Background: an optimization exercise with open tools, aiming at small area and a short achievable clock period. Do not read the settings as production practice.
In this exercise RTL edits were held to simulation tests only and were not proved equivalent to the original.
Some runs may be left out. An edit can pass the tests and still lose a function that they never use.

### flow/run.sh
#!/bin/bash
# synth_recipe.tcl (not shown) runs the flow's synth.tcl, then flattens the netlist and writes it again
# the make line also repeats each setting of config.mk as NAME=value (left out here)
make -C /OpenROAD-flow-scripts/flow DESIGN_CONFIG=/design/flow/config.mk WORK_HOME=/design/flow/orfs CLKGATE_MAP_FILE= SYNTH_SCRIPT=/design/flow/synth_recipe.tcl finish
### flow/config.mk
export PLATFORM = sky130hd
export DESIGN_NAME = mips
export DESIGN_NICKNAME = mips
export VERILOG_FILES = /design/flow/design.v
export SDC_FILE = /design/flow/constraint.sdc
export NUM_CORES = 4
export LEC_CHECK = 0
export CAP_MARGIN = 20
export CORE_MARGIN = 2
export CORE_UTILIZATION = 45
export PLACE_DENSITY = 0.6
export SLEW_MARGIN = 20
### flow/constraint.sdc
create_clock -name core_clock -period 7.0 [get_ports {clk}]
set_input_delay 1.4000 -clock core_clock [delete_from_list [all_inputs] [get_ports {clk}]]
set_output_delay 1.4000 -clock core_clock [all_outputs]
set_load 0.01 [all_outputs]
### flow/design.v
module mips (
    input             clk,
    input             rst,
    output     [ 7:0] imem_addr,
    input      [31:0] imem_data,
    output     [31:0] ret,
    output            st_en,
    output     [ 7:0] st_addr,
    output     [31:0] st_data
);
    reg  [ 7:0] curr_address;
    reg  [31:0] registers [0:12];
    reg  [31:0] curr_instr;
    reg  [31:0] stack     [0:31];
    reg  [ 4:0] stack_addr;
    reg  [31:0] memory    [0:31];
    wire [7:0] opcode;
    wire [7:0] dest;
    wire [7:0] src1;
    wire [7:0] src2;
    assign {opcode, dest, src1, src2} = curr_instr;
    localparam NOOP = 8'h0;
    localparam LOAD = 8'h1;
    localparam LDNM = 8'h2;
    localparam STR  = 8'h3;
    localparam ADD  = 8'h4;
    localparam SUB  = 8'h5;
    localparam XOR  = 8'h6;
    localparam AND  = 8'h7;
    localparam JMP  = 8'h8;
    localparam JMP0 = 8'h9;
    localparam PUSH = 8'hA;
    localparam POP  = 8'hB;
    wire [31:0] reg_s1  = (src1 < 8'd13) ? registers[src1[3:0]] : 32'h0;
    wire [31:0] reg_s2  = (src2 < 8'd13) ? registers[src2[3:0]] : 32'h0;
    wire [31:0] mem_s2  = (src2 < 8'd32) ? memory[src2[4:0]]    : 32'h0;
    wire [ 4:0] stack_top = stack_addr - 5'd1;
    assign imem_addr = curr_address;
    assign ret       = registers[12];
    assign st_en     = (opcode == STR);
    assign st_addr   = dest;
    assign st_data   = reg_s2;
    integer i;
    always @(posedge clk) begin
        if (rst) begin
            curr_instr   <= 32'h0;
            curr_address <= 8'h0;
            stack_addr   <= 5'h0;
            for (i = 0; i < 13; i = i + 1)
                registers[i] <= 32'h0;
            for (i = 0; i < 32; i = i + 1)
                stack[i] <= 32'h0;
            for (i = 0; i < 32; i = i + 1)
                memory[i] <= 32'h0;
            memory[0] <= 32'hF;  
            memory[2] <= 32'h3;  
            memory[3] <= 32'hF;
        end else begin
            curr_instr <= imem_data;
            case (opcode)
                JMP:
                    curr_address <= dest;
                JMP0: begin
                    if (reg_s2 != 0)
                        curr_address <= dest;
                    else
                        curr_address <= curr_address + 8'd1;
                end
                default:
                    curr_address <= curr_address + 8'd1;
            endcase
            case (opcode)
                NOOP: begin end
                LOAD:
                    if (dest < 8'd13) registers[dest[3:0]] <= mem_s2;
                LDNM:
                    if (dest < 8'd13) registers[dest[3:0]] <= {24'h0, src2};
                STR:
                    if (dest < 8'd32) memory[dest[4:0]] <= reg_s2;
                PUSH: begin
                    stack[stack_addr] <= reg_s2;
                    stack_addr <= stack_addr + 5'd1;
                end
                POP: begin
                    stack_addr <= stack_top;
                    if (dest < 8'd13) registers[dest[3:0]] <= stack[stack_top];
                end
                ADD:
                    if (dest < 8'd13) registers[dest[3:0]] <= reg_s1 + reg_s2;
                SUB:
                    if (dest < 8'd13) registers[dest[3:0]] <= reg_s1 - reg_s2;
                XOR:
                    if (dest < 8'd13) registers[dest[3:0]] <= reg_s1 ^ reg_s2;
                AND:
                    if (dest < 8'd13) registers[dest[3:0]] <= reg_s1 & reg_s2;
                default: begin end
            endcase
        end
    end
endmodule
==> flow_summary.json, run 1 <==
{
  "cts_inserted_buffers": 288,
  "met2WireLength_um": 184000,
  "rr_worst_depth": 17,
  "rows": 190,
  "detailroute.wirelength.met3_um": 42000,
  "grt_use_met3_pct": 6.11,
  "worst_hold_path_type": "register to register",
  "yosys.area_share.adder_pct": 0.749,
  "worst_ep_arrival_time_ps": 5250,
  "layout_worst_path_cycle_share_pct": 95.0,
  "largest_class": "sequential cells",
  "postLayoutSetupSlackWorst_ps": 351,
  "top_reg_cell_synth": "sky130_fd_sc_hd__edfxtp_1",
  "timing.max_slew.rel_slack_pct": 18.7,
  "dominant_combinational_cell_family_by_area_after_synthesis": "multiplexers",
  "n_all_inverters": 105,
  "dpl-instance-area_um2": 127000,
  "drv_cap": 0,
  "post_synth_mux_area_share_pct": 18.0,
  "clock_insertion_delay_worst_skew_ps": 930,
  "fin_nets": 8464,
  "detail_route.vias_per_cell": 6.21,
  "synth-warning-count": 1,
  "most-common-layout-cells": "2560 x sky130_fd_sc_hd__edfxtp_1, 2447 x sky130_fd_sc_hd__nor2_1, 888 x sky130_fd_sc_hd__mux4_2, 313 x sky130_fd_sc_hd__buf_4, 290 x sky130_fd_sc_hd__clkbuf_16",
  "timing.final.max_slew_violations": 0,
  "layout-drive-gt1-share_pct": 20.5,
  "grt.overflow.total": 0,
  "synth_area_um2": 121000,
  "route.detailed.wl_per_inst_um": 32.7,
  "largest_registers": "memory: 1024 flops, stack: 1024 flops, registers: 512 flops",
  "regToRegStartpoint": "curr_instr[0]$_SDFF_PP0_",
  "cts.clk_slew.worst_paths_ps": 60,
  "post_synth_xor_xnor_area_pct": 0.340,
  "holdWs_ps": 521,
  "fill_cells": 22400,
  "clock_sinks": 2605,
  "fin_setup_tns_ps": 0,
  "cpLargestDelayFamily": "buffers and inverters",
  "die-area_um2": 272000,
  "setup_viol": 0,
  "drcViolationCount": 0,
  "layout_min_cycle_time_ps": 6650,
  "synth_seq_cells": 2605,
  "finalClockSkew_ps": 77.1,
  "critical_path.max_stage_delay_ps": 840,
  "layout.clock_buffers": 354,
  "n_sequential_cell": 2605,
  "dp.cells": 11600,
  "global_route.usage.met1_pct": 39.8,
  "comb.multi_input.count": 4908,
  "area_share_nonclk_buffers_pct": 2.93,
  "grt_use_total_pct": 28.9,
  "cts.path.max_buffers": 4,
  "grt_antenna_before_repair": 17,
  "ff_latch_area_um2": 77800,
  "cts.root.buffer_cell": "sky130_fd_sc_hd__clkbuf_16",
  "syn_inst": 8328,
  "wl_met1_um": 152000,
  "cp.depth": 8,
  "detail-route-antenna-nets": 0,
  "boundaryPins": 115,
  "min_path_cells": 2,
  "cp_slowest_cell": "sky130_fd_sc_hd__dfxtp_4",
  "worst_setup_path_start_kind": "register",
  "n_all_buffers": 451,
  "detailed_router_iteration_count_before_antenna_repair": 6,
  "crit_type": "register to output pin",
  "crit_path_end": "st_data[26]",
  "synth_compound_area_share_pct": 2.99,
  "setup.worst_path.end_class": "output pin",
  "core_region_area_um2": 267000,
  "final_common_cell": "sky130_fd_sc_hd__edfxtp_1",
  "portBuffers": 114,
  "hold_start": "curr_instr[23]$_SDFF_PP0_",
  "async_set_or_reset_register_ratio_after_synthesis_pct": 0,
  "post_cts_resized": 0,
  "multi_input_comb_area_um2": 40000,
  "data_required_time_of_the_critical_path_ps": 5600,
  "cts_hold_repair.buffers": 0,
  "cp_cell_sequence": "buf_12 -> buf_12 -> mux4_2 -> mux4_2 -> nand2_4 -> buf_4 -> inv_1 -> clkdlybuf4s50_1",
  "die_width_um": 522,
  "cts_max_level": 5,
  "multi_input_area_share_pct": 29.5,
  "timing.critical_path.from": "curr_instr[0]$_SDFF_PP0_",
  "well_tap_count": 3552,
  "grt_max_degree": 84,
  "tritoncts": "yes",
  "max_slew.worst_pin.slew_ps": 1190,
  "maxUsedRoutingLayer": "met5",
  "status": "no timing/DRC/antenna violations",
  "area.share.sequential_pct": 57.4,
  "gp_congestion": 0.969,
  "simple_gate_share_of_the_synthesized_area_pct": 10.3,
  "cp_max_fo": 66,
  "min_delay_worst_endpoint": "curr_address[7]$_SDFF_PP0_",
  "grt_first_pass_wirelength_um": 559000,
  "final_area_um2": 136000,
  "post_synth.cell_area_avg_um2": 14.5,
  "vias": 75400,
  "placement.setup.worst_slack_ps": 775,
  "synth.lib_cells_used.distinct": 86,
  "critical_path.n_buffers_inverters": 5,
  "critical_path.reg2reg.endpoint": "registers[14][26]$_DFFE_PP_",
  "worst-r2r-setup-slack_ps": 690,
  "area_growth_pct": 12.3,
  "hold_violations": 0,
  "synth_sequential_area_ratio_pct": 64.5,
  "post_cts_buffers": 0,
  "drtIter0Drc": 10400,
  "post_layout_nonfiller_instances": 12100
}
-- run 1: synth_stat cells (6+ instances only) --
cell type / instances / area [µm²]
sky130_fd_sc_hd__nand4_1: 8 / 50.1
sky130_fd_sc_hd__buf_1: 144 / 541
sky130_fd_sc_hd__o21a_1: 9 / 67.6
sky130_fd_sc_hd__buf_2: 128 / 641
sky130_fd_sc_hd__nor4_1: 20 / 125
sky130_fd_sc_hd__xnor2_1: 31 / 272
sky130_fd_sc_hd__a221oi_1: 8 / 70.1
sky130_fd_sc_hd__o21bai_1: 19 / 143
sky130_fd_sc_hd__dfxtp_1: 45 / 901
sky130_fd_sc_hd__a31oi_1: 22 / 138
sky130_fd_sc_hd__a21o_1: 18 / 135
sky130_fd_sc_hd__mux4_2: 888 / 20000
sky130_fd_sc_hd__o21ai_0: 66 / 330
sky130_fd_sc_hd__o211ai_1: 23 / 173
sky130_fd_sc_hd__a211oi_1: 40 / 300
sky130_fd_sc_hd__mux2_2: 12 / 135
sky130_fd_sc_hd__buf_4: 34 / 255
sky130_fd_sc_hd__buf_6: 9 / 101
sky130_fd_sc_hd__edfxtp_1: 2560 / 76900
sky130_fd_sc_hd__inv_1: 101 / 379
sky130_fd_sc_hd__ha_1: 69 / 863
sky130_fd_sc_hd__mux2i_1: 160 / 1600
sky130_fd_sc_hd__a22oi_1: 51 / 383
sky130_fd_sc_hd__a211oi_2: 11 / 138
sky130_fd_sc_hd__a21oi_1: 160 / 801
sky130_fd_sc_hd__nand3b_1: 6 / 45.0
sky130_fd_sc_hd__nand2_1: 304 / 1140
sky130_fd_sc_hd__nor2b_1: 50 / 313
sky130_fd_sc_hd__nor2_1: 2455 / 9220
sky130_fd_sc_hd__nand3_1: 63 / 315
sky130_fd_sc_hd__and3_1: 27 / 169
sky130_fd_sc_hd__o211a_1: 9 / 90.1
sky130_fd_sc_hd__or3_1: 16 / 100
sky130_fd_sc_hd__xor2_1: 14 / 123
sky130_fd_sc_hd__a211o_1: 9 / 78.8
sky130_fd_sc_hd__o22ai_1: 25 / 156
sky130_fd_sc_hd__or4_1: 6 / 45.0
sky130_fd_sc_hd__nor3_1: 56 / 280
sky130_fd_sc_hd__and2_1: 53 / 332
sky130_fd_sc_hd__nand2b_1: 16 / 100
sky130_fd_sc_hd__clkbuf_1: 490 / 1840
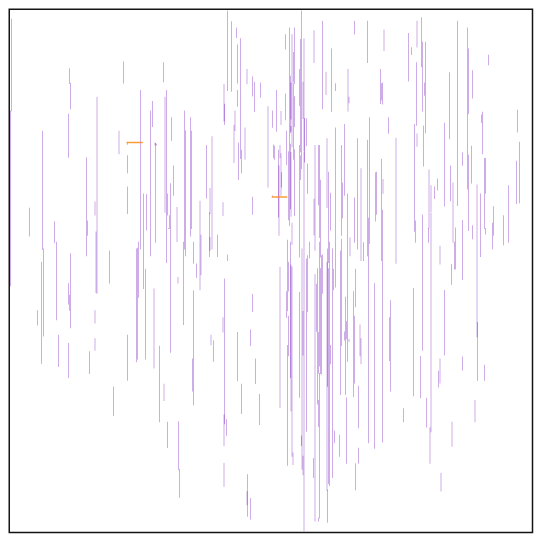
*Wiring by layer, run 1*
Drawn at 1 px/µm. Only two layers are drawn.
Key: metal 4 = purple [wire length 19100 µm]; metal 5 = orange [wire length 28.5 µm]

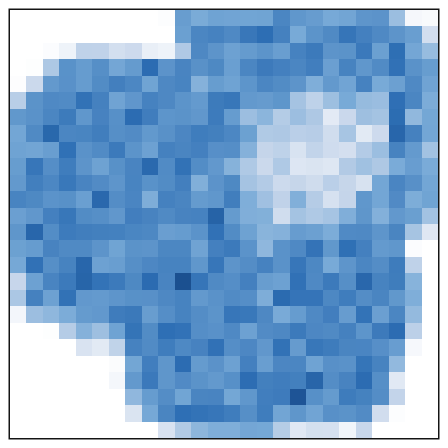
*Cell density map, run 1*
The die is cut into 26 by 26 equal tiles; white is low, dark blue is high, 0 to 100% covered.
13% of the tiles are nearly empty. The fullest tile reaches 87%. 3.3% of the tiles are over 75% full. The emptiest ninth of the die: south-west. The mean over all tiles is 48%.
core occupancy in the finished layout: 50.7%
effective utilization at floorplan: 45.1%

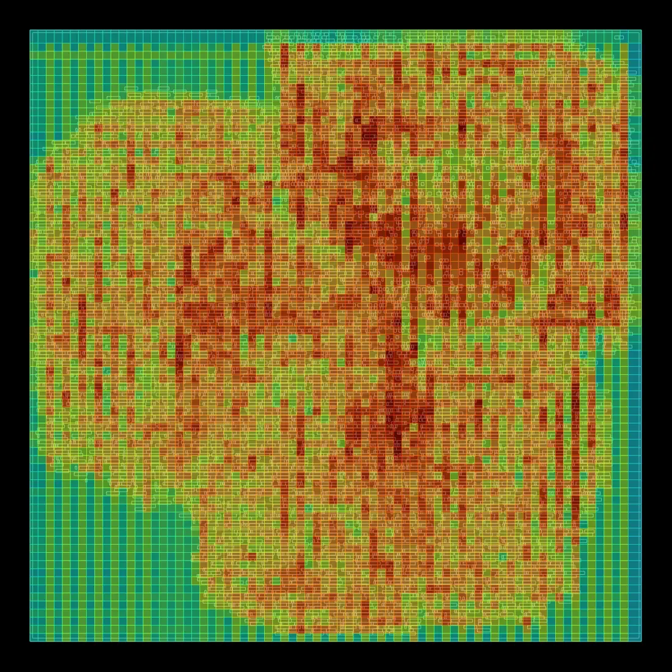
*Routing congestion, run 1*
met2 usage: 44.6%
grt peak-use layer: met2

--- run 2 (changed files replaced; the others as in run 1) ---
==> flow/design.v <==
module mips (
    input             clk,
    input             rst,
    output     [ 7:0] imem_addr,
    input      [31:0] imem_data,
    output     [31:0] ret,
    output            st_en,
    output     [ 7:0] st_addr,
    output     [31:0] st_data
);
    localparam NOOP = 8'h0;
    localparam LOAD = 8'h1;
    localparam LDNM = 8'h2;
    localparam STR  = 8'h3;
    localparam ADD  = 8'h4;
    localparam SUB  = 8'h5;
    localparam XOR  = 8'h6;
    localparam AND  = 8'h7;
    localparam JMP  = 8'h8;
    localparam JMP0 = 8'h9;
    localparam PUSH = 8'hA;
    localparam POP  = 8'hB;
    integer i;
    reg  [ 7:0] pc;
    reg  [31:0] rf    [0:12];
    reg  [12:0] rf_v;
    reg  [31:0] mem   [0:31];
    reg  [31:0] mem_v;
    reg  [31:0] stk   [0:31];
    reg  [31:0] stk_v;
    reg  [ 4:0] sp;
    reg         d_load, d_ldnm, d_str, d_add, d_sub, d_xor, d_and;
    reg         d_jmp, d_jmp0, d_push, d_pop;
    reg  [ 7:0] d_dest;
    reg  [ 7:0] d_src2;
    reg  [12:0] d_sel1;    
    reg  [12:0] d_sel2;    
    reg  [12:0] d_we;      
    reg  [31:0] rs1, rs2;
    always @* begin
        rs1 = 32'h0;
        rs2 = 32'h0;
        for (i = 0; i < 13; i = i + 1) begin
            rs1 = rs1 | (rf[i] & {32{d_sel1[i]}});
            rs2 = rs2 | (rf[i] & {32{d_sel2[i]}});
        end
    end
    wire        m_in  = (d_src2[7:5] == 3'b000);
    wire [ 4:0] m_idx = d_src2[4:0];
    wire        m_vld = mem_v[m_idx];
    reg  [31:0] m_init;
    always @* begin
        case (m_idx)
            5'd0:    m_init = 32'hF;
            5'd2:    m_init = 32'h3;
            5'd3:    m_init = 32'hF;
            default: m_init = 32'h0;
        endcase
    end
    wire [31:0] m_rd = !m_in ? 32'h0 : (m_vld ? mem[m_idx] : m_init);
    wire [ 4:0] sp_top = sp - 5'd1;
    wire [31:0] s_rd   = stk[sp_top] & {32{stk_v[sp_top]}};
    wire [31:0] sum = rs1 + ((d_sub ? ~rs2 : rs2)) + {31'h0, d_sub};
    wire [31:0] wd  = ((d_add | d_sub) ? sum : 32'h0)
                    | (d_xor  ? (rs1 ^ rs2)      : 32'h0)
                    | (d_and  ? (rs1 & rs2)      : 32'h0)
                    | (d_load ? m_rd             : 32'h0)
                    | (d_ldnm ? {24'h0, d_src2}  : 32'h0)
                    | (d_pop  ? s_rd             : 32'h0);
    always @(posedge clk) begin
        for (i = 0; i < 13; i = i + 1)
            if (d_we[i]) rf[i] <= wd;
    end
    wire [12:0] rf_v_nx = rst ? 13'h0 : (rf_v | d_we);
    always @(posedge clk) rf_v <= rf_v_nx;
    wire [31:0] m_we = (d_str && d_dest[7:5] == 3'b000) ? (32'h1 << d_dest[4:0]) : 32'h0;
    always @(posedge clk) begin
        for (i = 0; i < 32; i = i + 1)
            if (m_we[i]) mem[i] <= rs2;
        mem_v <= rst ? 32'h0 : (mem_v | m_we);
    end
    wire [31:0] s_we = d_push ? (32'h1 << sp) : 32'h0;
    always @(posedge clk) begin
        for (i = 0; i < 32; i = i + 1)
            if (s_we[i]) stk[i] <= rs2;
        stk_v <= rst ? 32'h0 : (stk_v | s_we);
        if (rst)         sp <= 5'd0;
        else if (d_push) sp <= sp + 5'd1;
        else if (d_pop)  sp <= sp_top;
    end
    wire take = d_jmp | (d_jmp0 & (|rs2));
    always @(posedge clk) begin
        if (rst)       pc <= 8'h0;
        else if (take) pc <= d_dest;
        else           pc <= pc + 8'd1;
    end
    wire [7:0] f_op   = imem_data[31:24];
    wire [7:0] f_dest = imem_data[23:16];
    wire [7:0] f_src1 = imem_data[15:8];
    wire [7:0] f_src2 = imem_data[7:0];
    wire f_wr = (f_op == LOAD) | (f_op == LDNM) | (f_op == ADD) | (f_op == SUB) |
                (f_op == XOR)  | (f_op == AND)  | (f_op == POP);
    reg [12:0] f_sel1, f_sel2, f_we;
    always @* begin
        for (i = 0; i < 13; i = i + 1) begin
            f_sel1[i] = (f_src1 == i) & rf_v_nx[i];
            f_sel2[i] = (f_src2 == i) & rf_v_nx[i];
            f_we[i]   = (f_dest == i) & f_wr;
        end
    end
    always @(posedge clk) begin
        if (rst) begin
            d_load <= 1'b0; d_ldnm <= 1'b0; d_str  <= 1'b0; d_add  <= 1'b0;
            d_sub  <= 1'b0; d_xor  <= 1'b0; d_and  <= 1'b0; d_jmp  <= 1'b0;
            d_jmp0 <= 1'b0; d_push <= 1'b0; d_pop  <= 1'b0;
            d_sel1 <= 13'h0; d_sel2 <= 13'h0; d_we <= 13'h0;
            d_dest <= 8'h0; d_src2 <= 8'h0;
        end else begin
            d_load <= (f_op == LOAD);
            d_ldnm <= (f_op == LDNM);
            d_str  <= (f_op == STR);
            d_add  <= (f_op == ADD);
            d_sub  <= (f_op == SUB);
            d_xor  <= (f_op == XOR);
            d_and  <= (f_op == AND);
            d_jmp  <= (f_op == JMP);
            d_jmp0 <= (f_op == JMP0);
            d_push <= (f_op == PUSH);
            d_pop  <= (f_op == POP);
            d_sel1 <= f_sel1;
            d_sel2 <= f_sel2;
            d_we   <= f_we;
            d_dest <= f_dest;
            d_src2 <= f_src2;
        end
    end
    assign imem_addr = pc;
    assign ret       = rf[12] & {32{rf_v[12]}};
    assign st_en     = d_str;
    assign st_addr   = d_dest;
    assign st_data   = rs2;
endmodule
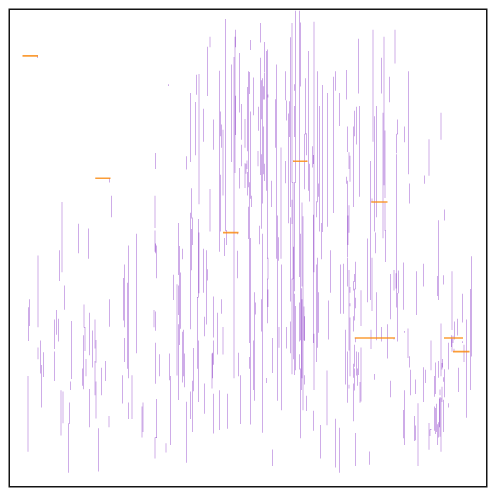
*Wiring by layer, run 2*
Drawn at 1 px/µm. Only two layers are drawn.
Key: metal 5 = orange [wire length 140 µm]; metal 4 = purple [wire length 18300 µm]
routed wire length: 372000 µm
total via count in the routed design: 66.7k

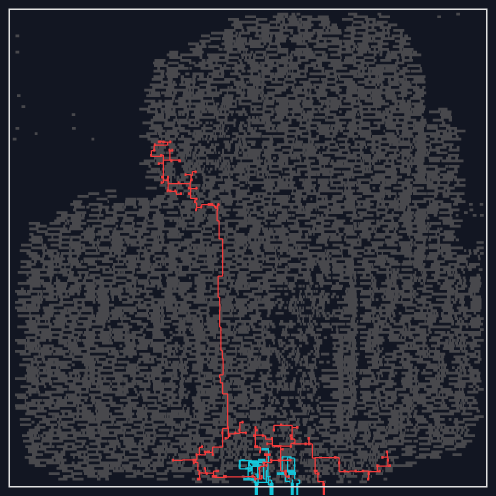
*Wires at chosen ports, followed through buffers, run 2*
Drawn at 1 px/µm.
Key: st_addr = cyan [bits 8, direction output, edge south, end cells 8, buffers 8, wire 429 µm]; rst = red [bits 1, direction input, edge south, end cells 111, buffers 2, wire 1270 µm]
total I/O pin count: 115
# port buffers: 114

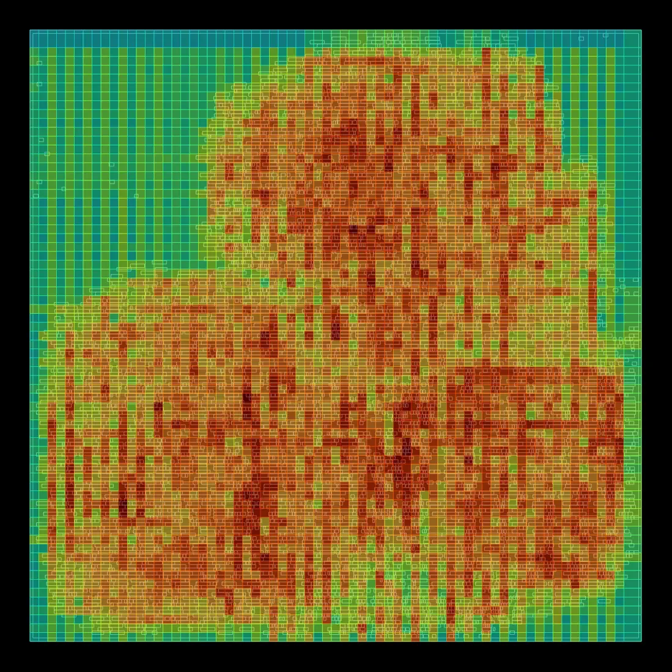
*Routing congestion, run 2*
core occupancy in the finished layout: 52.3%
met2 usage: 48.4%
met3 track utilization from global routing: 7.84%
wire length per cell: 38.4 µm
Global Route Usage Sum: 32.3%

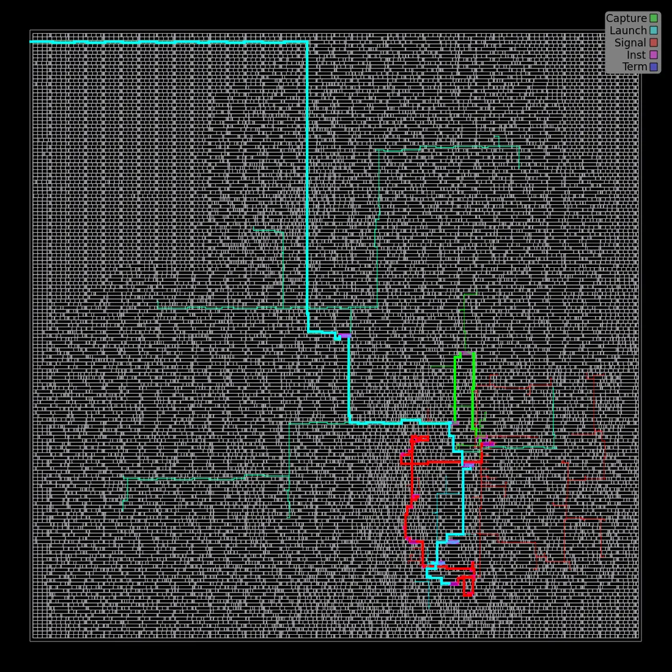
*Worst path highlighted, run 2*
final instance count without filler cells: 9692
Final Worst Setup Slack: 686 ps
fin crit period: 6310 ps
final sum of negative setup slack: 0 ps

==> run 2 against run 1 <==
Net effect: critical path depth is 7 higher; sequential share of layout area is 9.0 points higher; setup slack better by 330 ps; count of clock-buffer cells in the layout is 17 higher; synthesized cell count is 26% lower; die area is 17% lower; non-clock buffer count is 16 lower; wire length is 6.1% lower.
==> flow_summary.json, run 2 <==
{
  "clock.fmax_mhz": 158,
  "synth_seq_cells": 2620,
  "largest_registers": "mem: 1024 flops, stk: 1024 flops, rf: 416 flops",
  "synth-warning-count": 4,
  "yosys.area_share.adder_pct": 0.906,
  "setup.worst_path.end_class": "register",
  "synth_sequential_area_ratio_pct": 76.9,
  "start_util_pct": 45.2,
  "critical_path.reg2reg.endpoint": "rf[2][26]$_DFFE_PP_",
  "layout-drive-gt1-share_pct": 14.3,
  "cts.path.max_buffers": 4,
  "synth.top_cells.by_count": "2464 x sky130_fd_sc_hd__edfxtp_1, 790 x sky130_fd_sc_hd__a22oi_1, 375 x sky130_fd_sc_hd__nor2_1",
  "die-area_um2": 227000,
  "timing.critical_path.from": "d_sel1[4]$_SDFF_PP0_",
  "crit_path_end": "rf[2][26]$_DFFE_PP_",
  "grt_max_degree": 79,
  "cp_max_fo": 32,
  "cts_hold_repair.buffers": 0,
  "final_area_um2": 116000,
  "post_synth_xor_xnor_area_pct": 0.516,
  "dpl-instance-area_um2": 107000,
  "worst_ep_arrival_time_ps": 6830,
  "die_width_um": 476,
  "final_common_cell": "sky130_fd_sc_hd__edfxtp_1",
  "drcViolationCount": 0,
  "crit_type": "register to register",
  "netlist_top_cells_area": "sky130_fd_sc_hd__edfxtp_1 74%, sky130_fd_sc_hd__a22oi_1 5.9%, sky130_fd_sc_hd__dfxtp_1 3.1%",
  "async_set_or_reset_register_ratio_after_synthesis_pct": 0,
  "placement.setup.worst_slack_ps": 931,
  "data_required_time_of_the_critical_path_ps": 7520,
  "yosys.cell_count.top_type": "sky130_fd_sc_hd__edfxtp_1",
  "syn_inst": 6132,
  "finalClockSkew_ps": 99.5,
  "dominant_combinational_cell_family_by_area_after_synthesis": "compound AO/OA/AOI/OAI gates",
  "cts_max_level": 5,
  "die_h_um": 476,
  "grt.overflow.total": 0,
  "tritoncts": "yes",
  "clock_insertion_delay_worst_skew_ps": 940,
  "rsz0062_at_grt": "false",
  "dp_hpwl_um": 216000,
  "hold_start": "stk_v[21]$_SDFF_PP0_",
  "timing.final.max_slew_violations": 0,
  "rows": 173,
  "core_region_area_um2": 222000,
  "met2WireLength_um": 164000,
  "post_cts_buffers": 0,
  "wl_met1_um": 137000,
  "timing.max_slew.rel_slack_pct": 7.49,
  "worst_setup_path_start_kind": "register",
  "detailed_router_iteration_count_before_antenna_repair": 14,
  "synth_compound_area_share_pct": 13.4,
  "detailroute.wirelength.met3_um": 52000,
  "regToRegStartpoint": "d_sel1[4]$_SDFF_PP0_",
  "holdWs_ps": 466,
  "synth_area_leader_cell": "sky130_fd_sc_hd__edfxtp_1",
  "status": "no timing/DRC/antenna violations",
  "grt_antenna_before_repair": 30,
  "setup_viol": 0,
  "layout_worst_path_cycle_share_pct": 90.2,
  "detail-route-antenna-nets": 0,
  "cts_inserted_buffers": 288,
  "grt_first_pass_wirelength_um": 507000,
  "clock_sinks": 2620,
  "rr_worst_depth": 15,
  "drv_cap": 0,
  "drtIter0Drc": 14100,
  "hold_violations": 0,
  "synth.lib_cells_used.distinct": 90,
  "cts.root.buffer_cell": "sky130_fd_sc_hd__clkbuf_16",
  "fin_nets": 6606,
  "worst_hold_path_type": "register to register",
  "vias_in_the_first_global_route": 62400,
  "detail_route.vias_per_cell": 6.88,
  "area_growth_pct": 15.8,
  "synth.top_cell.area_share_pct": 73.8,
  "synth_area_um2": 100000,
  "max_slew.worst_pin.slew_ps": 1370,
  "worst-r2r-setup-slack_ps": 690,
  "dp.cells": 9184,
  "gp_congestion": 0.956,
  "top_reg_cell_synth": "sky130_fd_sc_hd__edfxtp_1",
  "synth_edf_count": 2464,
  "post_synth.cell_area_avg_um2": 16.3,
  "simple_gate_share_of_the_synthesized_area_pct": 5.91,
  "post_cts_resized": 0,
  "most-common-layout-cells": "2464 x sky130_fd_sc_hd__edfxtp_1, 790 x sky130_fd_sc_hd__a22oi_1, 313 x sky130_fd_sc_hd__buf_4, 299 x sky130_fd_sc_hd__clkbuf_16, 266 x sky130_fd_sc_hd__nor2_1",
  "cts.clk_slew.worst_paths_ps": 60,
  "maxUsedRoutingLayer": "met5",
  "post_synth_mux_area_share_pct": 0.687
}
-- run 2: cell types whose count changed after synthesis, moves of 174 or more --
cell                       previous run  this run
sky130_fd_sc_hd__nor2_1            2455       375
sky130_fd_sc_hd__a221oi_1             8       215
sky130_fd_sc_hd__a22o_1               3       177
sky130_fd_sc_hd__mux4_2             888        18
sky130_fd_sc_hd__a22oi_1             51       790
sky130_fd_sc_hd__clkbuf_1           490       249
-- run 2: cell type report --
| class | count | area [µm²] |
|---|---|---|
| clock inverters | 123 | 1000 |
| well taps | 2975 | 3720 |
| diodes | 13 | 32.5 |
| flip-flops and latches | 2620 | 77100 |
| repair buffers | 435 | 3660 |
| clock buffers | 371 | 7860 |
| inverters | 65 | 244 |
| fillers | 17700 | 106000 |
| multi-input cells | 3090 | 22400 |
-- run 2: how the worst min path moves through the flow --
stage,endpoint,slack (ps),depth (start not counted)
finish,stk_v[21]$_SDFF_PP0_,470,2
floorplan,mem_v[10]$_SDFF_PP0_,430,2
global placement,mem_v[3]$_SDFF_PP0_,440,2
CTS,mem_v[31]$_SDFF_PP0_,470,2
global route,mem_v[24]$_SDFF_PP0_,490,2
detailed placement,mem_v[18]$_SDFF_PP0_,460,2
-- run 2: layer usage --
layer | global-route usage, % | vias to the layer above
met3 | 7.84 | 887
met1 | 44.9 | 33900
met5 | 0 | -
met2 | 48.4 | 5670
li1 | - | 26200
met4 | 14.0 | 16
-- run 2: worst max-delay path: stages (launching register included) --
cell and delay, ps:
sky130_fd_sc_hd__dfxtp_1 310, sky130_fd_sc_hd__buf_4 310, sky130_fd_sc_hd__a222oi_1 450, sky130_fd_sc_hd__nand3_1 130, sky130_fd_sc_hd__nor3_1 700, sky130_fd_sc_hd__a21oi_1 280
sky130_fd_sc_hd__fa_1 500, sky130_fd_sc_hd__a21o_1 200, sky130_fd_sc_hd__a21oi_1 250, sky130_fd_sc_hd__o21bai_1 140, sky130_fd_sc_hd__a2111oi_2 550, sky130_fd_sc_hd__nor2_1 230
sky130_fd_sc_hd__a211o_1 330, sky130_fd_sc_hd__a31oi_1 480, sky130_fd_sc_hd__a32oi_1 110, sky130_fd_sc_hd__o2111ai_1 970
--- run 3 (changed files replaced; the others as in run 2) ---
==> flow/design.v <==
module mips (
    input             clk,
    input             rst,
    output     [ 7:0] imem_addr,
    input      [31:0] imem_data,
    output     [31:0] ret,
    output            st_en,
    output     [ 7:0] st_addr,
    output     [31:0] st_data
);
    localparam NOOP = 8'h0;
    localparam LOAD = 8'h1;
    localparam LDNM = 8'h2;
    localparam STR  = 8'h3;
    localparam ADD  = 8'h4;
    localparam SUB  = 8'h5;
    localparam XOR  = 8'h6;
    localparam AND  = 8'h7;
    localparam JMP  = 8'h8;
    localparam JMP0 = 8'h9;
    localparam PUSH = 8'hA;
    localparam POP  = 8'hB;
    integer i;
    reg  [ 7:0] pc;
    reg  [31:0] rf    [0:12];
    reg  [12:0] rf_v;
    reg  [31:0] mem   [0:31];
    reg  [31:0] mem_v;
    reg  [31:0] stk   [0:31];
    reg  [31:0] stk_v;
    reg  [ 4:0] sp;
    reg         d_load, d_ldnm, d_str, d_add, d_sub, d_xor, d_and;
    reg         d_jmp, d_jmp0, d_push, d_pop;
    reg  [ 7:0] d_dest;
    reg  [ 7:0] d_src2;
    reg  [12:0] d_we;      
    reg  [31:0] op1, op2;  
    wire        m_in  = (d_src2[7:5] == 3'b000);
    wire [ 4:0] m_idx = d_src2[4:0];
    wire        m_vld = mem_v[m_idx];
    reg  [31:0] m_init;
    always @* begin
        case (m_idx)
            5'd0:    m_init = 32'hF;
            5'd2:    m_init = 32'h3;
            5'd3:    m_init = 32'hF;
            default: m_init = 32'h0;
        endcase
    end
    wire [31:0] m_rd = !m_in ? 32'h0 : (m_vld ? mem[m_idx] : m_init);
    wire [ 4:0] sp_top = sp - 5'd1;
    wire [31:0] s_rd   = stk[sp_top] & {32{stk_v[sp_top]}};
    wire [31:0] sum = op1 + ((d_sub ? ~op2 : op2)) + {31'h0, d_sub};
    wire [31:0] wd  = ((d_add | d_sub) ? sum : 32'h0)
                    | (d_xor  ? (op1 ^ op2)      : 32'h0)
                    | (d_and  ? (op1 & op2)      : 32'h0)
                    | (d_load ? m_rd             : 32'h0)
                    | (d_ldnm ? {24'h0, d_src2}  : 32'h0)
                    | (d_pop  ? s_rd             : 32'h0);
    always @(posedge clk) begin
        for (i = 0; i < 12; i = i + 1)
            if (d_we[i]) rf[i] <= wd;
        if (rst)           rf[12] <= 32'h0;
        else if (d_we[12]) rf[12] <= wd;
    end
    always @(posedge clk) rf_v <= rst ? 13'h0 : (rf_v | d_we);
    wire [31:0] m_we = (d_str && d_dest[7:5] == 3'b000) ? (32'h1 << d_dest[4:0]) : 32'h0;
    always @(posedge clk) begin
        for (i = 0; i < 32; i = i + 1)
            if (m_we[i]) mem[i] <= op2;
        mem_v <= rst ? 32'h0 : (mem_v | m_we);
    end
    wire [31:0] s_we = d_push ? (32'h1 << sp) : 32'h0;
    always @(posedge clk) begin
        for (i = 0; i < 32; i = i + 1)
            if (s_we[i]) stk[i] <= op2;
        stk_v <= rst ? 32'h0 : (stk_v | s_we);
        if (rst)         sp <= 5'd0;
        else if (d_push) sp <= sp + 5'd1;
        else if (d_pop)  sp <= sp_top;
    end
    wire take = d_jmp | (d_jmp0 & (|op2));
    always @(posedge clk) begin
        if (rst)       pc <= 8'h0;
        else if (take) pc <= d_dest;
        else           pc <= pc + 8'd1;
    end
    wire [7:0] f_op   = imem_data[31:24];
    wire [7:0] f_dest = imem_data[23:16];
    wire [7:0] f_src1 = imem_data[15:8];
    wire [7:0] f_src2 = imem_data[7:0];
    wire f_wr = (f_op == LOAD) | (f_op == LDNM) | (f_op == ADD) | (f_op == SUB) |
                (f_op == XOR)  | (f_op == AND)  | (f_op == POP);
    reg [12:0] f_sel1, f_sel2, f_we;
    reg [31:0] f_rd1, f_rd2;
    always @* begin
        for (i = 0; i < 13; i = i + 1) begin
            f_sel1[i] = (f_src1 == i);
            f_sel2[i] = (f_src2 == i);
            f_we[i]   = (f_dest == i) & f_wr;
        end
        f_rd1 = 32'h0;
        f_rd2 = 32'h0;
        for (i = 0; i < 13; i = i + 1) begin
            f_rd1 = f_rd1 | (rf[i] & {32{f_sel1[i] & rf_v[i]}});
            f_rd2 = f_rd2 | (rf[i] & {32{f_sel2[i] & rf_v[i]}});
        end
    end
    wire f_fw1 = |(f_sel1 & d_we);
    wire f_fw2 = |(f_sel2 & d_we);
    always @(posedge clk) begin
        op1 <= f_fw1 ? wd : f_rd1;
        op2 <= f_fw2 ? wd : f_rd2;
        d_dest <= f_dest;
        d_src2 <= f_src2;
        if (rst) begin
            d_load <= 1'b0; d_ldnm <= 1'b0; d_str  <= 1'b0; d_add  <= 1'b0;
            d_sub  <= 1'b0; d_xor  <= 1'b0; d_and  <= 1'b0; d_jmp  <= 1'b0;
            d_jmp0 <= 1'b0; d_push <= 1'b0; d_pop  <= 1'b0;
            d_we   <= 13'h0;
        end else begin
            d_load <= (f_op == LOAD);
            d_ldnm <= (f_op == LDNM);
            d_str  <= (f_op == STR);
            d_add  <= (f_op == ADD);
            d_sub  <= (f_op == SUB);
            d_xor  <= (f_op == XOR);
            d_and  <= (f_op == AND);
            d_jmp  <= (f_op == JMP);
            d_jmp0 <= (f_op == JMP0);
            d_push <= (f_op == PUSH);
            d_pop  <= (f_op == POP);
            d_we   <= f_we;
        end
    end
    assign imem_addr = pc;
    assign ret       = rf[12];
    assign st_en     = d_str;
    assign st_addr   = d_dest;
    assign st_data   = op2;
endmodule
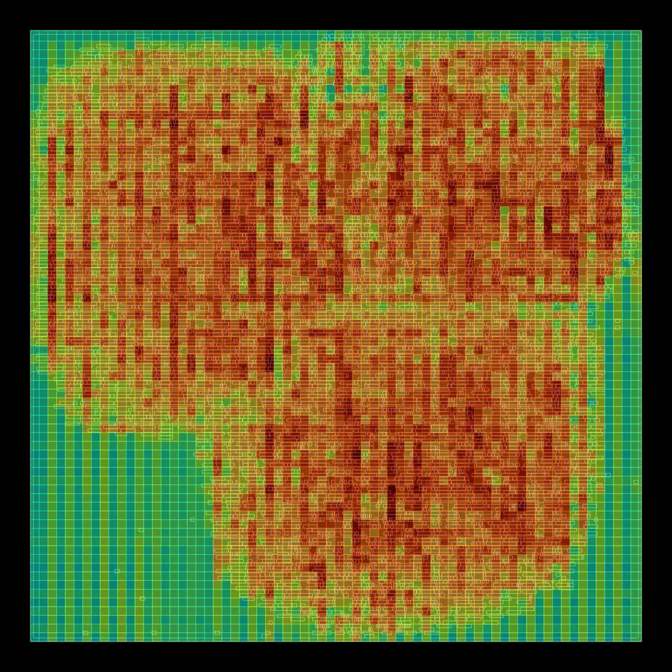
*Routing congestion, run 3*
met3 track utilization from global routing: 10.4%
grt met1 use: 47.0%
core occupancy in the finished layout: 52.2%
wire length per cell: 40.7 µm

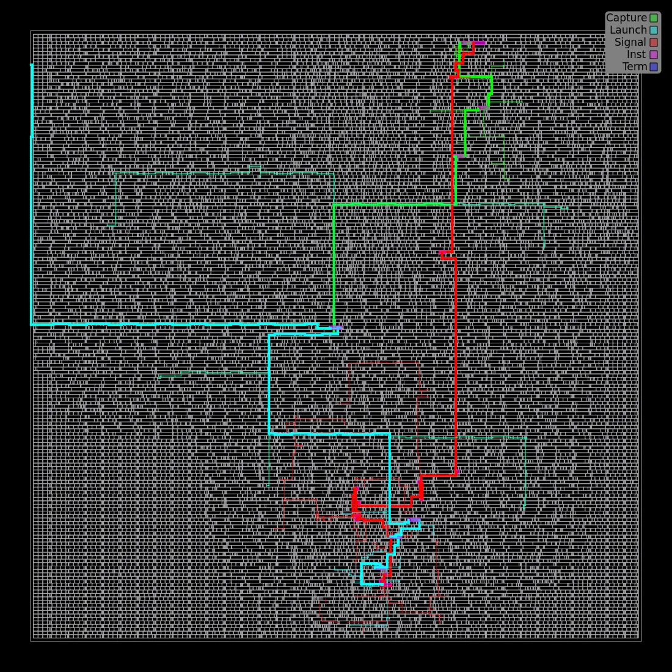
*Worst path highlighted, run 3*
final instance count without filler cells: 10.3k
Final Worst Setup Slack: 529 ps
fin crit period: 6470 ps

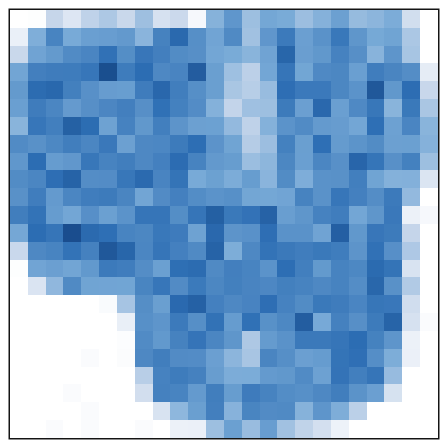
*Cell density map, run 3*
The die is cut into 24 by 24 equal tiles; white is low, dark blue is high, 0 to 100% covered.
14% of the tiles are nearly empty. 6.4% of the tiles are over 75% full. The emptiest ninth of the die: south-west. The fullest tile reaches 88%. The mean over all tiles is 50%.

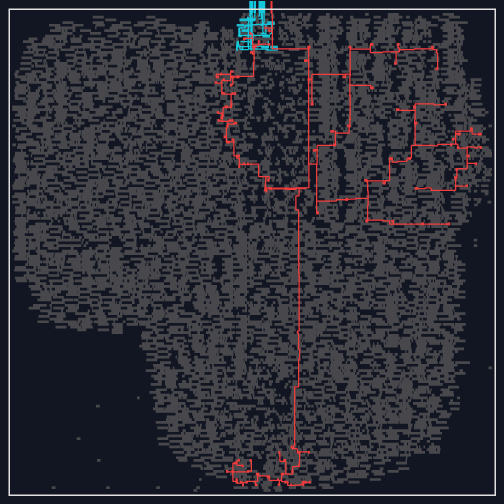
*Wires at chosen ports, followed through buffers, run 3*
Drawn at 1 px/µm.
Key: st_addr = cyan [bits 8, direction output, edge north, end cells 8, buffers 8, wire 530 µm]; rst = red [bits 1, direction input, edge north, end cells 126, buffers 3, wire 2360 µm]

==> run 3 against run 2 <==
Net effect: still clean on timing, DRC and antenna; first-iteration DRC count rose by 12%; core utilization fell by 0.078 points; global-route usage rose by 2.4 points; critical path depth fell by 2; count of clock-buffer cells in the layout rose by 21; hold slack improved by 4.1 ps; setup slack got worse by 160 ps; flip-flop and latch count rose by 38; critical path type unchanged; highest routed layer unchanged.
==> flow_summary.json, run 3 <==
{
  "core_region_area_um2": 230000,
  "cpLargestDelayFamily": "compound AO/OA/AOI/OAI gates",
  "synth_compound_area_share_pct": 13.6,
  "dpl-instance-area_um2": 111000,
  "maxUsedRoutingLayer": "met5",
  "placement.setup.worst_slack_ps": 746,
  "post_cts_buffers": 0,
  "grt_first_pass_wirelength_um": 564000,
  "cts.clk_slew.worst_paths_ps": 60,
  "grt_use_total_pct": 34.7,
  "detailroute.wirelength.met3_um": 62800,
  "vias_in_the_first_global_route": 67200,
  "final_common_cell": "sky130_fd_sc_hd__edfxtp_1",
  "drv_cap": 0,
  "clock.fmax_mhz": 155,
  "grt_max_degree": 79,
  "cp_slowest_cell": "sky130_fd_sc_hd__dfxtp_1",
  "cts.root.buffer_cell": "sky130_fd_sc_hd__clkbuf_16",
  "crit_type": "register to register",
  "totalWireLength_um": 418000,
  "busiest_layer": "met2",
  "tritoncts": "yes",
  "start_util_pct": 45.2,
  "setup_viol": 0,
  "final_area_um2": 120000,
  "fin_nets": 7136,
  "gp_congestion": 0.998,
  "max_slew.worst_pin.slew_ps": 1280,
  "ff_latch_area_um2": 77600,
  "post_synth_xor_xnor_area_pct": 0.562,
  "detailed_router_iteration_count_before_antenna_repair": 10,
  "cts.path.max_buffers": 4,
  "critical_path.n_buffers_inverters": 5,
  "setup.worst_path.end_class": "register",
  "fin_setup_tns_ps": 0,
  "global_route.usage.met2_pct": 50.8,
  "synth-warning-count": 4,
  "clock_insertion_delay_worst_skew_ps": 990,
  "syn_inst": 6698,
  "synth.top_cells.by_count": "2432 x sky130_fd_sc_hd__edfxtp_1, 780 x sky130_fd_sc_hd__a22oi_1, 388 x sky130_fd_sc_hd__nor2_1",
  "cts_inserted_buffers": 294,
  "cp_cell_sequence": "inv_1 -> ha_1 -> buf_4 -> and3b_1 -> a31oi_2 -> buf_4 -> nor2_1 -> buf_4 -> a22o_1 -> nor4_1 -> o2111ai_1 -> a221oi_2 -> inv_1",
  "die_h_um": 484,
  "vias": 72800,
  "met2WireLength_um": 180000,
  "status": "no timing/DRC/antenna violations",
  "drtIter0Drc": 15700,
  "critical_path.max_stage_delay_ps": 1000,
  "worst_hold_path_type": "register to register",
  "data_required_time_of_the_critical_path_ps": 7620,
  "crit_top_cell": "sky130_fd_sc_hd__buf_4",
  "portBuffers": 114,
  "detail-route-antenna-nets": 0,
  "rows": 176,
  "netlist_top_cells_area": "sky130_fd_sc_hd__edfxtp_1 70%, sky130_fd_sc_hd__a22oi_1 5.6%, sky130_fd_sc_hd__dfxtp_1 4.4%",
  "layout-drive-gt1-share_pct": 14.5,
  "rsz0062_at_grt": "false",
  "yosys.area_share.adder_pct": 0.959,
  "cp_max_fo": 36,
  "clock_sinks": 2658,
  "cts_max_level": 5,
  "cts_hold_repair.buffers": 0,
  "post_synth_mux_area_share_pct": 1.24,
  "dp_hpwl_um": 246000,
  "finalClockSkew_ps": 81.6,
  "grt_antenna_before_repair": 28,
  "synth_edf_count": 2432,
  "detail_route.vias_per_cell": 7.08,
  "worst_ep_arrival_time_ps": 7090,
  "grt.overflow.total": 0,
  "synth_sequential_area_ratio_pct": 74.7,
  "post_synth.cell_area_avg_um2": 15.5,
  "top_reg_cell_synth": "sky130_fd_sc_hd__edfxtp_1",
  "hold_violations": 0,
  "synth_area_um2": 104000,
  "boundaryPins": 115,
  "post_cts_resized": 0,
  "most-common-layout-cells": "2432 x sky130_fd_sc_hd__edfxtp_1, 780 x sky130_fd_sc_hd__a22oi_1, 349 x sky130_fd_sc_hd__buf_4, 302 x sky130_fd_sc_hd__clkbuf_16, 293 x sky130_fd_sc_hd__nor2_1",
  "async_set_or_reset_register_ratio_after_synthesis_pct": 0,
  "drcViolationCount": 0,
  "fill_cells": 18500,
  "die-area_um2": 235000,
  "layout_worst_path_cycle_share_pct": 92.4,
  "worst_setup_path_start_kind": "register",
  "synth.top_cell.area_share_pct": 70.3,
  "dominant_combinational_cell_family_by_area_after_synthesis": "compound AO/OA/AOI/OAI gates",
  "synth_seq_cells": 2658
}
==> run 3: cell types whose count changed in the layout (fill, tap and decap cells not counted), moves of 33 or more <==
cell                       previous run  this run
sky130_fd_sc_hd__buf_4              313       349
sky130_fd_sc_hd__mux2i_1             17        50
sky130_fd_sc_hd__dfxtp_1            141       177
sky130_fd_sc_hd__nor3_1              68       112
sky130_fd_sc_hd__a21oi_1            100       151
sky130_fd_sc_hd__a221oi_1           215        57
sky130_fd_sc_hd__a221o_1              8        48
sky130_fd_sc_hd__nand4_1            115       149
sky130_fd_sc_hd__a22o_1             177       122
sky130_fd_sc_hd__and3_1              37        94
sky130_fd_sc_hd__a31oi_1             13        60
sky130_fd_sc_hd__nand3_1            168       273
==> run 3: through the flow <==
step,utilization (%),hold slack (ps),cells
3_3_place_gp,48.2,444,9748
6_report,52.2,470,10300
2_1_floorplan,-,435,6698
5_1_grt,52.2,484,10300
4_1_cts,52.2,466,10300
3_5_place_dp,48.3,454,9751
==> run 3: tightest hold or removal path: stages, from the launching register on <==
cell and delay [ps]:
sky130_fd_sc_hd__dfxtp_1 320, sky130_fd_sc_hd__nor2_1 50, sky130_fd_sc_hd__nor2_1 70
==> run 3: final cells by class <==
class	instances	area share, %
flip-flops and latches	2658	64.7
clock inverters	116	0.907
diodes	20	0.0417
repair buffers	470	3.23
multi-input cells	3556	21.2
inverters	43	0.135
well taps	3026	3.16
clock buffers	392	6.66
==> run 3: final timing paths <==
check / slack, ps / end / startpoint / depth (start not counted)
max reg2reg: 530 / rf[10][21]$_DFFE_PP_ / sp[0]$_SDFFE_PP0P_ / 13
min: 470 / mem_v[12]$_SDFF_PP0_ / mem_v[12]$_SDFF_PP0_ / 2
min reg2reg: 470 / mem_v[12]$_SDFF_PP0_ / mem_v[12]$_SDFF_PP0_ / 2
max: 530 / rf[10][21]$_DFFE_PP_ / sp[0]$_SDFFE_PP0P_ / 13
==> run 4: a larger rewrite; changed files in full <==
==> flow/design.v <==
module mips (
    input             clk,
    input             rst,
    output     [ 7:0] imem_addr,
    input      [31:0] imem_data,
    output     [31:0] ret,
    output            st_en,
    output     [ 7:0] st_addr,
    output     [31:0] st_data
);
    localparam NOOP = 8'h0;
    localparam LOAD = 8'h1;
    localparam LDNM = 8'h2;
    localparam STR  = 8'h3;
    localparam ADD  = 8'h4;
    localparam SUB  = 8'h5;
    localparam XOR  = 8'h6;
    localparam AND  = 8'h7;
    localparam JMP  = 8'h8;
    localparam JMP0 = 8'h9;
    localparam PUSH = 8'hA;
    localparam POP  = 8'hB;
    integer i, k;
    reg  [ 7:0] pc;
    reg  [31:0] rf    [0:12];
    reg  [11:0] rf_v;
    reg  [31:0] mem   [0:31];
    reg  [31:0] mem_v;
    reg  [31:0] stk   [0:31];
    reg  [31:0] stk_v;
    reg  [ 4:0] sp;
    reg         d_str, d_arith, d_sub, d_xor, d_and, d_jmp, d_jmp0, d_push, d_pop;
    reg  [ 7:0] d_dest;
    reg  [12:0] d_we;      
    reg  [31:0] op1;       
    reg  [31:0] op2;       
    reg  [31:0] op2w;      
    reg  [31:0] ld_q;      
    wire [31:0] p = op1 ^ op2;
    wire [31:0] g = op1 & op2;
    reg  [31:0] gg, pp, gn, pn;
    always @* begin
        gg = g;
        pp = p;
        gg[0] = g[0] | (p[0] & d_sub);
        for (k = 1; k < 32; k = k * 2) begin
            gn = gg;
            pn = pp;
            for (i = k; i < 32; i = i + 1) begin
                gn[i] = gg[i] | (pp[i] & gg[i-k]);
                pn[i] = pp[i] & pp[i-k];
            end
            gg = gn;
            pp = pn;
        end
    end
    wire [31:0] cy    = {gg[30:0], d_sub};       
    wire [31:0] sum   = p ^ cy;
    wire [31:0] other = (d_xor ? p : 32'h0) | (d_and ? g : 32'h0) | ld_q;
    wire [31:0] wd    = d_arith ? sum : other;
    always @(posedge clk) begin
        for (i = 0; i < 12; i = i + 1)
            if (d_we[i]) rf[i] <= wd;
        if (rst)           rf[12] <= 32'h0;
        else if (d_we[12]) rf[12] <= wd;
        rf_v <= rst ? 12'h0 : (rf_v | d_we[11:0]);
    end
    wire [31:0] m_we = (d_str && d_dest[7:5] == 3'b000) ? (32'h1 << d_dest[4:0]) : 32'h0;
    always @(posedge clk) begin
        for (i = 0; i < 32; i = i + 1)
            if (m_we[i]) mem[i] <= op2w;
        mem_v <= rst ? 32'h0 : (mem_v | m_we);
    end
    wire [31:0] s_we = d_push ? (32'h1 << sp) : 32'h0;
    always @(posedge clk) begin
        for (i = 0; i < 32; i = i + 1)
            if (s_we[i]) stk[i] <= op2w;
        stk_v <= rst ? 32'h0 : (stk_v | s_we);
        if (rst)         sp <= 5'd0;
        else if (d_push) sp <= sp + 5'd1;
        else if (d_pop)  sp <= sp - 5'd1;
    end
    wire take = d_jmp | (d_jmp0 & (|op2w));
    always @(posedge clk) begin
        if (rst)       pc <= 8'h0;
        else if (take) pc <= d_dest;
        else           pc <= pc + 8'd1;
    end
    wire [7:0] f_op   = imem_data[31:24];
    wire [7:0] f_dest = imem_data[23:16];
    wire [7:0] f_src1 = imem_data[15:8];
    wire [7:0] f_src2 = imem_data[7:0];
    wire f_load = (f_op == LOAD);
    wire f_ldnm = (f_op == LDNM);
    wire f_sub  = (f_op == SUB);
    wire f_pop  = (f_op == POP);
    wire f_wr   = f_load | f_ldnm | (f_op == ADD) | f_sub | (f_op == XOR) |
                  (f_op == AND) | f_pop;
    reg [12:0] f_sel1, f_sel2, f_we;
    reg [31:0] f_rd1, f_rd2;
    always @* begin
        for (i = 0; i < 13; i = i + 1) begin
            f_sel1[i] = (f_src1 == i);
            f_sel2[i] = (f_src2 == i);
            f_we[i]   = (f_dest == i) & f_wr;
        end
        f_rd1 = 32'h0;
        f_rd2 = 32'h0;
        for (i = 0; i < 13; i = i + 1) begin
            f_rd1 = f_rd1 | (rf[i] & {32{f_sel1[i] & ((i == 12) | rf_v[i % 12])}});
            f_rd2 = f_rd2 | (rf[i] & {32{f_sel2[i] & ((i == 12) | rf_v[i % 12])}});
        end
    end
    wire        f_fw1 = |(f_sel1 & d_we);
    wire        f_fw2 = |(f_sel2 & d_we);
    wire [31:0] f_sx  = {32{f_sub}};
    wire [31:0] f_mhit = (32'h1 << f_src2[4:0]) & {32{f_src2[7:5] == 3'b000}};
    reg  [31:0] f_mrd;
    always @* begin
        f_mrd = 32'h0;
        for (i = 0; i < 32; i = i + 1)
            f_mrd = f_mrd | (mem[i] & {32{f_mhit[i] & mem_v[i]}});
        if (f_mhit[0] & ~mem_v[0]) f_mrd = f_mrd | 32'hF;
        if (f_mhit[2] & ~mem_v[2]) f_mrd = f_mrd | 32'h3;
        if (f_mhit[3] & ~mem_v[3]) f_mrd = f_mrd | 32'hF;
    end
    wire        f_mfw  = |(f_mhit & m_we);
    wire [31:0] f_mval = f_mfw ? op2w : f_mrd;
    wire [ 4:0] f_sidx = d_pop ? (sp - 5'd2) : (sp - 5'd1);
    wire [31:0] f_shit = 32'h1 << f_sidx;
    reg  [31:0] f_srd;
    always @* begin
        f_srd = 32'h0;
        for (i = 0; i < 32; i = i + 1)
            f_srd = f_srd | (stk[i] & {32{f_shit[i] & stk_v[i]}});
    end
    wire [31:0] f_sval = d_push ? op2w : f_srd;
    always @(posedge clk) begin
        op1  <= f_fw1 ? wd : f_rd1;
        op2  <= f_fw2 ? (wd ^ f_sx) : (f_rd2 ^ f_sx);
        op2w <= f_fw2 ? wd : f_rd2;
        d_dest <= f_dest;
        if (rst) begin
            d_str  <= 1'b0; d_arith <= 1'b0; d_sub  <= 1'b0; d_xor  <= 1'b0;
            d_and  <= 1'b0; d_jmp   <= 1'b0; d_jmp0 <= 1'b0; d_push <= 1'b0;
            d_pop  <= 1'b0;
            d_we   <= 13'h0;
            ld_q   <= 32'h0;
        end else begin
            d_str   <= (f_op == STR);
            d_arith <= (f_op == ADD) | f_sub;
            d_sub   <= f_sub;
            d_xor   <= (f_op == XOR);
            d_and   <= (f_op == AND);
            d_jmp   <= (f_op == JMP);
            d_jmp0  <= (f_op == JMP0);
            d_push  <= (f_op == PUSH);
            d_pop   <= f_pop;
            d_we    <= f_we;
            ld_q    <= (f_load ? f_mval : 32'h0) | (f_pop ? f_sval : 32'h0) |
                       (f_ldnm ? {24'h0, f_src2} : 32'h0);
        end
    end
    assign imem_addr = pc;
    assign ret       = rf[12];
    assign st_en     = d_str;
    assign st_addr   = d_dest;
    assign st_data   = op2w;
endmodule
==> flow/config.mk <==
export PLATFORM = sky130hd
export DESIGN_NAME = mips
export DESIGN_NICKNAME = mips
export VERILOG_FILES = /design/flow/design.v
export SDC_FILE = /design/flow/constraint.sdc
export NUM_CORES = 4
export LEC_CHECK = 0
export CAP_MARGIN = 20
export CORE_MARGIN = 2
export CORE_UTILIZATION = 45
export PLACE_DENSITY = 0.6
export SETUP_SLACK_MARGIN = 4.0
export SLEW_MARGIN = 20
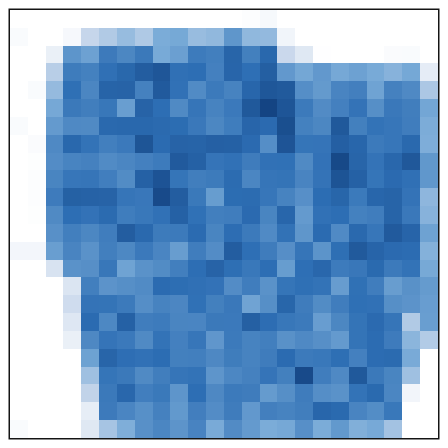
*Cell density map, run 4*
The die is cut into 24 by 24 equal tiles; white is low, dark blue is high, 0 to 100% covered.
The emptiest ninth of the die: south-west. 17% of the tiles are nearly empty. The mean over all tiles is 54%. The fullest tile reaches 92%. 18% of the tiles are over 75% full.

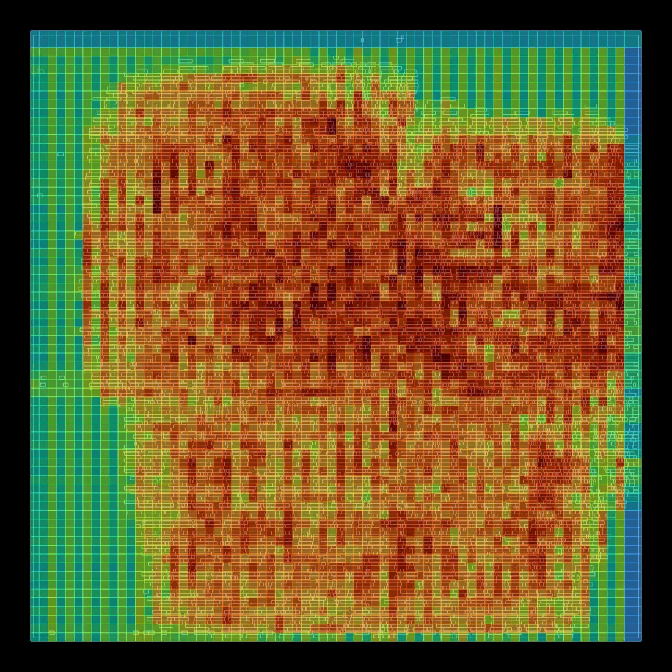
*Routing congestion, run 4*
grt met1 use: 45.4%
core occupancy in the finished layout: 56.6%
wire length per cell: 40.9 µm
Global Route Usage Sum: 35.2%

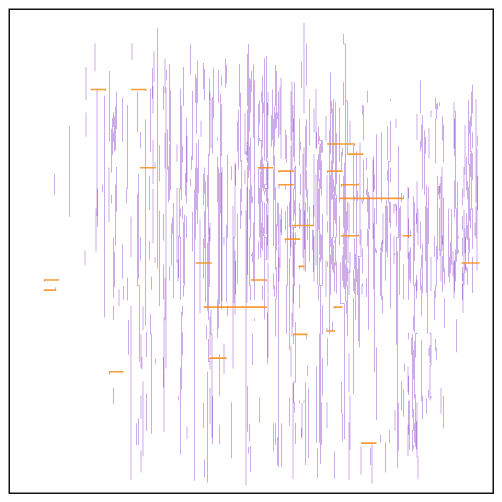
*Wiring by layer, run 4*
Drawn at 1 px/µm. Only two layers are drawn.
total via count in the routed design: 73.5k
routed wire length: 424000 µm

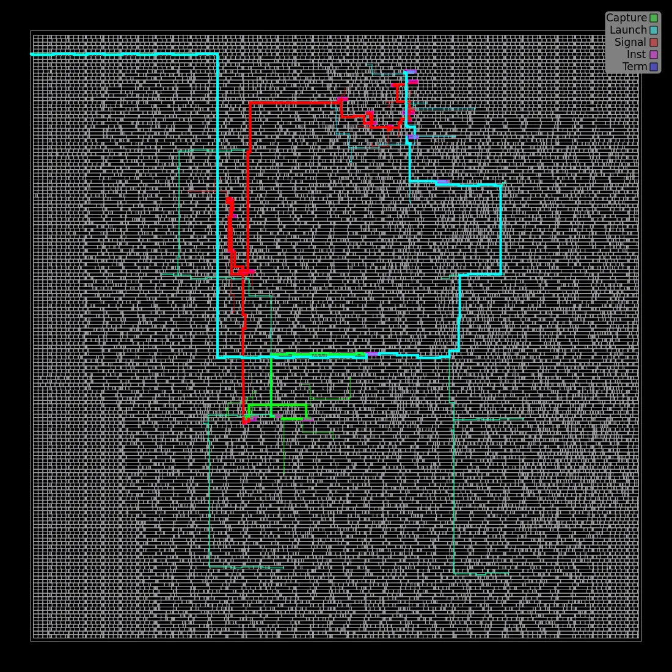
*Worst path highlighted, run 4*
final instance count without filler cells: 10.4k
fin crit period: 3510 ps
Final Worst Setup Slack: 3490 ps

==> run 4 against run 3 <==
Net effect: final cell count up 0.89%; setup slack better by 3000 ps; core utilization up 4.3 points; fmax up 84%; non-clock buffer count up 396; register-to-register slack better by 3000 ps; area after synthesis down 0.83%; hold slack worse by 13 ps; critical endpoint is now ld_q[22]$_SDFF_PP0_; largest cell class unchanged; highest routed layer unchanged.
==> flow_summary.json, run 4 <==
{
  "status": "no timing/DRC/antenna violations",
  "detail_route.vias_per_cell": 7.09,
  "grt_first_pass_wirelength_um": 564000,
  "grt_use_met3_pct": 13.3,
  "post_synth.cell_area_avg_um2": 16.1,
  "grt_max_degree": 69,
  "timing.max_slew.rel_slack_pct": 29.6,
  "rsz0062_at_grt": "true",
  "dp_hpwl_um": 208000,
  "n_all_buffers": 866,
  "clock_insertion_delay_worst_skew_ps": 960,
  "crit_type": "register to register",
  "hold_start": "mem_v[22]$_SDFF_PP0_",
  "drcViolationCount": 0,
  "synth.lib_cells_used.distinct": 99,
  "final_area_um2": 129000,
  "fin_nets": 7214,
  "area.share.sequential_pct": 61.3,
  "cts_inserted_buffers": 293,
  "synth_area_leader_cell": "sky130_fd_sc_hd__edfxtp_1",
  "regToRegStartpoint": "sp[1]$_SDFFE_PP0P_",
  "area_growth_pct": 24.9,
  "layout.clock_buffers": 384,
  "core_region_area_um2": 227000,
  "yosys.cell_count.top_type": "sky130_fd_sc_hd__edfxtp_1",
  "grt_antenna_before_repair": 50,
  "synth.top_cells.by_count": "2432 x sky130_fd_sc_hd__edfxtp_1, 719 x sky130_fd_sc_hd__a22oi_1, 313 x sky130_fd_sc_hd__nor2_1",
  "hold_violations": 0,
  "antenna_cells_inserted": 28,
  "synth_edf_count": 2432,
  "detail-route-antenna-nets": 0,
  "n_sequential_cell": 2711,
  "largest_class": "sequential cells",
  "setup.worst_path.end_class": "register",
  "async_set_or_reset_register_ratio_after_synthesis_pct": 0,
  "worst_ep_arrival_time_ps": 4390,
  "timing.final.max_slew_violations": 0,
  "cp_max_fo": 6,
  "global_route.usage.met2_pct": 51.3,
  "busiest_layer": "met2",
  "netlist_top_cells_area": "sky130_fd_sc_hd__edfxtp_1 71%, sky130_fd_sc_hd__dfxtp_1 5.4%, sky130_fd_sc_hd__a22oi_1 5.2%",
  "cts_max_level": 5,
  "die-area_um2": 233000,
  "detailed_router_iteration_count_before_antenna_repair": 8,
  "n_all_inverters": 83,
  "comb.multi_input.count": 3180,
  "multi_input_area_share_pct": 20.2,
  "final_common_cell": "sky130_fd_sc_hd__edfxtp_1",
  "start_util_pct": 45.3,
  "cts.path.max_buffers": 4,
  "tritoncts": "yes",
  "setup_viol": 0,
  "layout-drive-gt1-share_pct": 26.7,
  "cts.clk_slew.worst_paths_ps": 60,
  "rows": 175,
  "worst_hold_path_type": "register to register",
  "synth_seq_cells": 2711,
  "largest_registers": "mem: 1024 flops, stk: 1024 flops, rf: 416 flops",
  "timing.critical_path.from": "sp[1]$_SDFFE_PP0P_",
  "vias_in_the_first_global_route": 67800,
  "multi_input_comb_area_um2": 26000,
  "layout_worst_path_cycle_share_pct": 50.1,
  "ff_latch_area_um2": 78900,
  "well_tap_count": 3009,
  "drv_cap": 0,
  "drtIter0Drc": 14400,
  "top_reg_cell_synth": "sky130_fd_sc_hd__edfxtp_1",
  "gp_congestion": 0.894,
  "data_required_time_of_the_critical_path_ps": 7880,
  "area_share_nonclk_buffers_pct": 8.14,
  "synth.top_cell.area_share_pct": 70.9,
  "finalClockSkew_ps": 44.6,
  "worst_setup_path_start_kind": "register",
  "synth-warning-count": 4,
  "dpl-instance-area_um2": 109000,
  "fill_cells": 17100,
  "die_h_um": 482,
  "die_width_um": 482,
  "cts.root.buffer_cell": "sky130_fd_sc_hd__clkbuf_16",
  "clock_area_share_pct": 6.94,
  "max_slew.worst_pin.slew_ps": 1060,
  "clock.fmax_mhz": 285,
  "clock_sinks": 2711,
  "most-common-layout-cells": "2432 x sky130_fd_sc_hd__edfxtp_1, 667 x sky130_fd_sc_hd__a22oi_1, 417 x sky130_fd_sc_hd__buf_4, 307 x sky130_fd_sc_hd__clkbuf_16, 253 x sky130_fd_sc_hd__nor2_1",
  "portBuffers": 114,
  "fin_setup_tns_ps": 0,
  "syn_inst": 6381,
  "synth_sequential_area_ratio_pct": 76.3,
  "boundaryPins": 115,
  "grt.overflow.total": 0,
  "synth_area_um2": 103000
}
run 4: cell types whose count changed after synthesis, sizes merged, moves of 53 or more:
cell	previous run	this run
a221oi	59	280
dfxtp	226	279
buf	69	212
and3	106	49
nor2	389	316
nand3	273	201
a22o	122	233
clkbuf	372	221
a22oi	780	719
nand2	243	158
run 4: logic make-up (layout without fill, tap and decap cells):
group           after synthesis  in the layout  share of synthesized area [%]
buf+inv                     500           1445                           2.18
simple gates               1174           1183                           6.15
compound gates             1876           1877                           14.1
flops                      2711           2711                           76.3
mux                          22             22                          0.236
xor+xnor                     53             53                          0.487
other cells                   0             28                              0
fa+ha+maj                    45             45                          0.561
run 4: timing repair:
item	in CTS	in global routing
setup endpoints to repair	638	477
hold buffers	0	0
setup buffers	297	116
pin swaps	197	141
gates cloned	69	18
gates resized for setup	1119	322
run 4: critical path: stages, from the launching register on:
cell                        delay [ps]
sky130_fd_sc_hd__dfxtp_4           380
sky130_fd_sc_hd__inv_6              60
sky130_fd_sc_hd__ha_4              150
sky130_fd_sc_hd__nand3b_1          140
sky130_fd_sc_hd__and3b_2           290
sky130_fd_sc_hd__buf_6             150
sky130_fd_sc_hd__o21ai_4            70
sky130_fd_sc_hd__buf_12            140
sky130_fd_sc_hd__nor4_4            820
sky130_fd_sc_hd__bufbuf_16         430
sky130_fd_sc_hd__a22oi_1            80
sky130_fd_sc_hd__nand4_1           140
sky130_fd_sc_hd__a2111oi_2          60
sky130_fd_sc_hd__a31oi_2           400
sky130_fd_sc_hd__a21o_1            130
run 4: final timing paths:
check / endpoint / slack (ps) / depth (start not counted)
worst max-delay path: ld_q[22]$_SDFF_PP0_ / 3490 / 14
worst min-delay path: mem_v[22]$_SDFF_PP0_ / 460 / 1
worst max register to register: ld_q[22]$_SDFF_PP0_ / 3490 / 14
worst min register to register: mem_v[22]$_SDFF_PP0_ / 460 / 1
run 4: through the flow:
stage               hold WS (ps)  setup WS [ps]  instances
floorplan                    432           3240       6381
global placement             441           1310       9346
detailed placement           450           1260       9348
CTS                          462           3590      10200
global route                 471           3430      10400
finish                       457           3490      10400
run 4: routing by layer:
layer,up-vias,wire (µm),share of wire [%]
met2,6988,181000,43
li1,28100,-,-
met4,56,29400,6.9
met3,1528,70000,17
met5,-,482,0.11
met1,36800,143000,34
--- run 5 (diff from run 4) ---
--- a/flow/design.v
+++ b/flow/design.v
@@ -36,6 +36,7 @@
     reg  [31:0] op2;       
     reg  [31:0] op2w;      
     reg  [31:0] ld_q;      
+    reg  [31:0] s_sel;     
     wire [31:0] p = op1 ^ op2;
     wire [31:0] g = op1 & op2;
     reg  [31:0] gg, pp, gn, pn;
@@ -55,9 +56,10 @@
         end
     end
     wire [31:0] cy    = {gg[30:0], d_sub};       
-    wire [31:0] sum   = p ^ cy;
     wire [31:0] other = (d_xor ? p : 32'h0) | (d_and ? g : 32'h0) | ld_q;
-    wire [31:0] wd    = d_arith ? sum : other;
+    wire [31:0] wd0   = d_arith ?  p : other;
+    wire [31:0] wd1   = d_arith ? ~p : other;
+    wire [31:0] wd    = (cy & wd1) | (~cy & wd0);
     always @(posedge clk) begin
         for (i = 0; i < 12; i = i + 1)
             if (d_we[i]) rf[i] <= wd;
@@ -80,6 +82,7 @@
         else if (d_push) sp <= sp + 5'd1;
         else if (d_pop)  sp <= sp - 5'd1;
     end
+    always @(posedge clk) s_sel <= rst ? 32'h0 : s_sel_d;
     wire take = d_jmp | (d_jmp0 & (|op2w));
     always @(posedge clk) begin
         if (rst)       pc <= 8'h0;
@@ -126,15 +129,16 @@
     end
     wire        f_mfw  = |(f_mhit & m_we);
     wire [31:0] f_mval = f_mfw ? op2w : f_mrd;
-    wire [ 4:0] f_sidx = d_pop ? (sp - 5'd2) : (sp - 5'd1);
-    wire [31:0] f_shit = 32'h1 << f_sidx;
     reg  [31:0] f_srd;
     always @* begin
         f_srd = 32'h0;
         for (i = 0; i < 32; i = i + 1)
-            f_srd = f_srd | (stk[i] & {32{f_shit[i] & stk_v[i]}});
+            f_srd = f_srd | (stk[i] & {32{s_sel[i]}});
     end
     wire [31:0] f_sval = d_push ? op2w : f_srd;
+    wire [ 4:0] sp_nx   = d_push ? sp + 5'd1 : d_pop ? sp - 5'd1 : sp;
+    wire [ 4:0] s_idx   = (f_op == POP) ? (sp_nx - 5'd2) : (sp_nx - 5'd1);
+    wire [31:0] s_sel_d = (32'h1 << s_idx) & (stk_v | s_we);
     always @(posedge clk) begin
         op1  <= f_fw1 ? wd : f_rd1;
         op2  <= f_fw2 ? (wd ^ f_sx) : (f_rd2 ^ f_sx);
--- a/flow/config.mk
+++ b/flow/config.mk
@@ -8,6 +8,8 @@
 export CAP_MARGIN = 20
 export CORE_MARGIN = 2
 export CORE_UTILIZATION = 45
+export CTS_CLUSTER_DIAMETER = 80
+export CTS_CLUSTER_SIZE = 25
 export PLACE_DENSITY = 0.6
 export SETUP_SLACK_MARGIN = 4.0
 export SLEW_MARGIN = 20
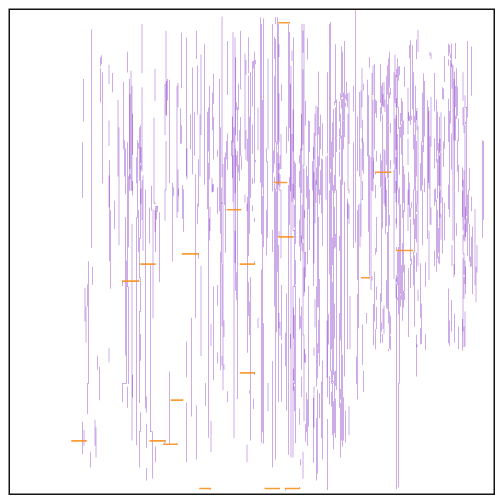
*Wiring by layer, run 5*
Drawn at 1 px/µm. Only two layers are drawn.
Key: metal 4 = purple [wire length 37.8 mm]; metal 5 = orange [wire length 249 µm]
total via count in the routed design: 73.4k
wire length per cell: 43.1 µm
Global Route Usage Sum: 35.6%

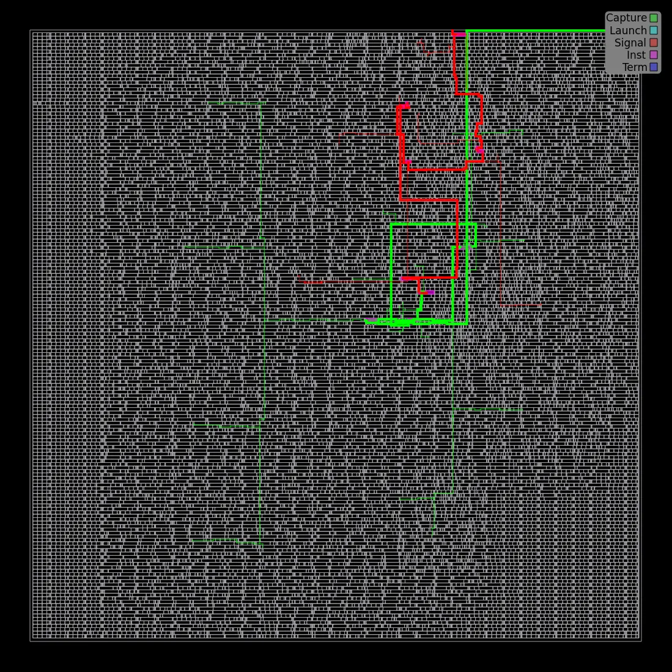
*Worst path highlighted, run 5*
core occupancy in the finished layout: 53.6%
Final Worst Setup Slack: 3780 ps
final instance count without filler cells: 10.1k
fin crit period: 3220 ps

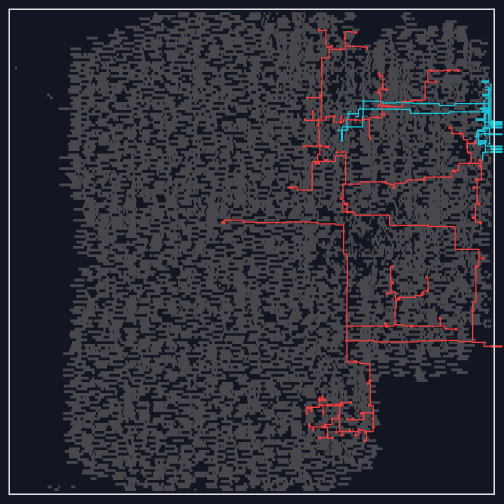
*Wires at chosen ports, followed through buffers, run 5*
Drawn at 1 px/µm.

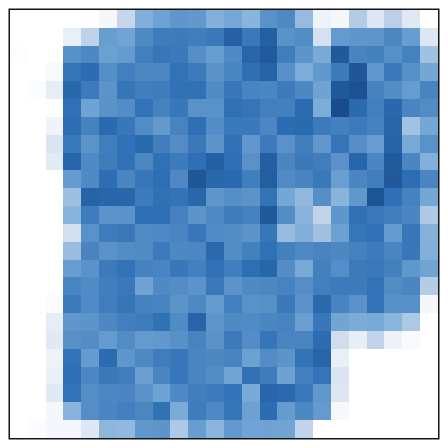
*Cell density map, run 5*
The die is cut into 24 by 24 equal tiles; white is low, dark blue is high, 0 to 100% covered.
The emptiest ninth of the die: south-east. The fullest tile reaches 89%. 8.9% of the tiles are over 75% full. 16% of the tiles are nearly empty.
core area: 229000 µm²
effective utilization at floorplan: 45.1%

==> run 5 against run 4 <==
Net effect: sequential share of layout area up 3.4 points; first-iteration DRC count increased by 5.3%; highest routed layer unchanged; setup slack improved by 290 ps; critical endpoint is now ld_q[9]$_SDFF_PP0_; die area rose by 0.48%; clock skew increased by 16 ps.
==> flow_summary.json, run 5 <==
{
  "min_delay_worst_endpoint": "mem_v[18]$_SDFF_PP0_",
  "gp_congestion": 0.932,
  "critical_path.reg2reg.endpoint": "ld_q[2]$_SDFF_PP0_",
  "totalWireLength_um": 437000,
  "worst_ep_arrival_time_ps": 3950,
  "timing.max_slew.rel_slack_pct": 2.79,
  "grt.overflow.total": 0,
  "largest_registers": "mem: 1024 flops, stk: 1024 flops, rf: 416 flops",
  "synth-warning-count": 4,
  "regToRegStartpoint": "s_sel[19]$_SDFF_PP0_",
  "drv_cap": 0,
  "detail_route.vias_per_cell": 7.25,
  "finalClockSkew_ps": 60.4,
  "final_area_um2": 123000,
  "netlist_top_cells_area": "sky130_fd_sc_hd__edfxtp_1 71%, sky130_fd_sc_hd__dfxtp_1 6.0%, sky130_fd_sc_hd__a22oi_1 4.7%",
  "clock_insertion_delay_worst_skew_ps": 870,
  "status": "no timing/DRC/antenna violations",
  "min_path_cells": 1,
  "synth_seq_cells": 2743,
  "synth.top_cell.area_share_pct": 70.5,
  "rr_worst_depth": 9,
  "timing.final.max_slew_violations": 0,
  "synth_area_leader_cell": "sky130_fd_sc_hd__edfxtp_1",
  "cp_max_fo": 18,
  "die_width_um": 484,
  "data_required_time_of_the_critical_path_ps": 7730,
  "grt_antenna_before_repair": 46,
  "rows": 176,
  "syn_inst": 6422,
  "cts.path.max_buffers": 3,
  "holdWs_ps": 465,
  "yosys.cell_count.top_type": "sky130_fd_sc_hd__edfxtp_1",
  "clock_sinks": 2743,
  "top_reg_cell_synth": "sky130_fd_sc_hd__edfxtp_1",
  "dp.cells": 9401,
  "drtIter0Drc": 15100,
  "layout_worst_path_cycle_share_pct": 46.0,
  "most-common-layout-cells": "2432 x sky130_fd_sc_hd__edfxtp_1, 600 x sky130_fd_sc_hd__a22oi_1, 485 x sky130_fd_sc_hd__buf_4, 282 x sky130_fd_sc_hd__a22o_1, 282 x sky130_fd_sc_hd__nor2_1",
  "setup.worst_path.end_class": "register",
  "detail-route-antenna-nets": 0,
  "portBuffers": 114,
  "setup_viol": 0,
  "cts_inserted_buffers": 136,
  "rsz0062_at_grt": "true",
  "vias_in_the_first_global_route": 66300,
  "fin_nets": 7070,
  "die_h_um": 484,
  "dpl-instance-area_um2": 110000,
  "synth.top_cells.by_count": "2432 x sky130_fd_sc_hd__edfxtp_1, 642 x sky130_fd_sc_hd__a22oi_1, 351 x sky130_fd_sc_hd__nor2_1",
  "grt_first_pass_wirelength_um": 573000,
  "cts.root.buffer_cell": "sky130_fd_sc_hd__clkbuf_16",
  "cts.clk_slew.worst_paths_ps": 90,
  "area_growth_pct": 18.7,
  "die-area_um2": 234000,
  "post_synth.cell_area_avg_um2": 16.1,
  "synth_edf_count": 2432,
  "layout-drive-gt1-share_pct": 22.7,
  "max_slew.worst_pin.slew_ps": 1440,
  "async_set_or_reset_register_ratio_after_synthesis_pct": 0,
  "cts_max_level": 4,
  "placement.setup.worst_slack_ps": 1480,
  "synth_area_um2": 104000,
  "worst_hold_path_type": "register to register",
  "tritoncts": "yes",
  "hold_violations": 0,
  "final_common_cell": "sky130_fd_sc_hd__edfxtp_1",
  "hold_start": "mem_v[18]$_SDFF_PP0_",
  "timing.critical_path.from": "imem_data[3]",
  "drcViolationCount": 0,
  "clock.fmax_mhz": 311,
  "synth_sequential_area_ratio_pct": 76.6,
  "boundaryPins": 115,
  "crit_type": "primary input to register",
  "worst-r2r-setup-slack_ps": 3850,
  "dp_hpwl_um": 218000,
  "fin_setup_tns_ps": 0,
  "grt_max_degree": 67,
  "detailed_router_iteration_count_before_antenna_repair": 10,
  "worst_setup_path_start_kind": "primary input",
  "synth.lib_cells_used.distinct": 97
}
==> run 5: cell families after synthesis <==
logic type      count (synthesis)  synth area share, %
compound gates               1848                 14.0
xor+xnor                       61                0.516
fa+ha+maj                      43                0.520
buf+inv                       488                 1.99
flops                        2743                 76.6
mux                            50                0.498
simple gates                 1189                 5.94
==> run 5: timing repair <==
item,CTS,global route
gates resized for setup,844,292
hold buffers,0,0
setup buffers,272,127
gates cloned,63,17
endpoints found under the setup margin,1065,350
pin swaps,143,150
==> run 5: critical path, stage by stage <==
cell and delay [ps]:
sky130_fd_sc_hd__buf_16 140, sky130_fd_sc_hd__nor3b_1 150, sky130_fd_sc_hd__clkbuf_8 220, sky130_fd_sc_hd__and4_4 280, sky130_fd_sc_hd__buf_4 140, sky130_fd_sc_hd__a22oi_1 160
sky130_fd_sc_hd__o21ai_0 540, sky130_fd_sc_hd__or4_4 730, sky130_fd_sc_hd__nor2_4 120, sky130_fd_sc_hd__o21ai_1 60
==> run 5: area by class of cell <==
type / count / area (µm²)
repair inverters: 3 / 21.3
fillers: 18100 / 107000
inverters: 53 / 228
flip-flops and latches: 2743 / 79500
clock buffers: 179 / 3710
repair buffers: 854 / 9920
multi-input cells: 3202 / 25200
well taps: 3026 / 3790
diodes: 35 / 87.6
clock inverters: 34 / 397
==> run 5: how the worst max path moves through the flow <==
stage	endpoint	depth (start not counted)	slack, ps
floorplan	mem[19][0]$_DFFE_PP_	3	3210
global placement	ld_q[15]$_SDFF_PP0_	10	1480
detailed placement	ld_q[15]$_SDFF_PP0_	10	1480
CTS	ld_q[1]$_SDFF_PP0_	10	3860
global route	ld_q[0]$_SDFF_PP0_	10	3810
finish	ld_q[9]$_SDFF_PP0_	10	3780
==> run 5: metal layers <==
metal | GRT usage [%] | wire length (µm) | vias to the layer above
li1 | - | - | 27700
met1 | 45.3 | 146000 | 37000
met2 | 52.2 | 186000 | 7031
met3 | 11.3 | 67400 | 1543
met4 | 24.1 | 37800 | 38
met5 | 0 | 249 | -
--- run 6 (diff from run 5) ---
--- a/flow/design.v
+++ b/flow/design.v
@@ -32,9 +32,11 @@
     reg         d_str, d_arith, d_sub, d_xor, d_and, d_jmp, d_jmp0, d_push, d_pop;
     reg  [ 7:0] d_dest;
     reg  [12:0] d_we;      
+    reg         d_wr;      
     reg  [31:0] op1;       
     reg  [31:0] op2;       
     reg  [31:0] op2w;      
+    reg  [31:0] st_d;      
     reg  [31:0] ld_q;      
     reg  [31:0] s_sel;     
     wire [31:0] p = op1 ^ op2;
@@ -114,8 +116,8 @@
             f_rd2 = f_rd2 | (rf[i] & {32{f_sel2[i] & ((i == 12) | rf_v[i % 12])}});
         end
     end
-    wire        f_fw1 = |(f_sel1 & d_we);
-    wire        f_fw2 = |(f_sel2 & d_we);
+    wire        f_fw1 = d_wr & (f_src1 == d_dest);
+    wire        f_fw2 = d_wr & (f_src2 == d_dest);
     wire [31:0] f_sx  = {32{f_sub}};
     wire [31:0] f_mhit = (32'h1 << f_src2[4:0]) & {32{f_src2[7:5] == 3'b000}};
     reg  [31:0] f_mrd;
@@ -127,7 +129,7 @@
         if (f_mhit[2] & ~mem_v[2]) f_mrd = f_mrd | 32'h3;
         if (f_mhit[3] & ~mem_v[3]) f_mrd = f_mrd | 32'hF;
     end
-    wire        f_mfw  = |(f_mhit & m_we);
+    wire        f_mfw  = d_str & (d_dest == f_src2) & (f_src2[7:5] == 3'b000);
     wire [31:0] f_mval = f_mfw ? op2w : f_mrd;
     reg  [31:0] f_srd;
     always @* begin
@@ -137,8 +139,9 @@
     end
     wire [31:0] f_sval = d_push ? op2w : f_srd;
     wire [ 4:0] sp_nx   = d_push ? sp + 5'd1 : d_pop ? sp - 5'd1 : sp;
-    wire [ 4:0] s_idx   = (f_op == POP) ? (sp_nx - 5'd2) : (sp_nx - 5'd1);
-    wire [31:0] s_sel_d = (32'h1 << s_idx) & (stk_v | s_we);
+    wire [31:0] s_oh1   = (32'h1 << (sp_nx - 5'd1)) & (stk_v | s_we);
+    wire [31:0] s_oh2   = (32'h1 << (sp_nx - 5'd2)) & (stk_v | s_we);
+    wire [31:0] s_sel_d = f_pop ? s_oh2 : s_oh1;
     always @(posedge clk) begin
         op1  <= f_fw1 ? wd : f_rd1;
         op2  <= f_fw2 ? (wd ^ f_sx) : (f_rd2 ^ f_sx);
@@ -149,6 +152,8 @@
             d_and  <= 1'b0; d_jmp   <= 1'b0; d_jmp0 <= 1'b0; d_push <= 1'b0;
             d_pop  <= 1'b0;
             d_we   <= 13'h0;
+            d_wr   <= 1'b0;
+            st_d   <= 32'h0;
             ld_q   <= 32'h0;
         end else begin
             d_str   <= (f_op == STR);
@@ -161,6 +166,8 @@
             d_push  <= (f_op == PUSH);
             d_pop   <= f_pop;
             d_we    <= f_we;
+            d_wr    <= |f_we;
+            st_d    <= (f_op == STR) ? (f_fw2 ? wd : f_rd2) : 32'h0;
             ld_q    <= (f_load ? f_mval : 32'h0) | (f_pop ? f_sval : 32'h0) |
                        (f_ldnm ? {24'h0, f_src2} : 32'h0);
         end
@@ -169,5 +176,5 @@
     assign ret       = rf[12];
     assign st_en     = d_str;
     assign st_addr   = d_dest;
-    assign st_data   = op2w;
+    assign st_data   = st_d;
 endmodule
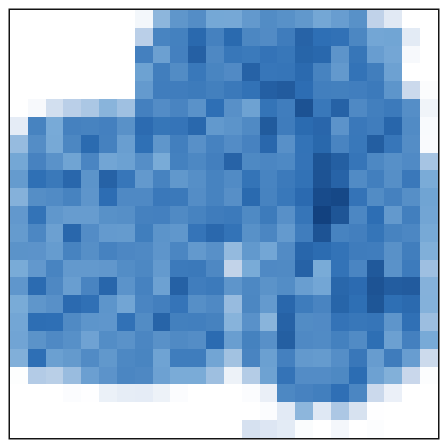
*Cell density map, run 6*
The die is cut into 24 by 24 equal tiles; white is low, dark blue is high, 0 to 100% covered.
The emptiest ninth of the die: north-west. The mean over all tiles is 51%. 16% of the tiles are nearly empty. 11% of the tiles are over 75% full.

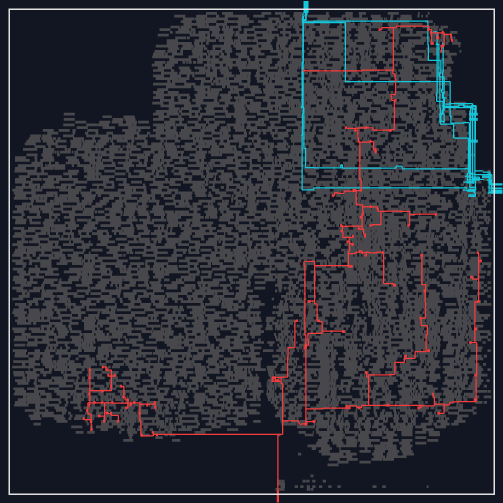
*Wires at chosen ports, followed through buffers, run 6*
Drawn at 1 px/µm.

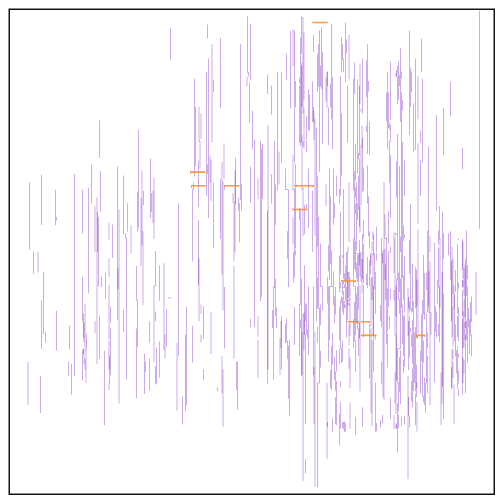
*Wiring by layer, run 6*
Drawn at 1 px/µm. Only two layers are drawn.
Key: metal 5 = orange [wire length 141 µm]; metal 4 = purple [wire length 27.3 mm]
Global Route Usage Sum: 33.8%
wire length per cell: 40.7 µm

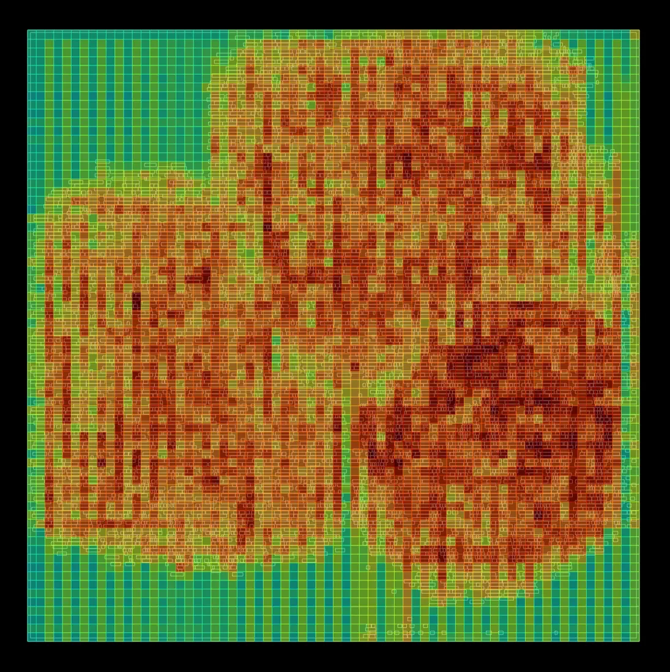
*Routing congestion, run 6*
met2 usage: 52.6%
met3 track utilization from global routing: 8.27%
core occupancy in the finished layout: 53.5%
grt met1 use: 44.4%

==> run 6 against run 5 <==
Net effect: still clean on timing, DRC and antenna; first-iteration DRC count fell by 5.0%; global-route usage fell by 1.8 points; setup slack got worse by 28 ps; register-to-register slack gained 30 ps; wire length decreased by 5.9%; die area hardly changed; core utilization shrank 0.11 points; via count decreased by 3.0%; area after synthesis about the same.
==> flow_summary.json, run 6 <==
{
  "worst_setup_path_start_kind": "primary input",
  "synth_seq_cells": 2776,
  "cts.root.buffer_cell": "sky130_fd_sc_hd__clkbuf_16",
  "area_growth_pct": 18.5,
  "totalWireLength_um": 411000,
  "worst_hold_path_type": "register to register",
  "crit_type": "primary input to register",
  "detail_route.vias_per_cell": 7.05,
  "clock_insertion_delay_worst_skew_ps": 860,
  "data_required_time_of_the_critical_path_ps": 7700,
  "maxUsedRoutingLayer": "met5",
  "top_reg_cell_synth": "sky130_fd_sc_hd__edfxtp_1",
  "die-area_um2": 234000,
  "gp_congestion": 0.892,
  "cts.clk_slew.worst_paths_ps": 110,
  "fill_cells": 18000,
  "synth.top_cell.area_share_pct": 70.6,
  "yosys.cell_count.top_type": "sky130_fd_sc_hd__edfxtp_1",
  "synth.lib_cells_used.distinct": 85,
  "critical_path.n_buffers_inverters": 6,
  "critical_path.reg2reg.endpoint": "ld_q[11]$_SDFF_PP0_",
  "regToRegStartpoint": "s_sel[5]$_SDFF_PP0_",
  "most-common-layout-cells": "2432 x sky130_fd_sc_hd__edfxtp_1, 466 x sky130_fd_sc_hd__buf_4, 442 x sky130_fd_sc_hd__a22oi_1, 320 x sky130_fd_sc_hd__a22o_1, 287 x sky130_fd_sc_hd__a221oi_1",
  "layout_min_cycle_time_ps": 3240,
  "fin_nets": 7041,
  "fin_setup_tns_ps": 0,
  "largest_registers": "mem: 1024 flops, stk: 1024 flops, rf: 416 flops",
  "detailed_router_iteration_count_before_antenna_repair": 8,
  "setup_viol": 0,
  "tritoncts": "yes",
  "cts.path.max_buffers": 3,
  "grt_first_pass_wirelength_um": 550000,
  "timing.final.max_slew_violations": 0,
  "layout_worst_path_cycle_share_pct": 46.4,
  "cts_max_level": 4,
  "setup.worst_path.end_class": "register",
  "clock_sinks": 2776,
  "hold_violations": 0,
  "cts_inserted_buffers": 139,
  "syn_inst": 6395,
  "clock.fmax_mhz": 308,
  "synth-warning-count": 4,
  "vias": 71200,
  "layout-drive-gt1-share_pct": 24.0,
  "max_slew.worst_pin.slew_ps": 1270,
  "start_util_pct": 45.1,
  "synth.top_cells.by_count": "2432 x sky130_fd_sc_hd__edfxtp_1, 559 x sky130_fd_sc_hd__a22oi_1, 356 x sky130_fd_sc_hd__a221oi_1",
  "die_h_um": 483,
  "synth_sequential_area_ratio_pct": 77.3,
  "ff_latch_area_um2": 80200,
  "final_common_cell": "sky130_fd_sc_hd__edfxtp_1",
  "grt_max_degree": 68,
  "detail-route-antenna-nets": 0,
  "hold_start": "stk_v[17]$_SDFF_PP0_",
  "worst_ep_arrival_time_ps": 3950,
  "multi_input_comb_area_um2": 25400,
  "post_synth.cell_area_avg_um2": 16.2,
  "critical_path.max_stage_delay_ps": 640,
  "worst-r2r-setup-slack_ps": 3880,
  "busiest_layer": "met2",
  "post_layout_nonfiller_instances": 10100,
  "dp_hpwl_um": 220000,
  "die_width_um": 483,
  "drv_cap": 0,
  "drtIter0Drc": 14400,
  "grt.overflow.total": 0,
  "wl_met1_um": 141000,
  "drcViolationCount": 0,
  "min_path_cells": 2,
  "grt_antenna_before_repair": 27,
  "synth_area_um2": 103000,
  "synth_area_leader_cell": "sky130_fd_sc_hd__edfxtp_1",
  "vias_in_the_first_global_route": 65100,
  "boundaryPins": 115,
  "holdWs_ps": 480,
  "synth_edf_count": 2432,
  "netlist_top_cells_area": "sky130_fd_sc_hd__edfxtp_1 71%, sky130_fd_sc_hd__dfxtp_1 6.7%, sky130_fd_sc_hd__a22oi_1 4.1%",
  "cp_cell_sequence": "buf_12 -> or4_4 -> nor3b_4 -> buf_6 -> buf_12 -> and3_4 -> buf_12 -> buf_12 -> buf_12 -> a22oi_2 -> nand3_2 -> nor2_4 -> a21oi_4 -> xnor2_1",
  "met2WireLength_um": 184000,
  "rr_worst_depth": 6,
  "status": "no timing/DRC/antenna violations",
  "detailroute.wirelength.met3_um": 57700,
  "core_region_area_um2": 229000,
  "dp.cells": 9402,
  "rsz0062_at_grt": "true",
  "cpLargestDelayFamily": "simple AND/OR/NAND/NOR gates",
  "cp_max_fo": 6,
  "finalClockSkew_ps": 42.8,
  "cp_slowest_cell": "sky130_fd_sc_hd__or4_4",
  "timing.max_slew.rel_slack_pct": 14.4,
  "min_delay_worst_endpoint": "stk_v[17]$_SDFF_PP0_",
  "crit_top_cell": "sky130_fd_sc_hd__buf_12",
  "async_set_or_reset_register_ratio_after_synthesis_pct": 0,
  "portBuffers": 114,
  "rows": 176
}
run 6: cell count changes after synthesis, sizes merged, moves of 30 or more:
cell    delta
dfxtp     +33
a22o      +42
a221oi    +70
a222oi    -37
a21oi     +55
buf       -37
and2      +30
a22oi     -83
nand3     +59
run 6: what timing repair did:
action / 4_1_cts / 5_1_grt
cloned: 36 / 15
buffers inserted: 242 / 154
endpoints found under the setup margin: 531 / 495
pin swaps: 113 / 181
hold buffers: 0 / 0
resized for setup: 716 / 321
run 6: per-stage QoR:
stage	cell area (µm²)	setup slack, ps	utilization (%)
after detailed placement	110000	1610	48.1
final	123000	3760	53.5
after global routing	123000	3760	53.4
after CTS	119000	3930	52.1
after floorplan	105000	3690	-
after global placement	110000	1570	48.1
run 6: kinds of logic (layout without fill, tap and decap cells):
family	after synthesis	in the layout	share of synthesized area, %
DFF	2776	2776	77.3
AOI/OAI and AO/OA	1851	1851	14.0
and+or+nand+nor	1157	1180	5.55
buffers and inverters	477	1111	1.91
xor gates and xnor gates	76	76	0.643
adders and majority gates	43	43	0.520
muxes	15	15	0.152
other	0	16	0
run 6: worst max-delay path by stage:
stage                       startpoint                  end  slack [ps]  cells past startpoint
after floorplan           imem_data[7]      op2[26]$_DFF_P_        3690                     10
after global placement    imem_data[0]  ld_q[17]$_SDFF_PP0_        1570                     10
after detailed placement  imem_data[1]  ld_q[17]$_SDFF_PP0_        1610                     10
after CTS                 imem_data[4]  st_d[17]$_SDFF_PP0_        3930                     12
after global routing      imem_data[5]  ld_q[30]$_SDFF_PP0_        3760                     14
final                     imem_data[5]      op2[15]$_DFF_P_        3760                     14
run 6: area by class of cell:
type                    instances  share of cell area (%)
diodes                         16                  0.0327
clock buffers                 187                    3.05
clock inverters                42                   0.437
inverters                      57                   0.198
multi-input cells            3165                    20.7
flip-flops and latches       2776                    65.4
well taps                    3026                    3.09
repair buffers                819                    7.05
repair inverters                6                  0.0368
run 6: worst register-to-register path, stage by stage (launching register included):
cell	delay [ps]
sky130_fd_sc_hd__dfxtp_2	600
sky130_fd_sc_hd__buf_4	420
sky130_fd_sc_hd__a22o_1	260
sky130_fd_sc_hd__a221oi_1	260
sky130_fd_sc_hd__nand4_1	180
sky130_fd_sc_hd__nor3_1	1040
sky130_fd_sc_hd__o22ai_1	210
--- run 7 (changed files replaced; the others as in run 6) ---
==> flow/design.v <==
module mips (
    input             clk,
    input             rst,
    output     [ 7:0] imem_addr,
    input      [31:0] imem_data,
    output     [31:0] ret,
    output            st_en,
    output     [ 7:0] st_addr,
    output     [31:0] st_data
);
    localparam NOOP = 8'h0;
    localparam LOAD = 8'h1;
    localparam LDNM = 8'h2;
    localparam STR  = 8'h3;
    localparam ADD  = 8'h4;
    localparam SUB  = 8'h5;
    localparam XOR  = 8'h6;
    localparam AND  = 8'h7;
    localparam JMP  = 8'h8;
    localparam JMP0 = 8'h9;
    localparam PUSH = 8'hA;
    localparam POP  = 8'hB;
    integer i, k;
    reg  [ 7:0] pc;
    reg  [31:0] rf    [0:12];
    reg  [11:0] rf_v;
    reg  [31:0] mem   [0:31];
    reg  [31:0] mem_v;
    reg  [31:0] stk   [0:31];
    reg  [31:0] stk_v;
    reg  [31:0] sp_oh;     
    reg         d_str, d_arith, d_sub, d_xor, d_and, d_jmp, d_jmp0, d_push, d_pop;
    reg  [ 7:0] d_dest;
    reg  [12:0] d_we;      
    reg         d_wr;      
    reg  [31:0] op1;       
    reg  [31:0] op2;       
    reg  [31:0] op2w;      
    reg  [31:0] st_d;      
    reg  [31:0] m_sel;     
    reg         m_i3;      
    reg         m_if;      
    reg  [31:0] s_sel;     
    reg  [ 7:0] d_imm;     
    wire [31:0] p = op1 ^ op2;
    wire [31:0] g = op1 & op2;
    reg  [31:0] gg, pp, gn, pn;
    always @* begin
        gg = g;
        pp = p;
        gg[0] = g[0] | (p[0] & d_sub);
        for (k = 1; k < 32; k = k * 2) begin
            gn = gg;
            pn = pp;
            for (i = k; i < 32; i = i + 1) begin
                gn[i] = gg[i] | (pp[i] & gg[i-k]);
                pn[i] = pp[i] & pp[i-k];
            end
            gg = gn;
            pp = pn;
        end
    end
    wire [31:0] cy    = {gg[30:0], d_sub};       
    reg  [31:0] ld;
    always @* begin
        ld = {24'h0, d_imm};
        for (i = 0; i < 32; i = i + 1)
            ld = ld | (mem[i] & {32{m_sel[i]}}) | (stk[i] & {32{s_sel[i]}});
        ld[1:0] = ld[1:0] | {2{m_i3 | m_if}};
        ld[3:2] = ld[3:2] | {2{m_if}};
    end
    wire [31:0] other = (d_xor ? p : 32'h0) | (d_and ? g : 32'h0) | ld;
    wire [31:0] wd0   = d_arith ?  p : other;
    wire [31:0] wd1   = d_arith ? ~p : other;
    wire [31:0] wd    = (cy & wd1) | (~cy & wd0);
    always @(posedge clk) begin
        for (i = 0; i < 12; i = i + 1)
            if (d_we[i]) rf[i] <= wd;
        if (rst)           rf[12] <= 32'h0;
        else if (d_we[12]) rf[12] <= wd;
        rf_v <= rst ? 12'h0 : (rf_v | d_we[11:0]);
    end
    wire [31:0] m_we = (d_str && d_dest[7:5] == 3'b000) ? (32'h1 << d_dest[4:0]) : 32'h0;
    wire [31:0] mem_v_nx = mem_v | m_we;
    always @(posedge clk) begin
        for (i = 0; i < 32; i = i + 1)
            if (m_we[i]) mem[i] <= op2w;
        mem_v <= rst ? 32'h0 : mem_v_nx;
    end
    wire [31:0] s_we     = d_push ? sp_oh : 32'h0;
    wire [31:0] stk_v_nx = stk_v | s_we;
    wire [31:0] sp_oh_nx = d_push ? {sp_oh[30:0], sp_oh[31]} :
                           d_pop  ? {sp_oh[0], sp_oh[31:1]}  : sp_oh;
    always @(posedge clk) begin
        for (i = 0; i < 32; i = i + 1)
            if (s_we[i]) stk[i] <= op2w;
        stk_v <= rst ? 32'h0 : stk_v_nx;
        sp_oh <= rst ? 32'h1 : sp_oh_nx;
    end
    wire take = d_jmp | (d_jmp0 & (|op2w));
    always @(posedge clk) begin
        if (rst)       pc <= 8'h0;
        else if (take) pc <= d_dest;
        else           pc <= pc + 8'd1;
    end
    wire [7:0] f_op   = imem_data[31:24];
    wire [7:0] f_dest = imem_data[23:16];
    wire [7:0] f_src1 = imem_data[15:8];
    wire [7:0] f_src2 = imem_data[7:0];
    wire f_load = (f_op == LOAD);
    wire f_ldnm = (f_op == LDNM);
    wire f_sub  = (f_op == SUB);
    wire f_pop  = (f_op == POP);
    wire f_wr   = f_load | f_ldnm | (f_op == ADD) | f_sub | (f_op == XOR) |
                  (f_op == AND) | f_pop;
    reg [12:0] f_sel1, f_sel2, f_we;
    reg [31:0] f_rd1, f_rd2;
    always @* begin
        for (i = 0; i < 13; i = i + 1) begin
            f_sel1[i] = (f_src1 == i);
            f_sel2[i] = (f_src2 == i);
            f_we[i]   = (f_dest == i) & f_wr;
        end
        f_rd1 = 32'h0;
        f_rd2 = 32'h0;
        for (i = 0; i < 13; i = i + 1) begin
            f_rd1 = f_rd1 | (rf[i] & {32{f_sel1[i] & ((i == 12) | rf_v[i % 12])}});
            f_rd2 = f_rd2 | (rf[i] & {32{f_sel2[i] & ((i == 12) | rf_v[i % 12])}});
        end
    end
    wire        f_fw1 = d_wr & (f_src1 == d_dest);
    wire        f_fw2 = d_wr & (f_src2 == d_dest);
    wire [31:0] f_sx  = {32{f_sub}};
    wire [31:0] f_mhit = (32'h1 << f_src2[4:0]) & {32{f_load && f_src2[7:5] == 3'b000}};
    wire [31:0] f_stop = {sp_oh_nx[0], sp_oh_nx[31:1]};
    always @(posedge clk) begin
        op1  <= f_fw1 ? wd : f_rd1;
        op2  <= f_fw2 ? (wd ^ f_sx) : (f_rd2 ^ f_sx);
        op2w <= f_fw2 ? wd : f_rd2;
        d_dest <= f_dest;
        if (rst) begin
            d_str  <= 1'b0; d_arith <= 1'b0; d_sub  <= 1'b0; d_xor  <= 1'b0;
            d_and  <= 1'b0; d_jmp   <= 1'b0; d_jmp0 <= 1'b0; d_push <= 1'b0;
            d_pop  <= 1'b0;
            d_we   <= 13'h0;
            d_wr   <= 1'b0;
            st_d   <= 32'h0;
            m_sel  <= 32'h0;
            m_i3   <= 1'b0;
            m_if   <= 1'b0;
            s_sel  <= 32'h0;
            d_imm  <= 8'h0;
        end else begin
            d_str   <= (f_op == STR);
            d_arith <= (f_op == ADD) | f_sub;
            d_sub   <= f_sub;
            d_xor   <= (f_op == XOR);
            d_and   <= (f_op == AND);
            d_jmp   <= (f_op == JMP);
            d_jmp0  <= (f_op == JMP0);
            d_push  <= (f_op == PUSH);
            d_pop   <= f_pop;
            d_we    <= f_we;
            d_wr    <= |f_we;
            st_d    <= (f_op == STR) ? (f_fw2 ? wd : f_rd2) : 32'h0;
            m_sel   <= f_mhit & mem_v_nx;
            m_i3    <= f_mhit[2] & ~mem_v_nx[2];
            m_if    <= (f_mhit[0] & ~mem_v_nx[0]) | (f_mhit[3] & ~mem_v_nx[3]);
            s_sel   <= f_stop & stk_v_nx & {32{f_pop}};
            d_imm   <= f_ldnm ? f_src2 : 8'h0;
        end
    end
    assign imem_addr = pc;
    assign ret       = rf[12];
    assign st_en     = d_str;
    assign st_addr   = d_dest;
    assign st_data   = st_d;
endmodule
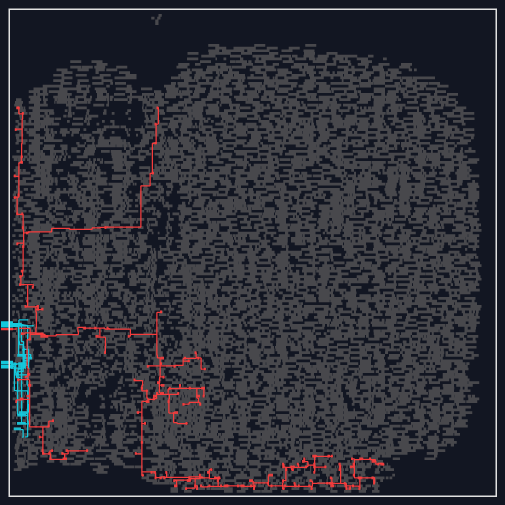
*Wires at chosen ports, followed through buffers, run 7*
Drawn at 1 px/µm.
Key: rst = red [bits 1, direction input, edge west, end cells 194, buffers 3, wire 2230 µm]; st_addr = cyan [bits 8, direction output, edge west, end cells 8, buffers 9, wire 648 µm]

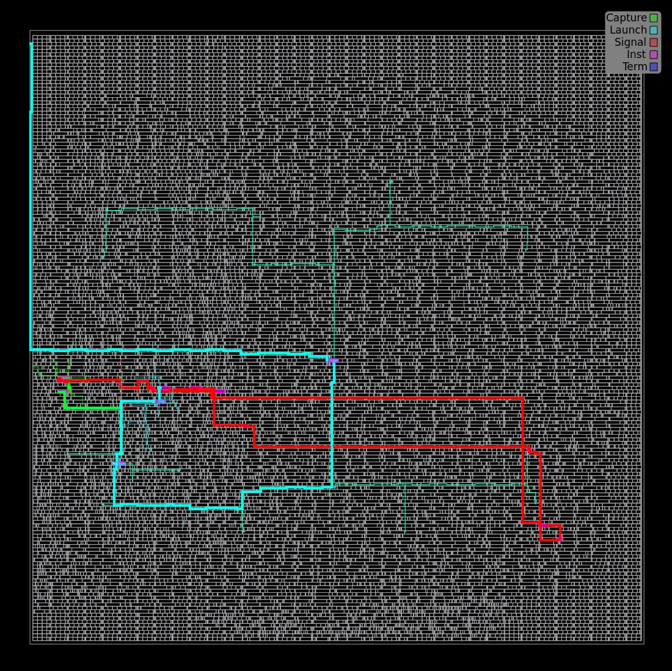
*Worst path highlighted, run 7*
Final Worst Setup Slack: 3420 ps
final instance count without filler cells: 10.0k
core occupancy in the finished layout: 53.5%

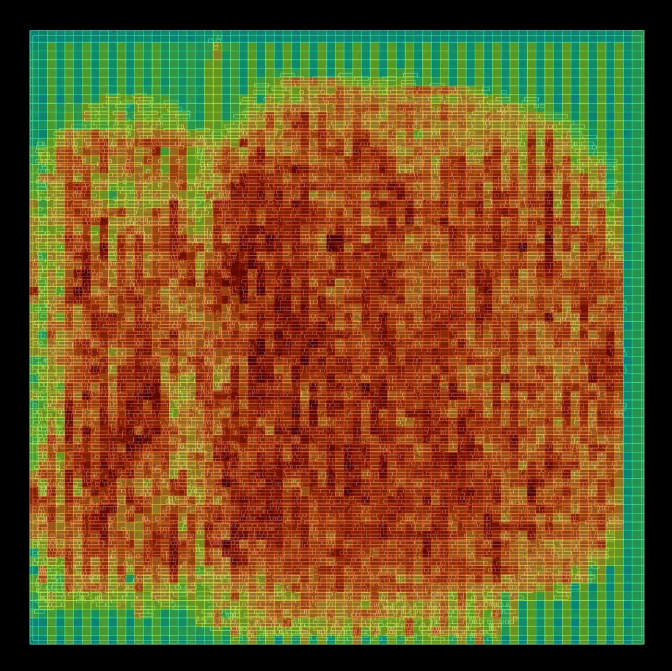
*Routing congestion, run 7*
wire length per cell: 48.7 µm
met3 track utilization from global routing: 13.4%

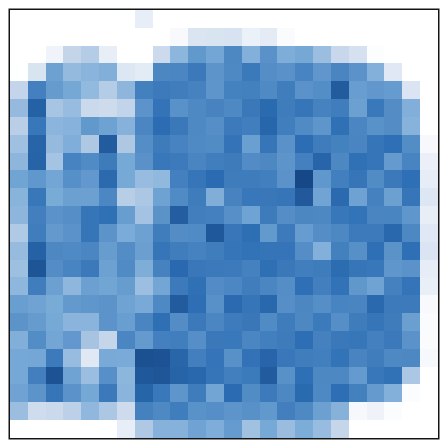
*Cell density map, run 7*
The die is cut into 24 by 24 equal tiles; white is low, dark blue is high, 0 to 100% covered.
core area: 230000 µm²
effective utilization at floorplan: 45.3%

==> run 7 against run 6 <==
Net effect: flip-flop and latch count rose by 37; area after synthesis rose by 0.84%; hold slack got worse by 24 ps; sequential share of layout area rose by 0.38 points; fmax fell by 9.4%; final cell count fell by 0.55%; clock skew rose by 13 ps; synthesized cell count fell by 0.80%; critical path depth fell by 5; critical path type is now register to register; critical endpoint is now rf[12][23]$_SDFFE_PP0P_.
==> flow_summary.json, run 7 <==
{
  "top_reg_cell_synth": "sky130_fd_sc_hd__edfxtp_1",
  "boundaryPins": 115,
  "layout_worst_path_cycle_share_pct": 51.2,
  "met2WireLength_um": 205000,
  "synth_edf_count": 2432,
  "synth.top_cell.area_share_pct": 70.0,
  "netlist_top_cells_area": "sky130_fd_sc_hd__edfxtp_1 70%, sky130_fd_sc_hd__dfxtp_1 7.3%, sky130_fd_sc_hd__a22oi_1 5.0%",
  "area_growth_pct": 18.2,
  "drcViolationCount": 0,
  "cp_slowest_cell": "sky130_fd_sc_hd__nor4_4",
  "final_common_cell": "sky130_fd_sc_hd__edfxtp_1",
  "global_route.usage.met2_pct": 58.5,
  "synth.top_cells.by_count": "2432 x sky130_fd_sc_hd__edfxtp_1, 695 x sky130_fd_sc_hd__a22oi_1, 427 x sky130_fd_sc_hd__nor2_1",
  "layout_min_cycle_time_ps": 3580,
  "drv_cap": 0,
  "hold_violations": 0,
  "detail_route.vias_per_cell": 7.46,
  "die-area_um2": 236000,
  "fin_setup_tns_ps": 0,
  "portBuffers": 114,
  "synth.lib_cells_used.distinct": 103,
  "gp_congestion": 0.925,
  "final_area_um2": 123000,
  "synth_area_leader_cell": "sky130_fd_sc_hd__edfxtp_1",
  "cts.path.max_buffers": 3,
  "rsz0062_at_grt": "true",
  "cts_max_level": 4,
  "grt_use_total_pct": 39.7,
  "grt_max_degree": 92,
  "most-common-layout-cells": "2432 x sky130_fd_sc_hd__edfxtp_1, 662 x sky130_fd_sc_hd__a22oi_1, 419 x sky130_fd_sc_hd__buf_4, 384 x sky130_fd_sc_hd__nor2_1, 289 x sky130_fd_sc_hd__a22o_1",
  "cts.clk_slew.worst_paths_ps": 100,
  "fin_nets": 6984,
  "max_slew.worst_pin.slew_ps": 1310,
  "data_required_time_of_the_critical_path_ps": 7730,
  "rows": 176,
  "wl_met1_um": 160000,
  "detailroute.wirelength.met3_um": 81600,
  "grt_first_pass_wirelength_um": 624000,
  "vias_in_the_first_global_route": 67000,
  "cts.root.buffer_cell": "sky130_fd_sc_hd__clkbuf_16",
  "die_h_um": 485,
  "timing.max_slew.rel_slack_pct": 12.4,
  "setup.worst_path.end_class": "register",
  "timing.final.max_slew_violations": 0,
  "async_set_or_reset_register_ratio_after_synthesis_pct": 0,
  "detailed_router_iteration_count_before_antenna_repair": 10,
  "vias": 74900,
  "tritoncts": "yes",
  "worst_hold_path_type": "register to register",
  "critical_path.max_stage_delay_ps": 930,
  "cp_max_fo": 12,
  "totalWireLength_um": 489000,
  "crit_type": "register to register",
  "grt.overflow.total": 0,
  "detail-route-antenna-nets": 0,
  "grt_antenna_before_repair": 30,
  "cp_cell_sequence": "ha_4 -> a22oi_2 -> nand3_2 -> or4_4 -> nor4_4 -> a2111oi_4 -> buf_6 -> mux2i_1 -> nor2_1",
  "busiest_layer": "met2",
  "clock_sinks": 2813,
  "die_width_um": 485,
  "maxUsedRoutingLayer": "met5",
  "synth_seq_cells": 2813,
  "synth-warning-count": 4,
  "finalClockSkew_ps": 55.8,
  "worst_setup_path_start_kind": "register",
  "synth_sequential_area_ratio_pct": 77.3,
  "syn_inst": 6344,
  "clock.fmax_mhz": 279,
  "setup_viol": 0,
  "drtIter0Drc": 18200,
  "yosys.cell_count.top_type": "sky130_fd_sc_hd__edfxtp_1",
  "cts_hold_repair.buffers": 0,
  "synth_area_um2": 104000,
  "cts_inserted_buffers": 140,
  "global_route.usage.met1_pct": 51.1,
  "dpl-instance-area_um2": 111000,
  "worst_ep_arrival_time_ps": 4310,
  "post_synth.cell_area_avg_um2": 16.4,
  "clock_insertion_delay_worst_skew_ps": 860,
  "largest_registers": "mem: 1024 flops, stk: 1024 flops, rf: 416 flops",
  "dp_hpwl_um": 267000,
  "layout-drive-gt1-share_pct": 22.4,
  "status": "no timing/DRC/antenna violations"
}
-- run 7: through the flow --
| stage | hold slack (ps) | setup slack, ps | instances |
|---|---|---|---|
| final | 456 | 3420 | 10000 |
| after global routing | 479 | 3560 | 10000 |
| after CTS | 451 | 3730 | 9860 |
| after detailed placement | 423 | 1640 | 9367 |
| after global placement | 423 | 1780 | 9358 |
| after floorplan | 400 | 3830 | 6344 |
-- run 7: worst paths after layout --
check | from | end | slack (ps) | cells past startpoint
hold / removal | mem_v[2]$_SDFF_PP0_ | m_i3$_SDFF_PP0_ | 460 | 1
setup / recovery | op2[23]$_DFF_P_ | rf[12][23]$_SDFFE_PP0P_ | 3420 | 9
setup reg to reg | op2[23]$_DFF_P_ | rf[12][23]$_SDFFE_PP0P_ | 3420 | 9
hold reg to reg | mem_v[2]$_SDFF_PP0_ | m_i3$_SDFF_PP0_ | 460 | 1
-- run 7: layout make-up --
type / count / area, µm²
clock inverters: 32 / 405
repair buffers: 805 / 9020
repair inverters: 8 / 60.1
flip-flops and latches: 2813 / 81100
inverters: 59 / 284
fillers: 18400 / 107000
well taps: 3026 / 3790
diodes: 21 / 52.6
multi-input cells: 3090 / 24700
clock buffers: 184 / 3860
-- run 7: timing repair --
action,CTS,global route
resized for setup,739,321
buffers inserted,258,134
endpoints found under the setup margin,1194,771
cloned,19,23
pin swaps,140,146
-- run 7: kinds of logic after synthesis --
| group | count (synthesis) | synth area share (%) |
|---|---|---|
| fa+ha+maj | 33 | 0.396 |
| buf+inv | 448 | 1.83 |
| compound gates | 1706 | 13.2 |
| flops | 2813 | 77.3 |
| mux | 67 | 0.655 |
| simple gates | 1211 | 6.01 |
| xor+xnor | 66 | 0.554 |
-- run 7: worst max-delay path: cells and delay by family, from the launching register on --
kind,cells,cell delay [ps]
and+or+nand+nor,4,1770
DFF,1,350
AOI/OAI and AO/OA,2,780
adders and majority gates,1,170
buffers and inverters,1,230
muxes,1,140
--- run 8 (diff from run 7) ---
--- a/flow/design.v
+++ b/flow/design.v
@@ -20,7 +20,7 @@
     localparam JMP0 = 8'h9;
     localparam PUSH = 8'hA;
     localparam POP  = 8'hB;
-    integer i, k;
+    integer i;
     reg  [ 7:0] pc;
     reg  [31:0] rf    [0:12];
     reg  [11:0] rf_v;
@@ -42,25 +42,8 @@
     reg         m_if;      
     reg  [31:0] s_sel;     
     reg  [ 7:0] d_imm;     
-    wire [31:0] p = op1 ^ op2;
-    wire [31:0] g = op1 & op2;
-    reg  [31:0] gg, pp, gn, pn;
-    always @* begin
-        gg = g;
-        pp = p;
-        gg[0] = g[0] | (p[0] & d_sub);
-        for (k = 1; k < 32; k = k * 2) begin
-            gn = gg;
-            pn = pp;
-            for (i = k; i < 32; i = i + 1) begin
-                gn[i] = gg[i] | (pp[i] & gg[i-k]);
-                pn[i] = pp[i] & pp[i-k];
-            end
-            gg = gn;
-            pp = pn;
-        end
-    end
-    wire [31:0] cy    = {gg[30:0], d_sub};       
+    wire [31:0] p, g, cy;    
+    mips_add u_add (.a(op1), .b(op2), .cin(d_sub), .p(p), .g(g), .c(cy));
     reg  [31:0] ld;
     always @* begin
         ld = {24'h0, d_imm};
@@ -176,3 +159,60 @@
     assign st_addr   = d_dest;
     assign st_data   = st_d;
 endmodule
+module mips_add (
+    input  [31:0] a,
+    input  [31:0] b,
+    input         cin,
+    output [31:0] p,
+    output [31:0] g,
+    output [31:0] c       
+);
+    assign p = a ^ b;
+    assign g = a & b;
+    wire [31:0] g0 = {g[31:1], g[0] | (p[0] & cin)};
+    wire [31:0] ng1, np1, g2, p2, ng3, np3, g4, p4, ng5, np5;
+    mips_pfx_pn #(1)  l1 (.gi(g0),  .pi(p),   .go(ng1), .po(np1));
+    mips_pfx_np #(2)  l2 (.gi(ng1), .pi(np1), .go(g2),  .po(p2));
+    mips_pfx_pn #(4)  l3 (.gi(g2),  .pi(p2),  .go(ng3), .po(np3));
+    mips_pfx_np #(8)  l4 (.gi(ng3), .pi(np3), .go(g4),  .po(p4));
+    mips_pfx_pn #(16) l5 (.gi(g4),  .pi(p4),  .go(ng5), .po(np5));
+    assign c = {~ng5[30:0], cin};
+endmodule
+module mips_pfx_pn #(parameter D = 1) (
+    input  [31:0] gi,
+    input  [31:0] pi,
+    output [31:0] go,
+    output [31:0] po
+);
+    genvar i;
+    generate
+        for (i = 0; i < 32; i = i + 1) begin : b
+            if (i >= D) begin : m
+                assign go[i] = ~(gi[i] | (pi[i] & gi[i-D]));
+                assign po[i] = ~(pi[i] & pi[i-D]);
+            end else begin : w
+                assign go[i] = ~gi[i];
+                assign po[i] = ~pi[i];
+            end
+        end
+    endgenerate
+endmodule
+module mips_pfx_np #(parameter D = 1) (
+    input  [31:0] gi,
+    input  [31:0] pi,
+    output [31:0] go,
+    output [31:0] po
+);
+    genvar i;
+    generate
+        for (i = 0; i < 32; i = i + 1) begin : b
+            if (i >= D) begin : m
+                assign go[i] = ~(gi[i] & (pi[i] | gi[i-D]));
+                assign po[i] = ~(pi[i] | pi[i-D]);
+            end else begin : w
+                assign go[i] = ~gi[i];
+                assign po[i] = ~pi[i];
+            end
+        end
+    endgenerate
+endmodule
--- a/flow/config.mk
+++ b/flow/config.mk
@@ -13,3 +13,4 @@
 export PLACE_DENSITY = 0.6
 export SETUP_SLACK_MARGIN = 4.0
 export SLEW_MARGIN = 20
+export SYNTH_HIERARCHICAL = 1
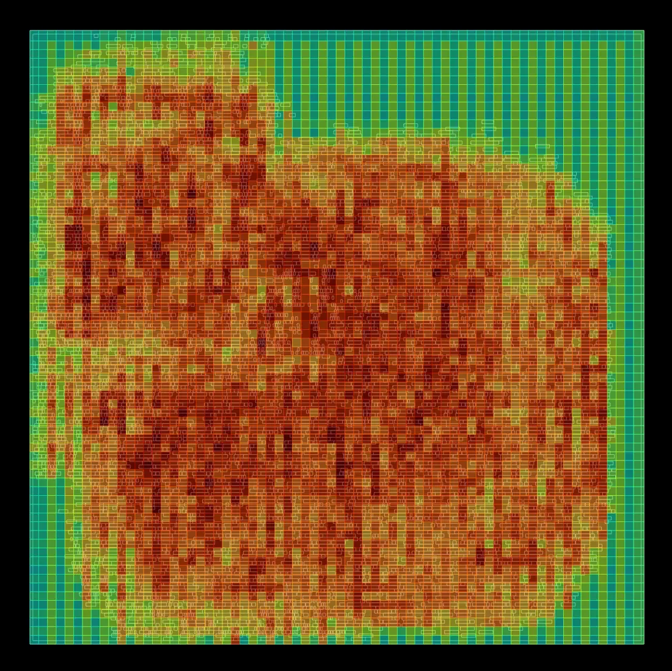
*Routing congestion, run 8*
met2 usage: 55.7%
core occupancy in the finished layout: 51.2%

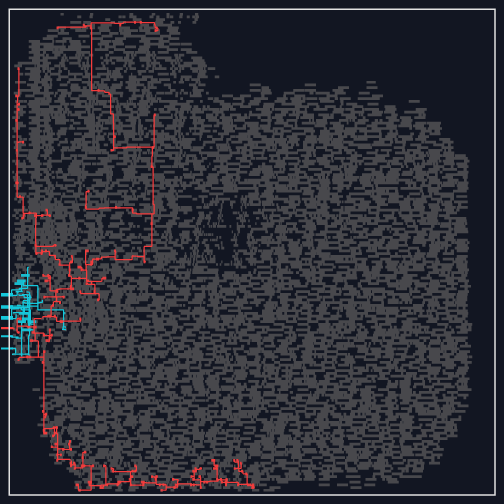
*Wires at chosen ports, followed through buffers, run 8*
Drawn at 1 px/µm.

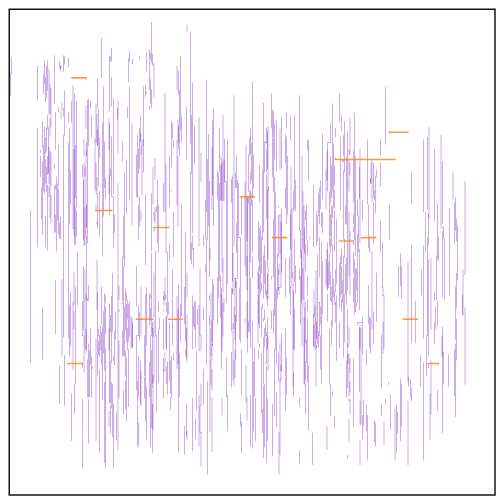
*Wiring by layer, run 8*
Drawn at 1 px/µm. Only two layers are drawn.
routed wire length: 470000 µm
Global Route Usage Sum: 38.9%

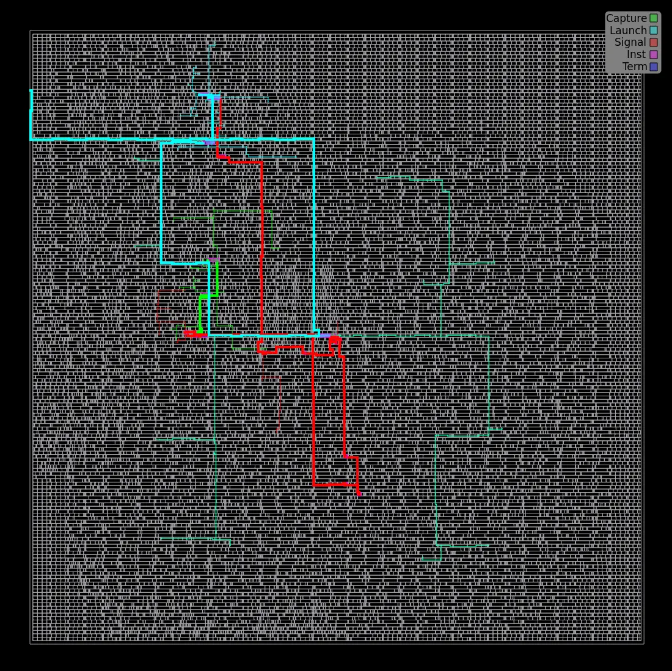
*Worst path highlighted, run 8*
fin crit period: 3090 ps
Final Worst Setup Slack: 3910 ps
final instance count without filler cells: 9741

==> run 8 against run 7 <==
Net effect: clock skew shrank 4.2 ps; critical endpoint is now op2[12]$_DFF_P_; count of clock-buffer cells in the layout grew 3; wire length shrank 3.7%; fmax grew 16%; critical path type unchanged; register-to-register slack gained 490 ps.
==> flow_summary.json, run 8 <==
{
  "timing.critical_path.from": "op1[2]$_DFF_P_",
  "synth-warning-count": 10,
  "die_h_um": 484,
  "hold_violations": 0,
  "dpl-instance-area_um2": 110000,
  "status": "no timing/DRC/antenna violations",
  "critical_path.n_buffers_inverters": 4,
  "cp.depth": 12,
  "multi_input_area_share_pct": 19.0,
  "synth_area_um2": 104000,
  "setup.worst_path.end_class": "register",
  "vias": 73500,
  "detail-route-antenna-nets": 0,
  "worst_ep_arrival_time_ps": 3830
}
run 8: cell types whose count changed in the layout (fill, tap and decap cells not counted), moves of 25 or more:
cell and change:
sky130_fd_sc_hd__and3_1 +25, sky130_fd_sc_hd__o21ai_1 +43, sky130_fd_sc_hd__dfxtp_4 -29, sky130_fd_sc_hd__a22o_1 -49
sky130_fd_sc_hd__a221oi_2 -52, sky130_fd_sc_hd__buf_4 -142, sky130_fd_sc_hd__inv_1 +54, sky130_fd_sc_hd__nand3_1 -47
sky130_fd_sc_hd__buf_12 -76, sky130_fd_sc_hd__dfxtp_2 +29, sky130_fd_sc_hd__a22oi_1 +157, sky130_fd_sc_hd__nand4_1 +29
run 8: routing by layer:
metal / vias to the layer above / GRT usage [%] / part of all wire [%]
li1: 26400 / - / -
met1: 36900 / 50.7 / 33
met2: 8401 / 55.7 / 42
met3: 1889 / 14.5 / 18
met4: 28 / 22.2 / 7.6
met5: - / 0 / 0.052

-- separate check: timing with driven ports --
Ports are ideal in the flow. The routed layouts listed here were re-timed in OpenROAD. Step 1, drivers: a clkbuf_16 drives clk and a buf_2 each remaining input, both assumed. Step 2 adds t to the input delays and takes it off the output delays; t is the mean of the earliest and latest rising clock arrival at the registers after step 1. Input paths then give back, and output paths get back, about the clock's delay inside the block. Three values: no drivers, after step 1, after step 2; two values: the first two.
run | t, ns | slack for setup (ns) | worst setup path at the end
run 1 | 0.990 | 0.351 / 0.251 / 0.694 | register to register
run 2 | 0.993 | 0.686 / 0.686 / 0.686 | register to register
run 3 | 1.033 | 0.529 / 0.529 / 0.529 | register to register
run 4 | 1.055 | 3.491 / 3.491 / 2.626 | input to register
run 5 | 0.935 | 3.783 / 3.775 / 2.840 | input to register
run 6 | 0.935 | 3.755 / 3.803 / 2.868 | input to register
run 7 | 0.941 | 3.419 / 3.419 / 3.126 | input to register
run 8 | 0.961 | 3.907 / 3.907 / 3.088 | input to register
After both steps setup and hold are still met in every run listed. For run 5, which loses most, drivers alone change the setup slack by -0.008 ns; drivers and shift together by -0.943 ns.
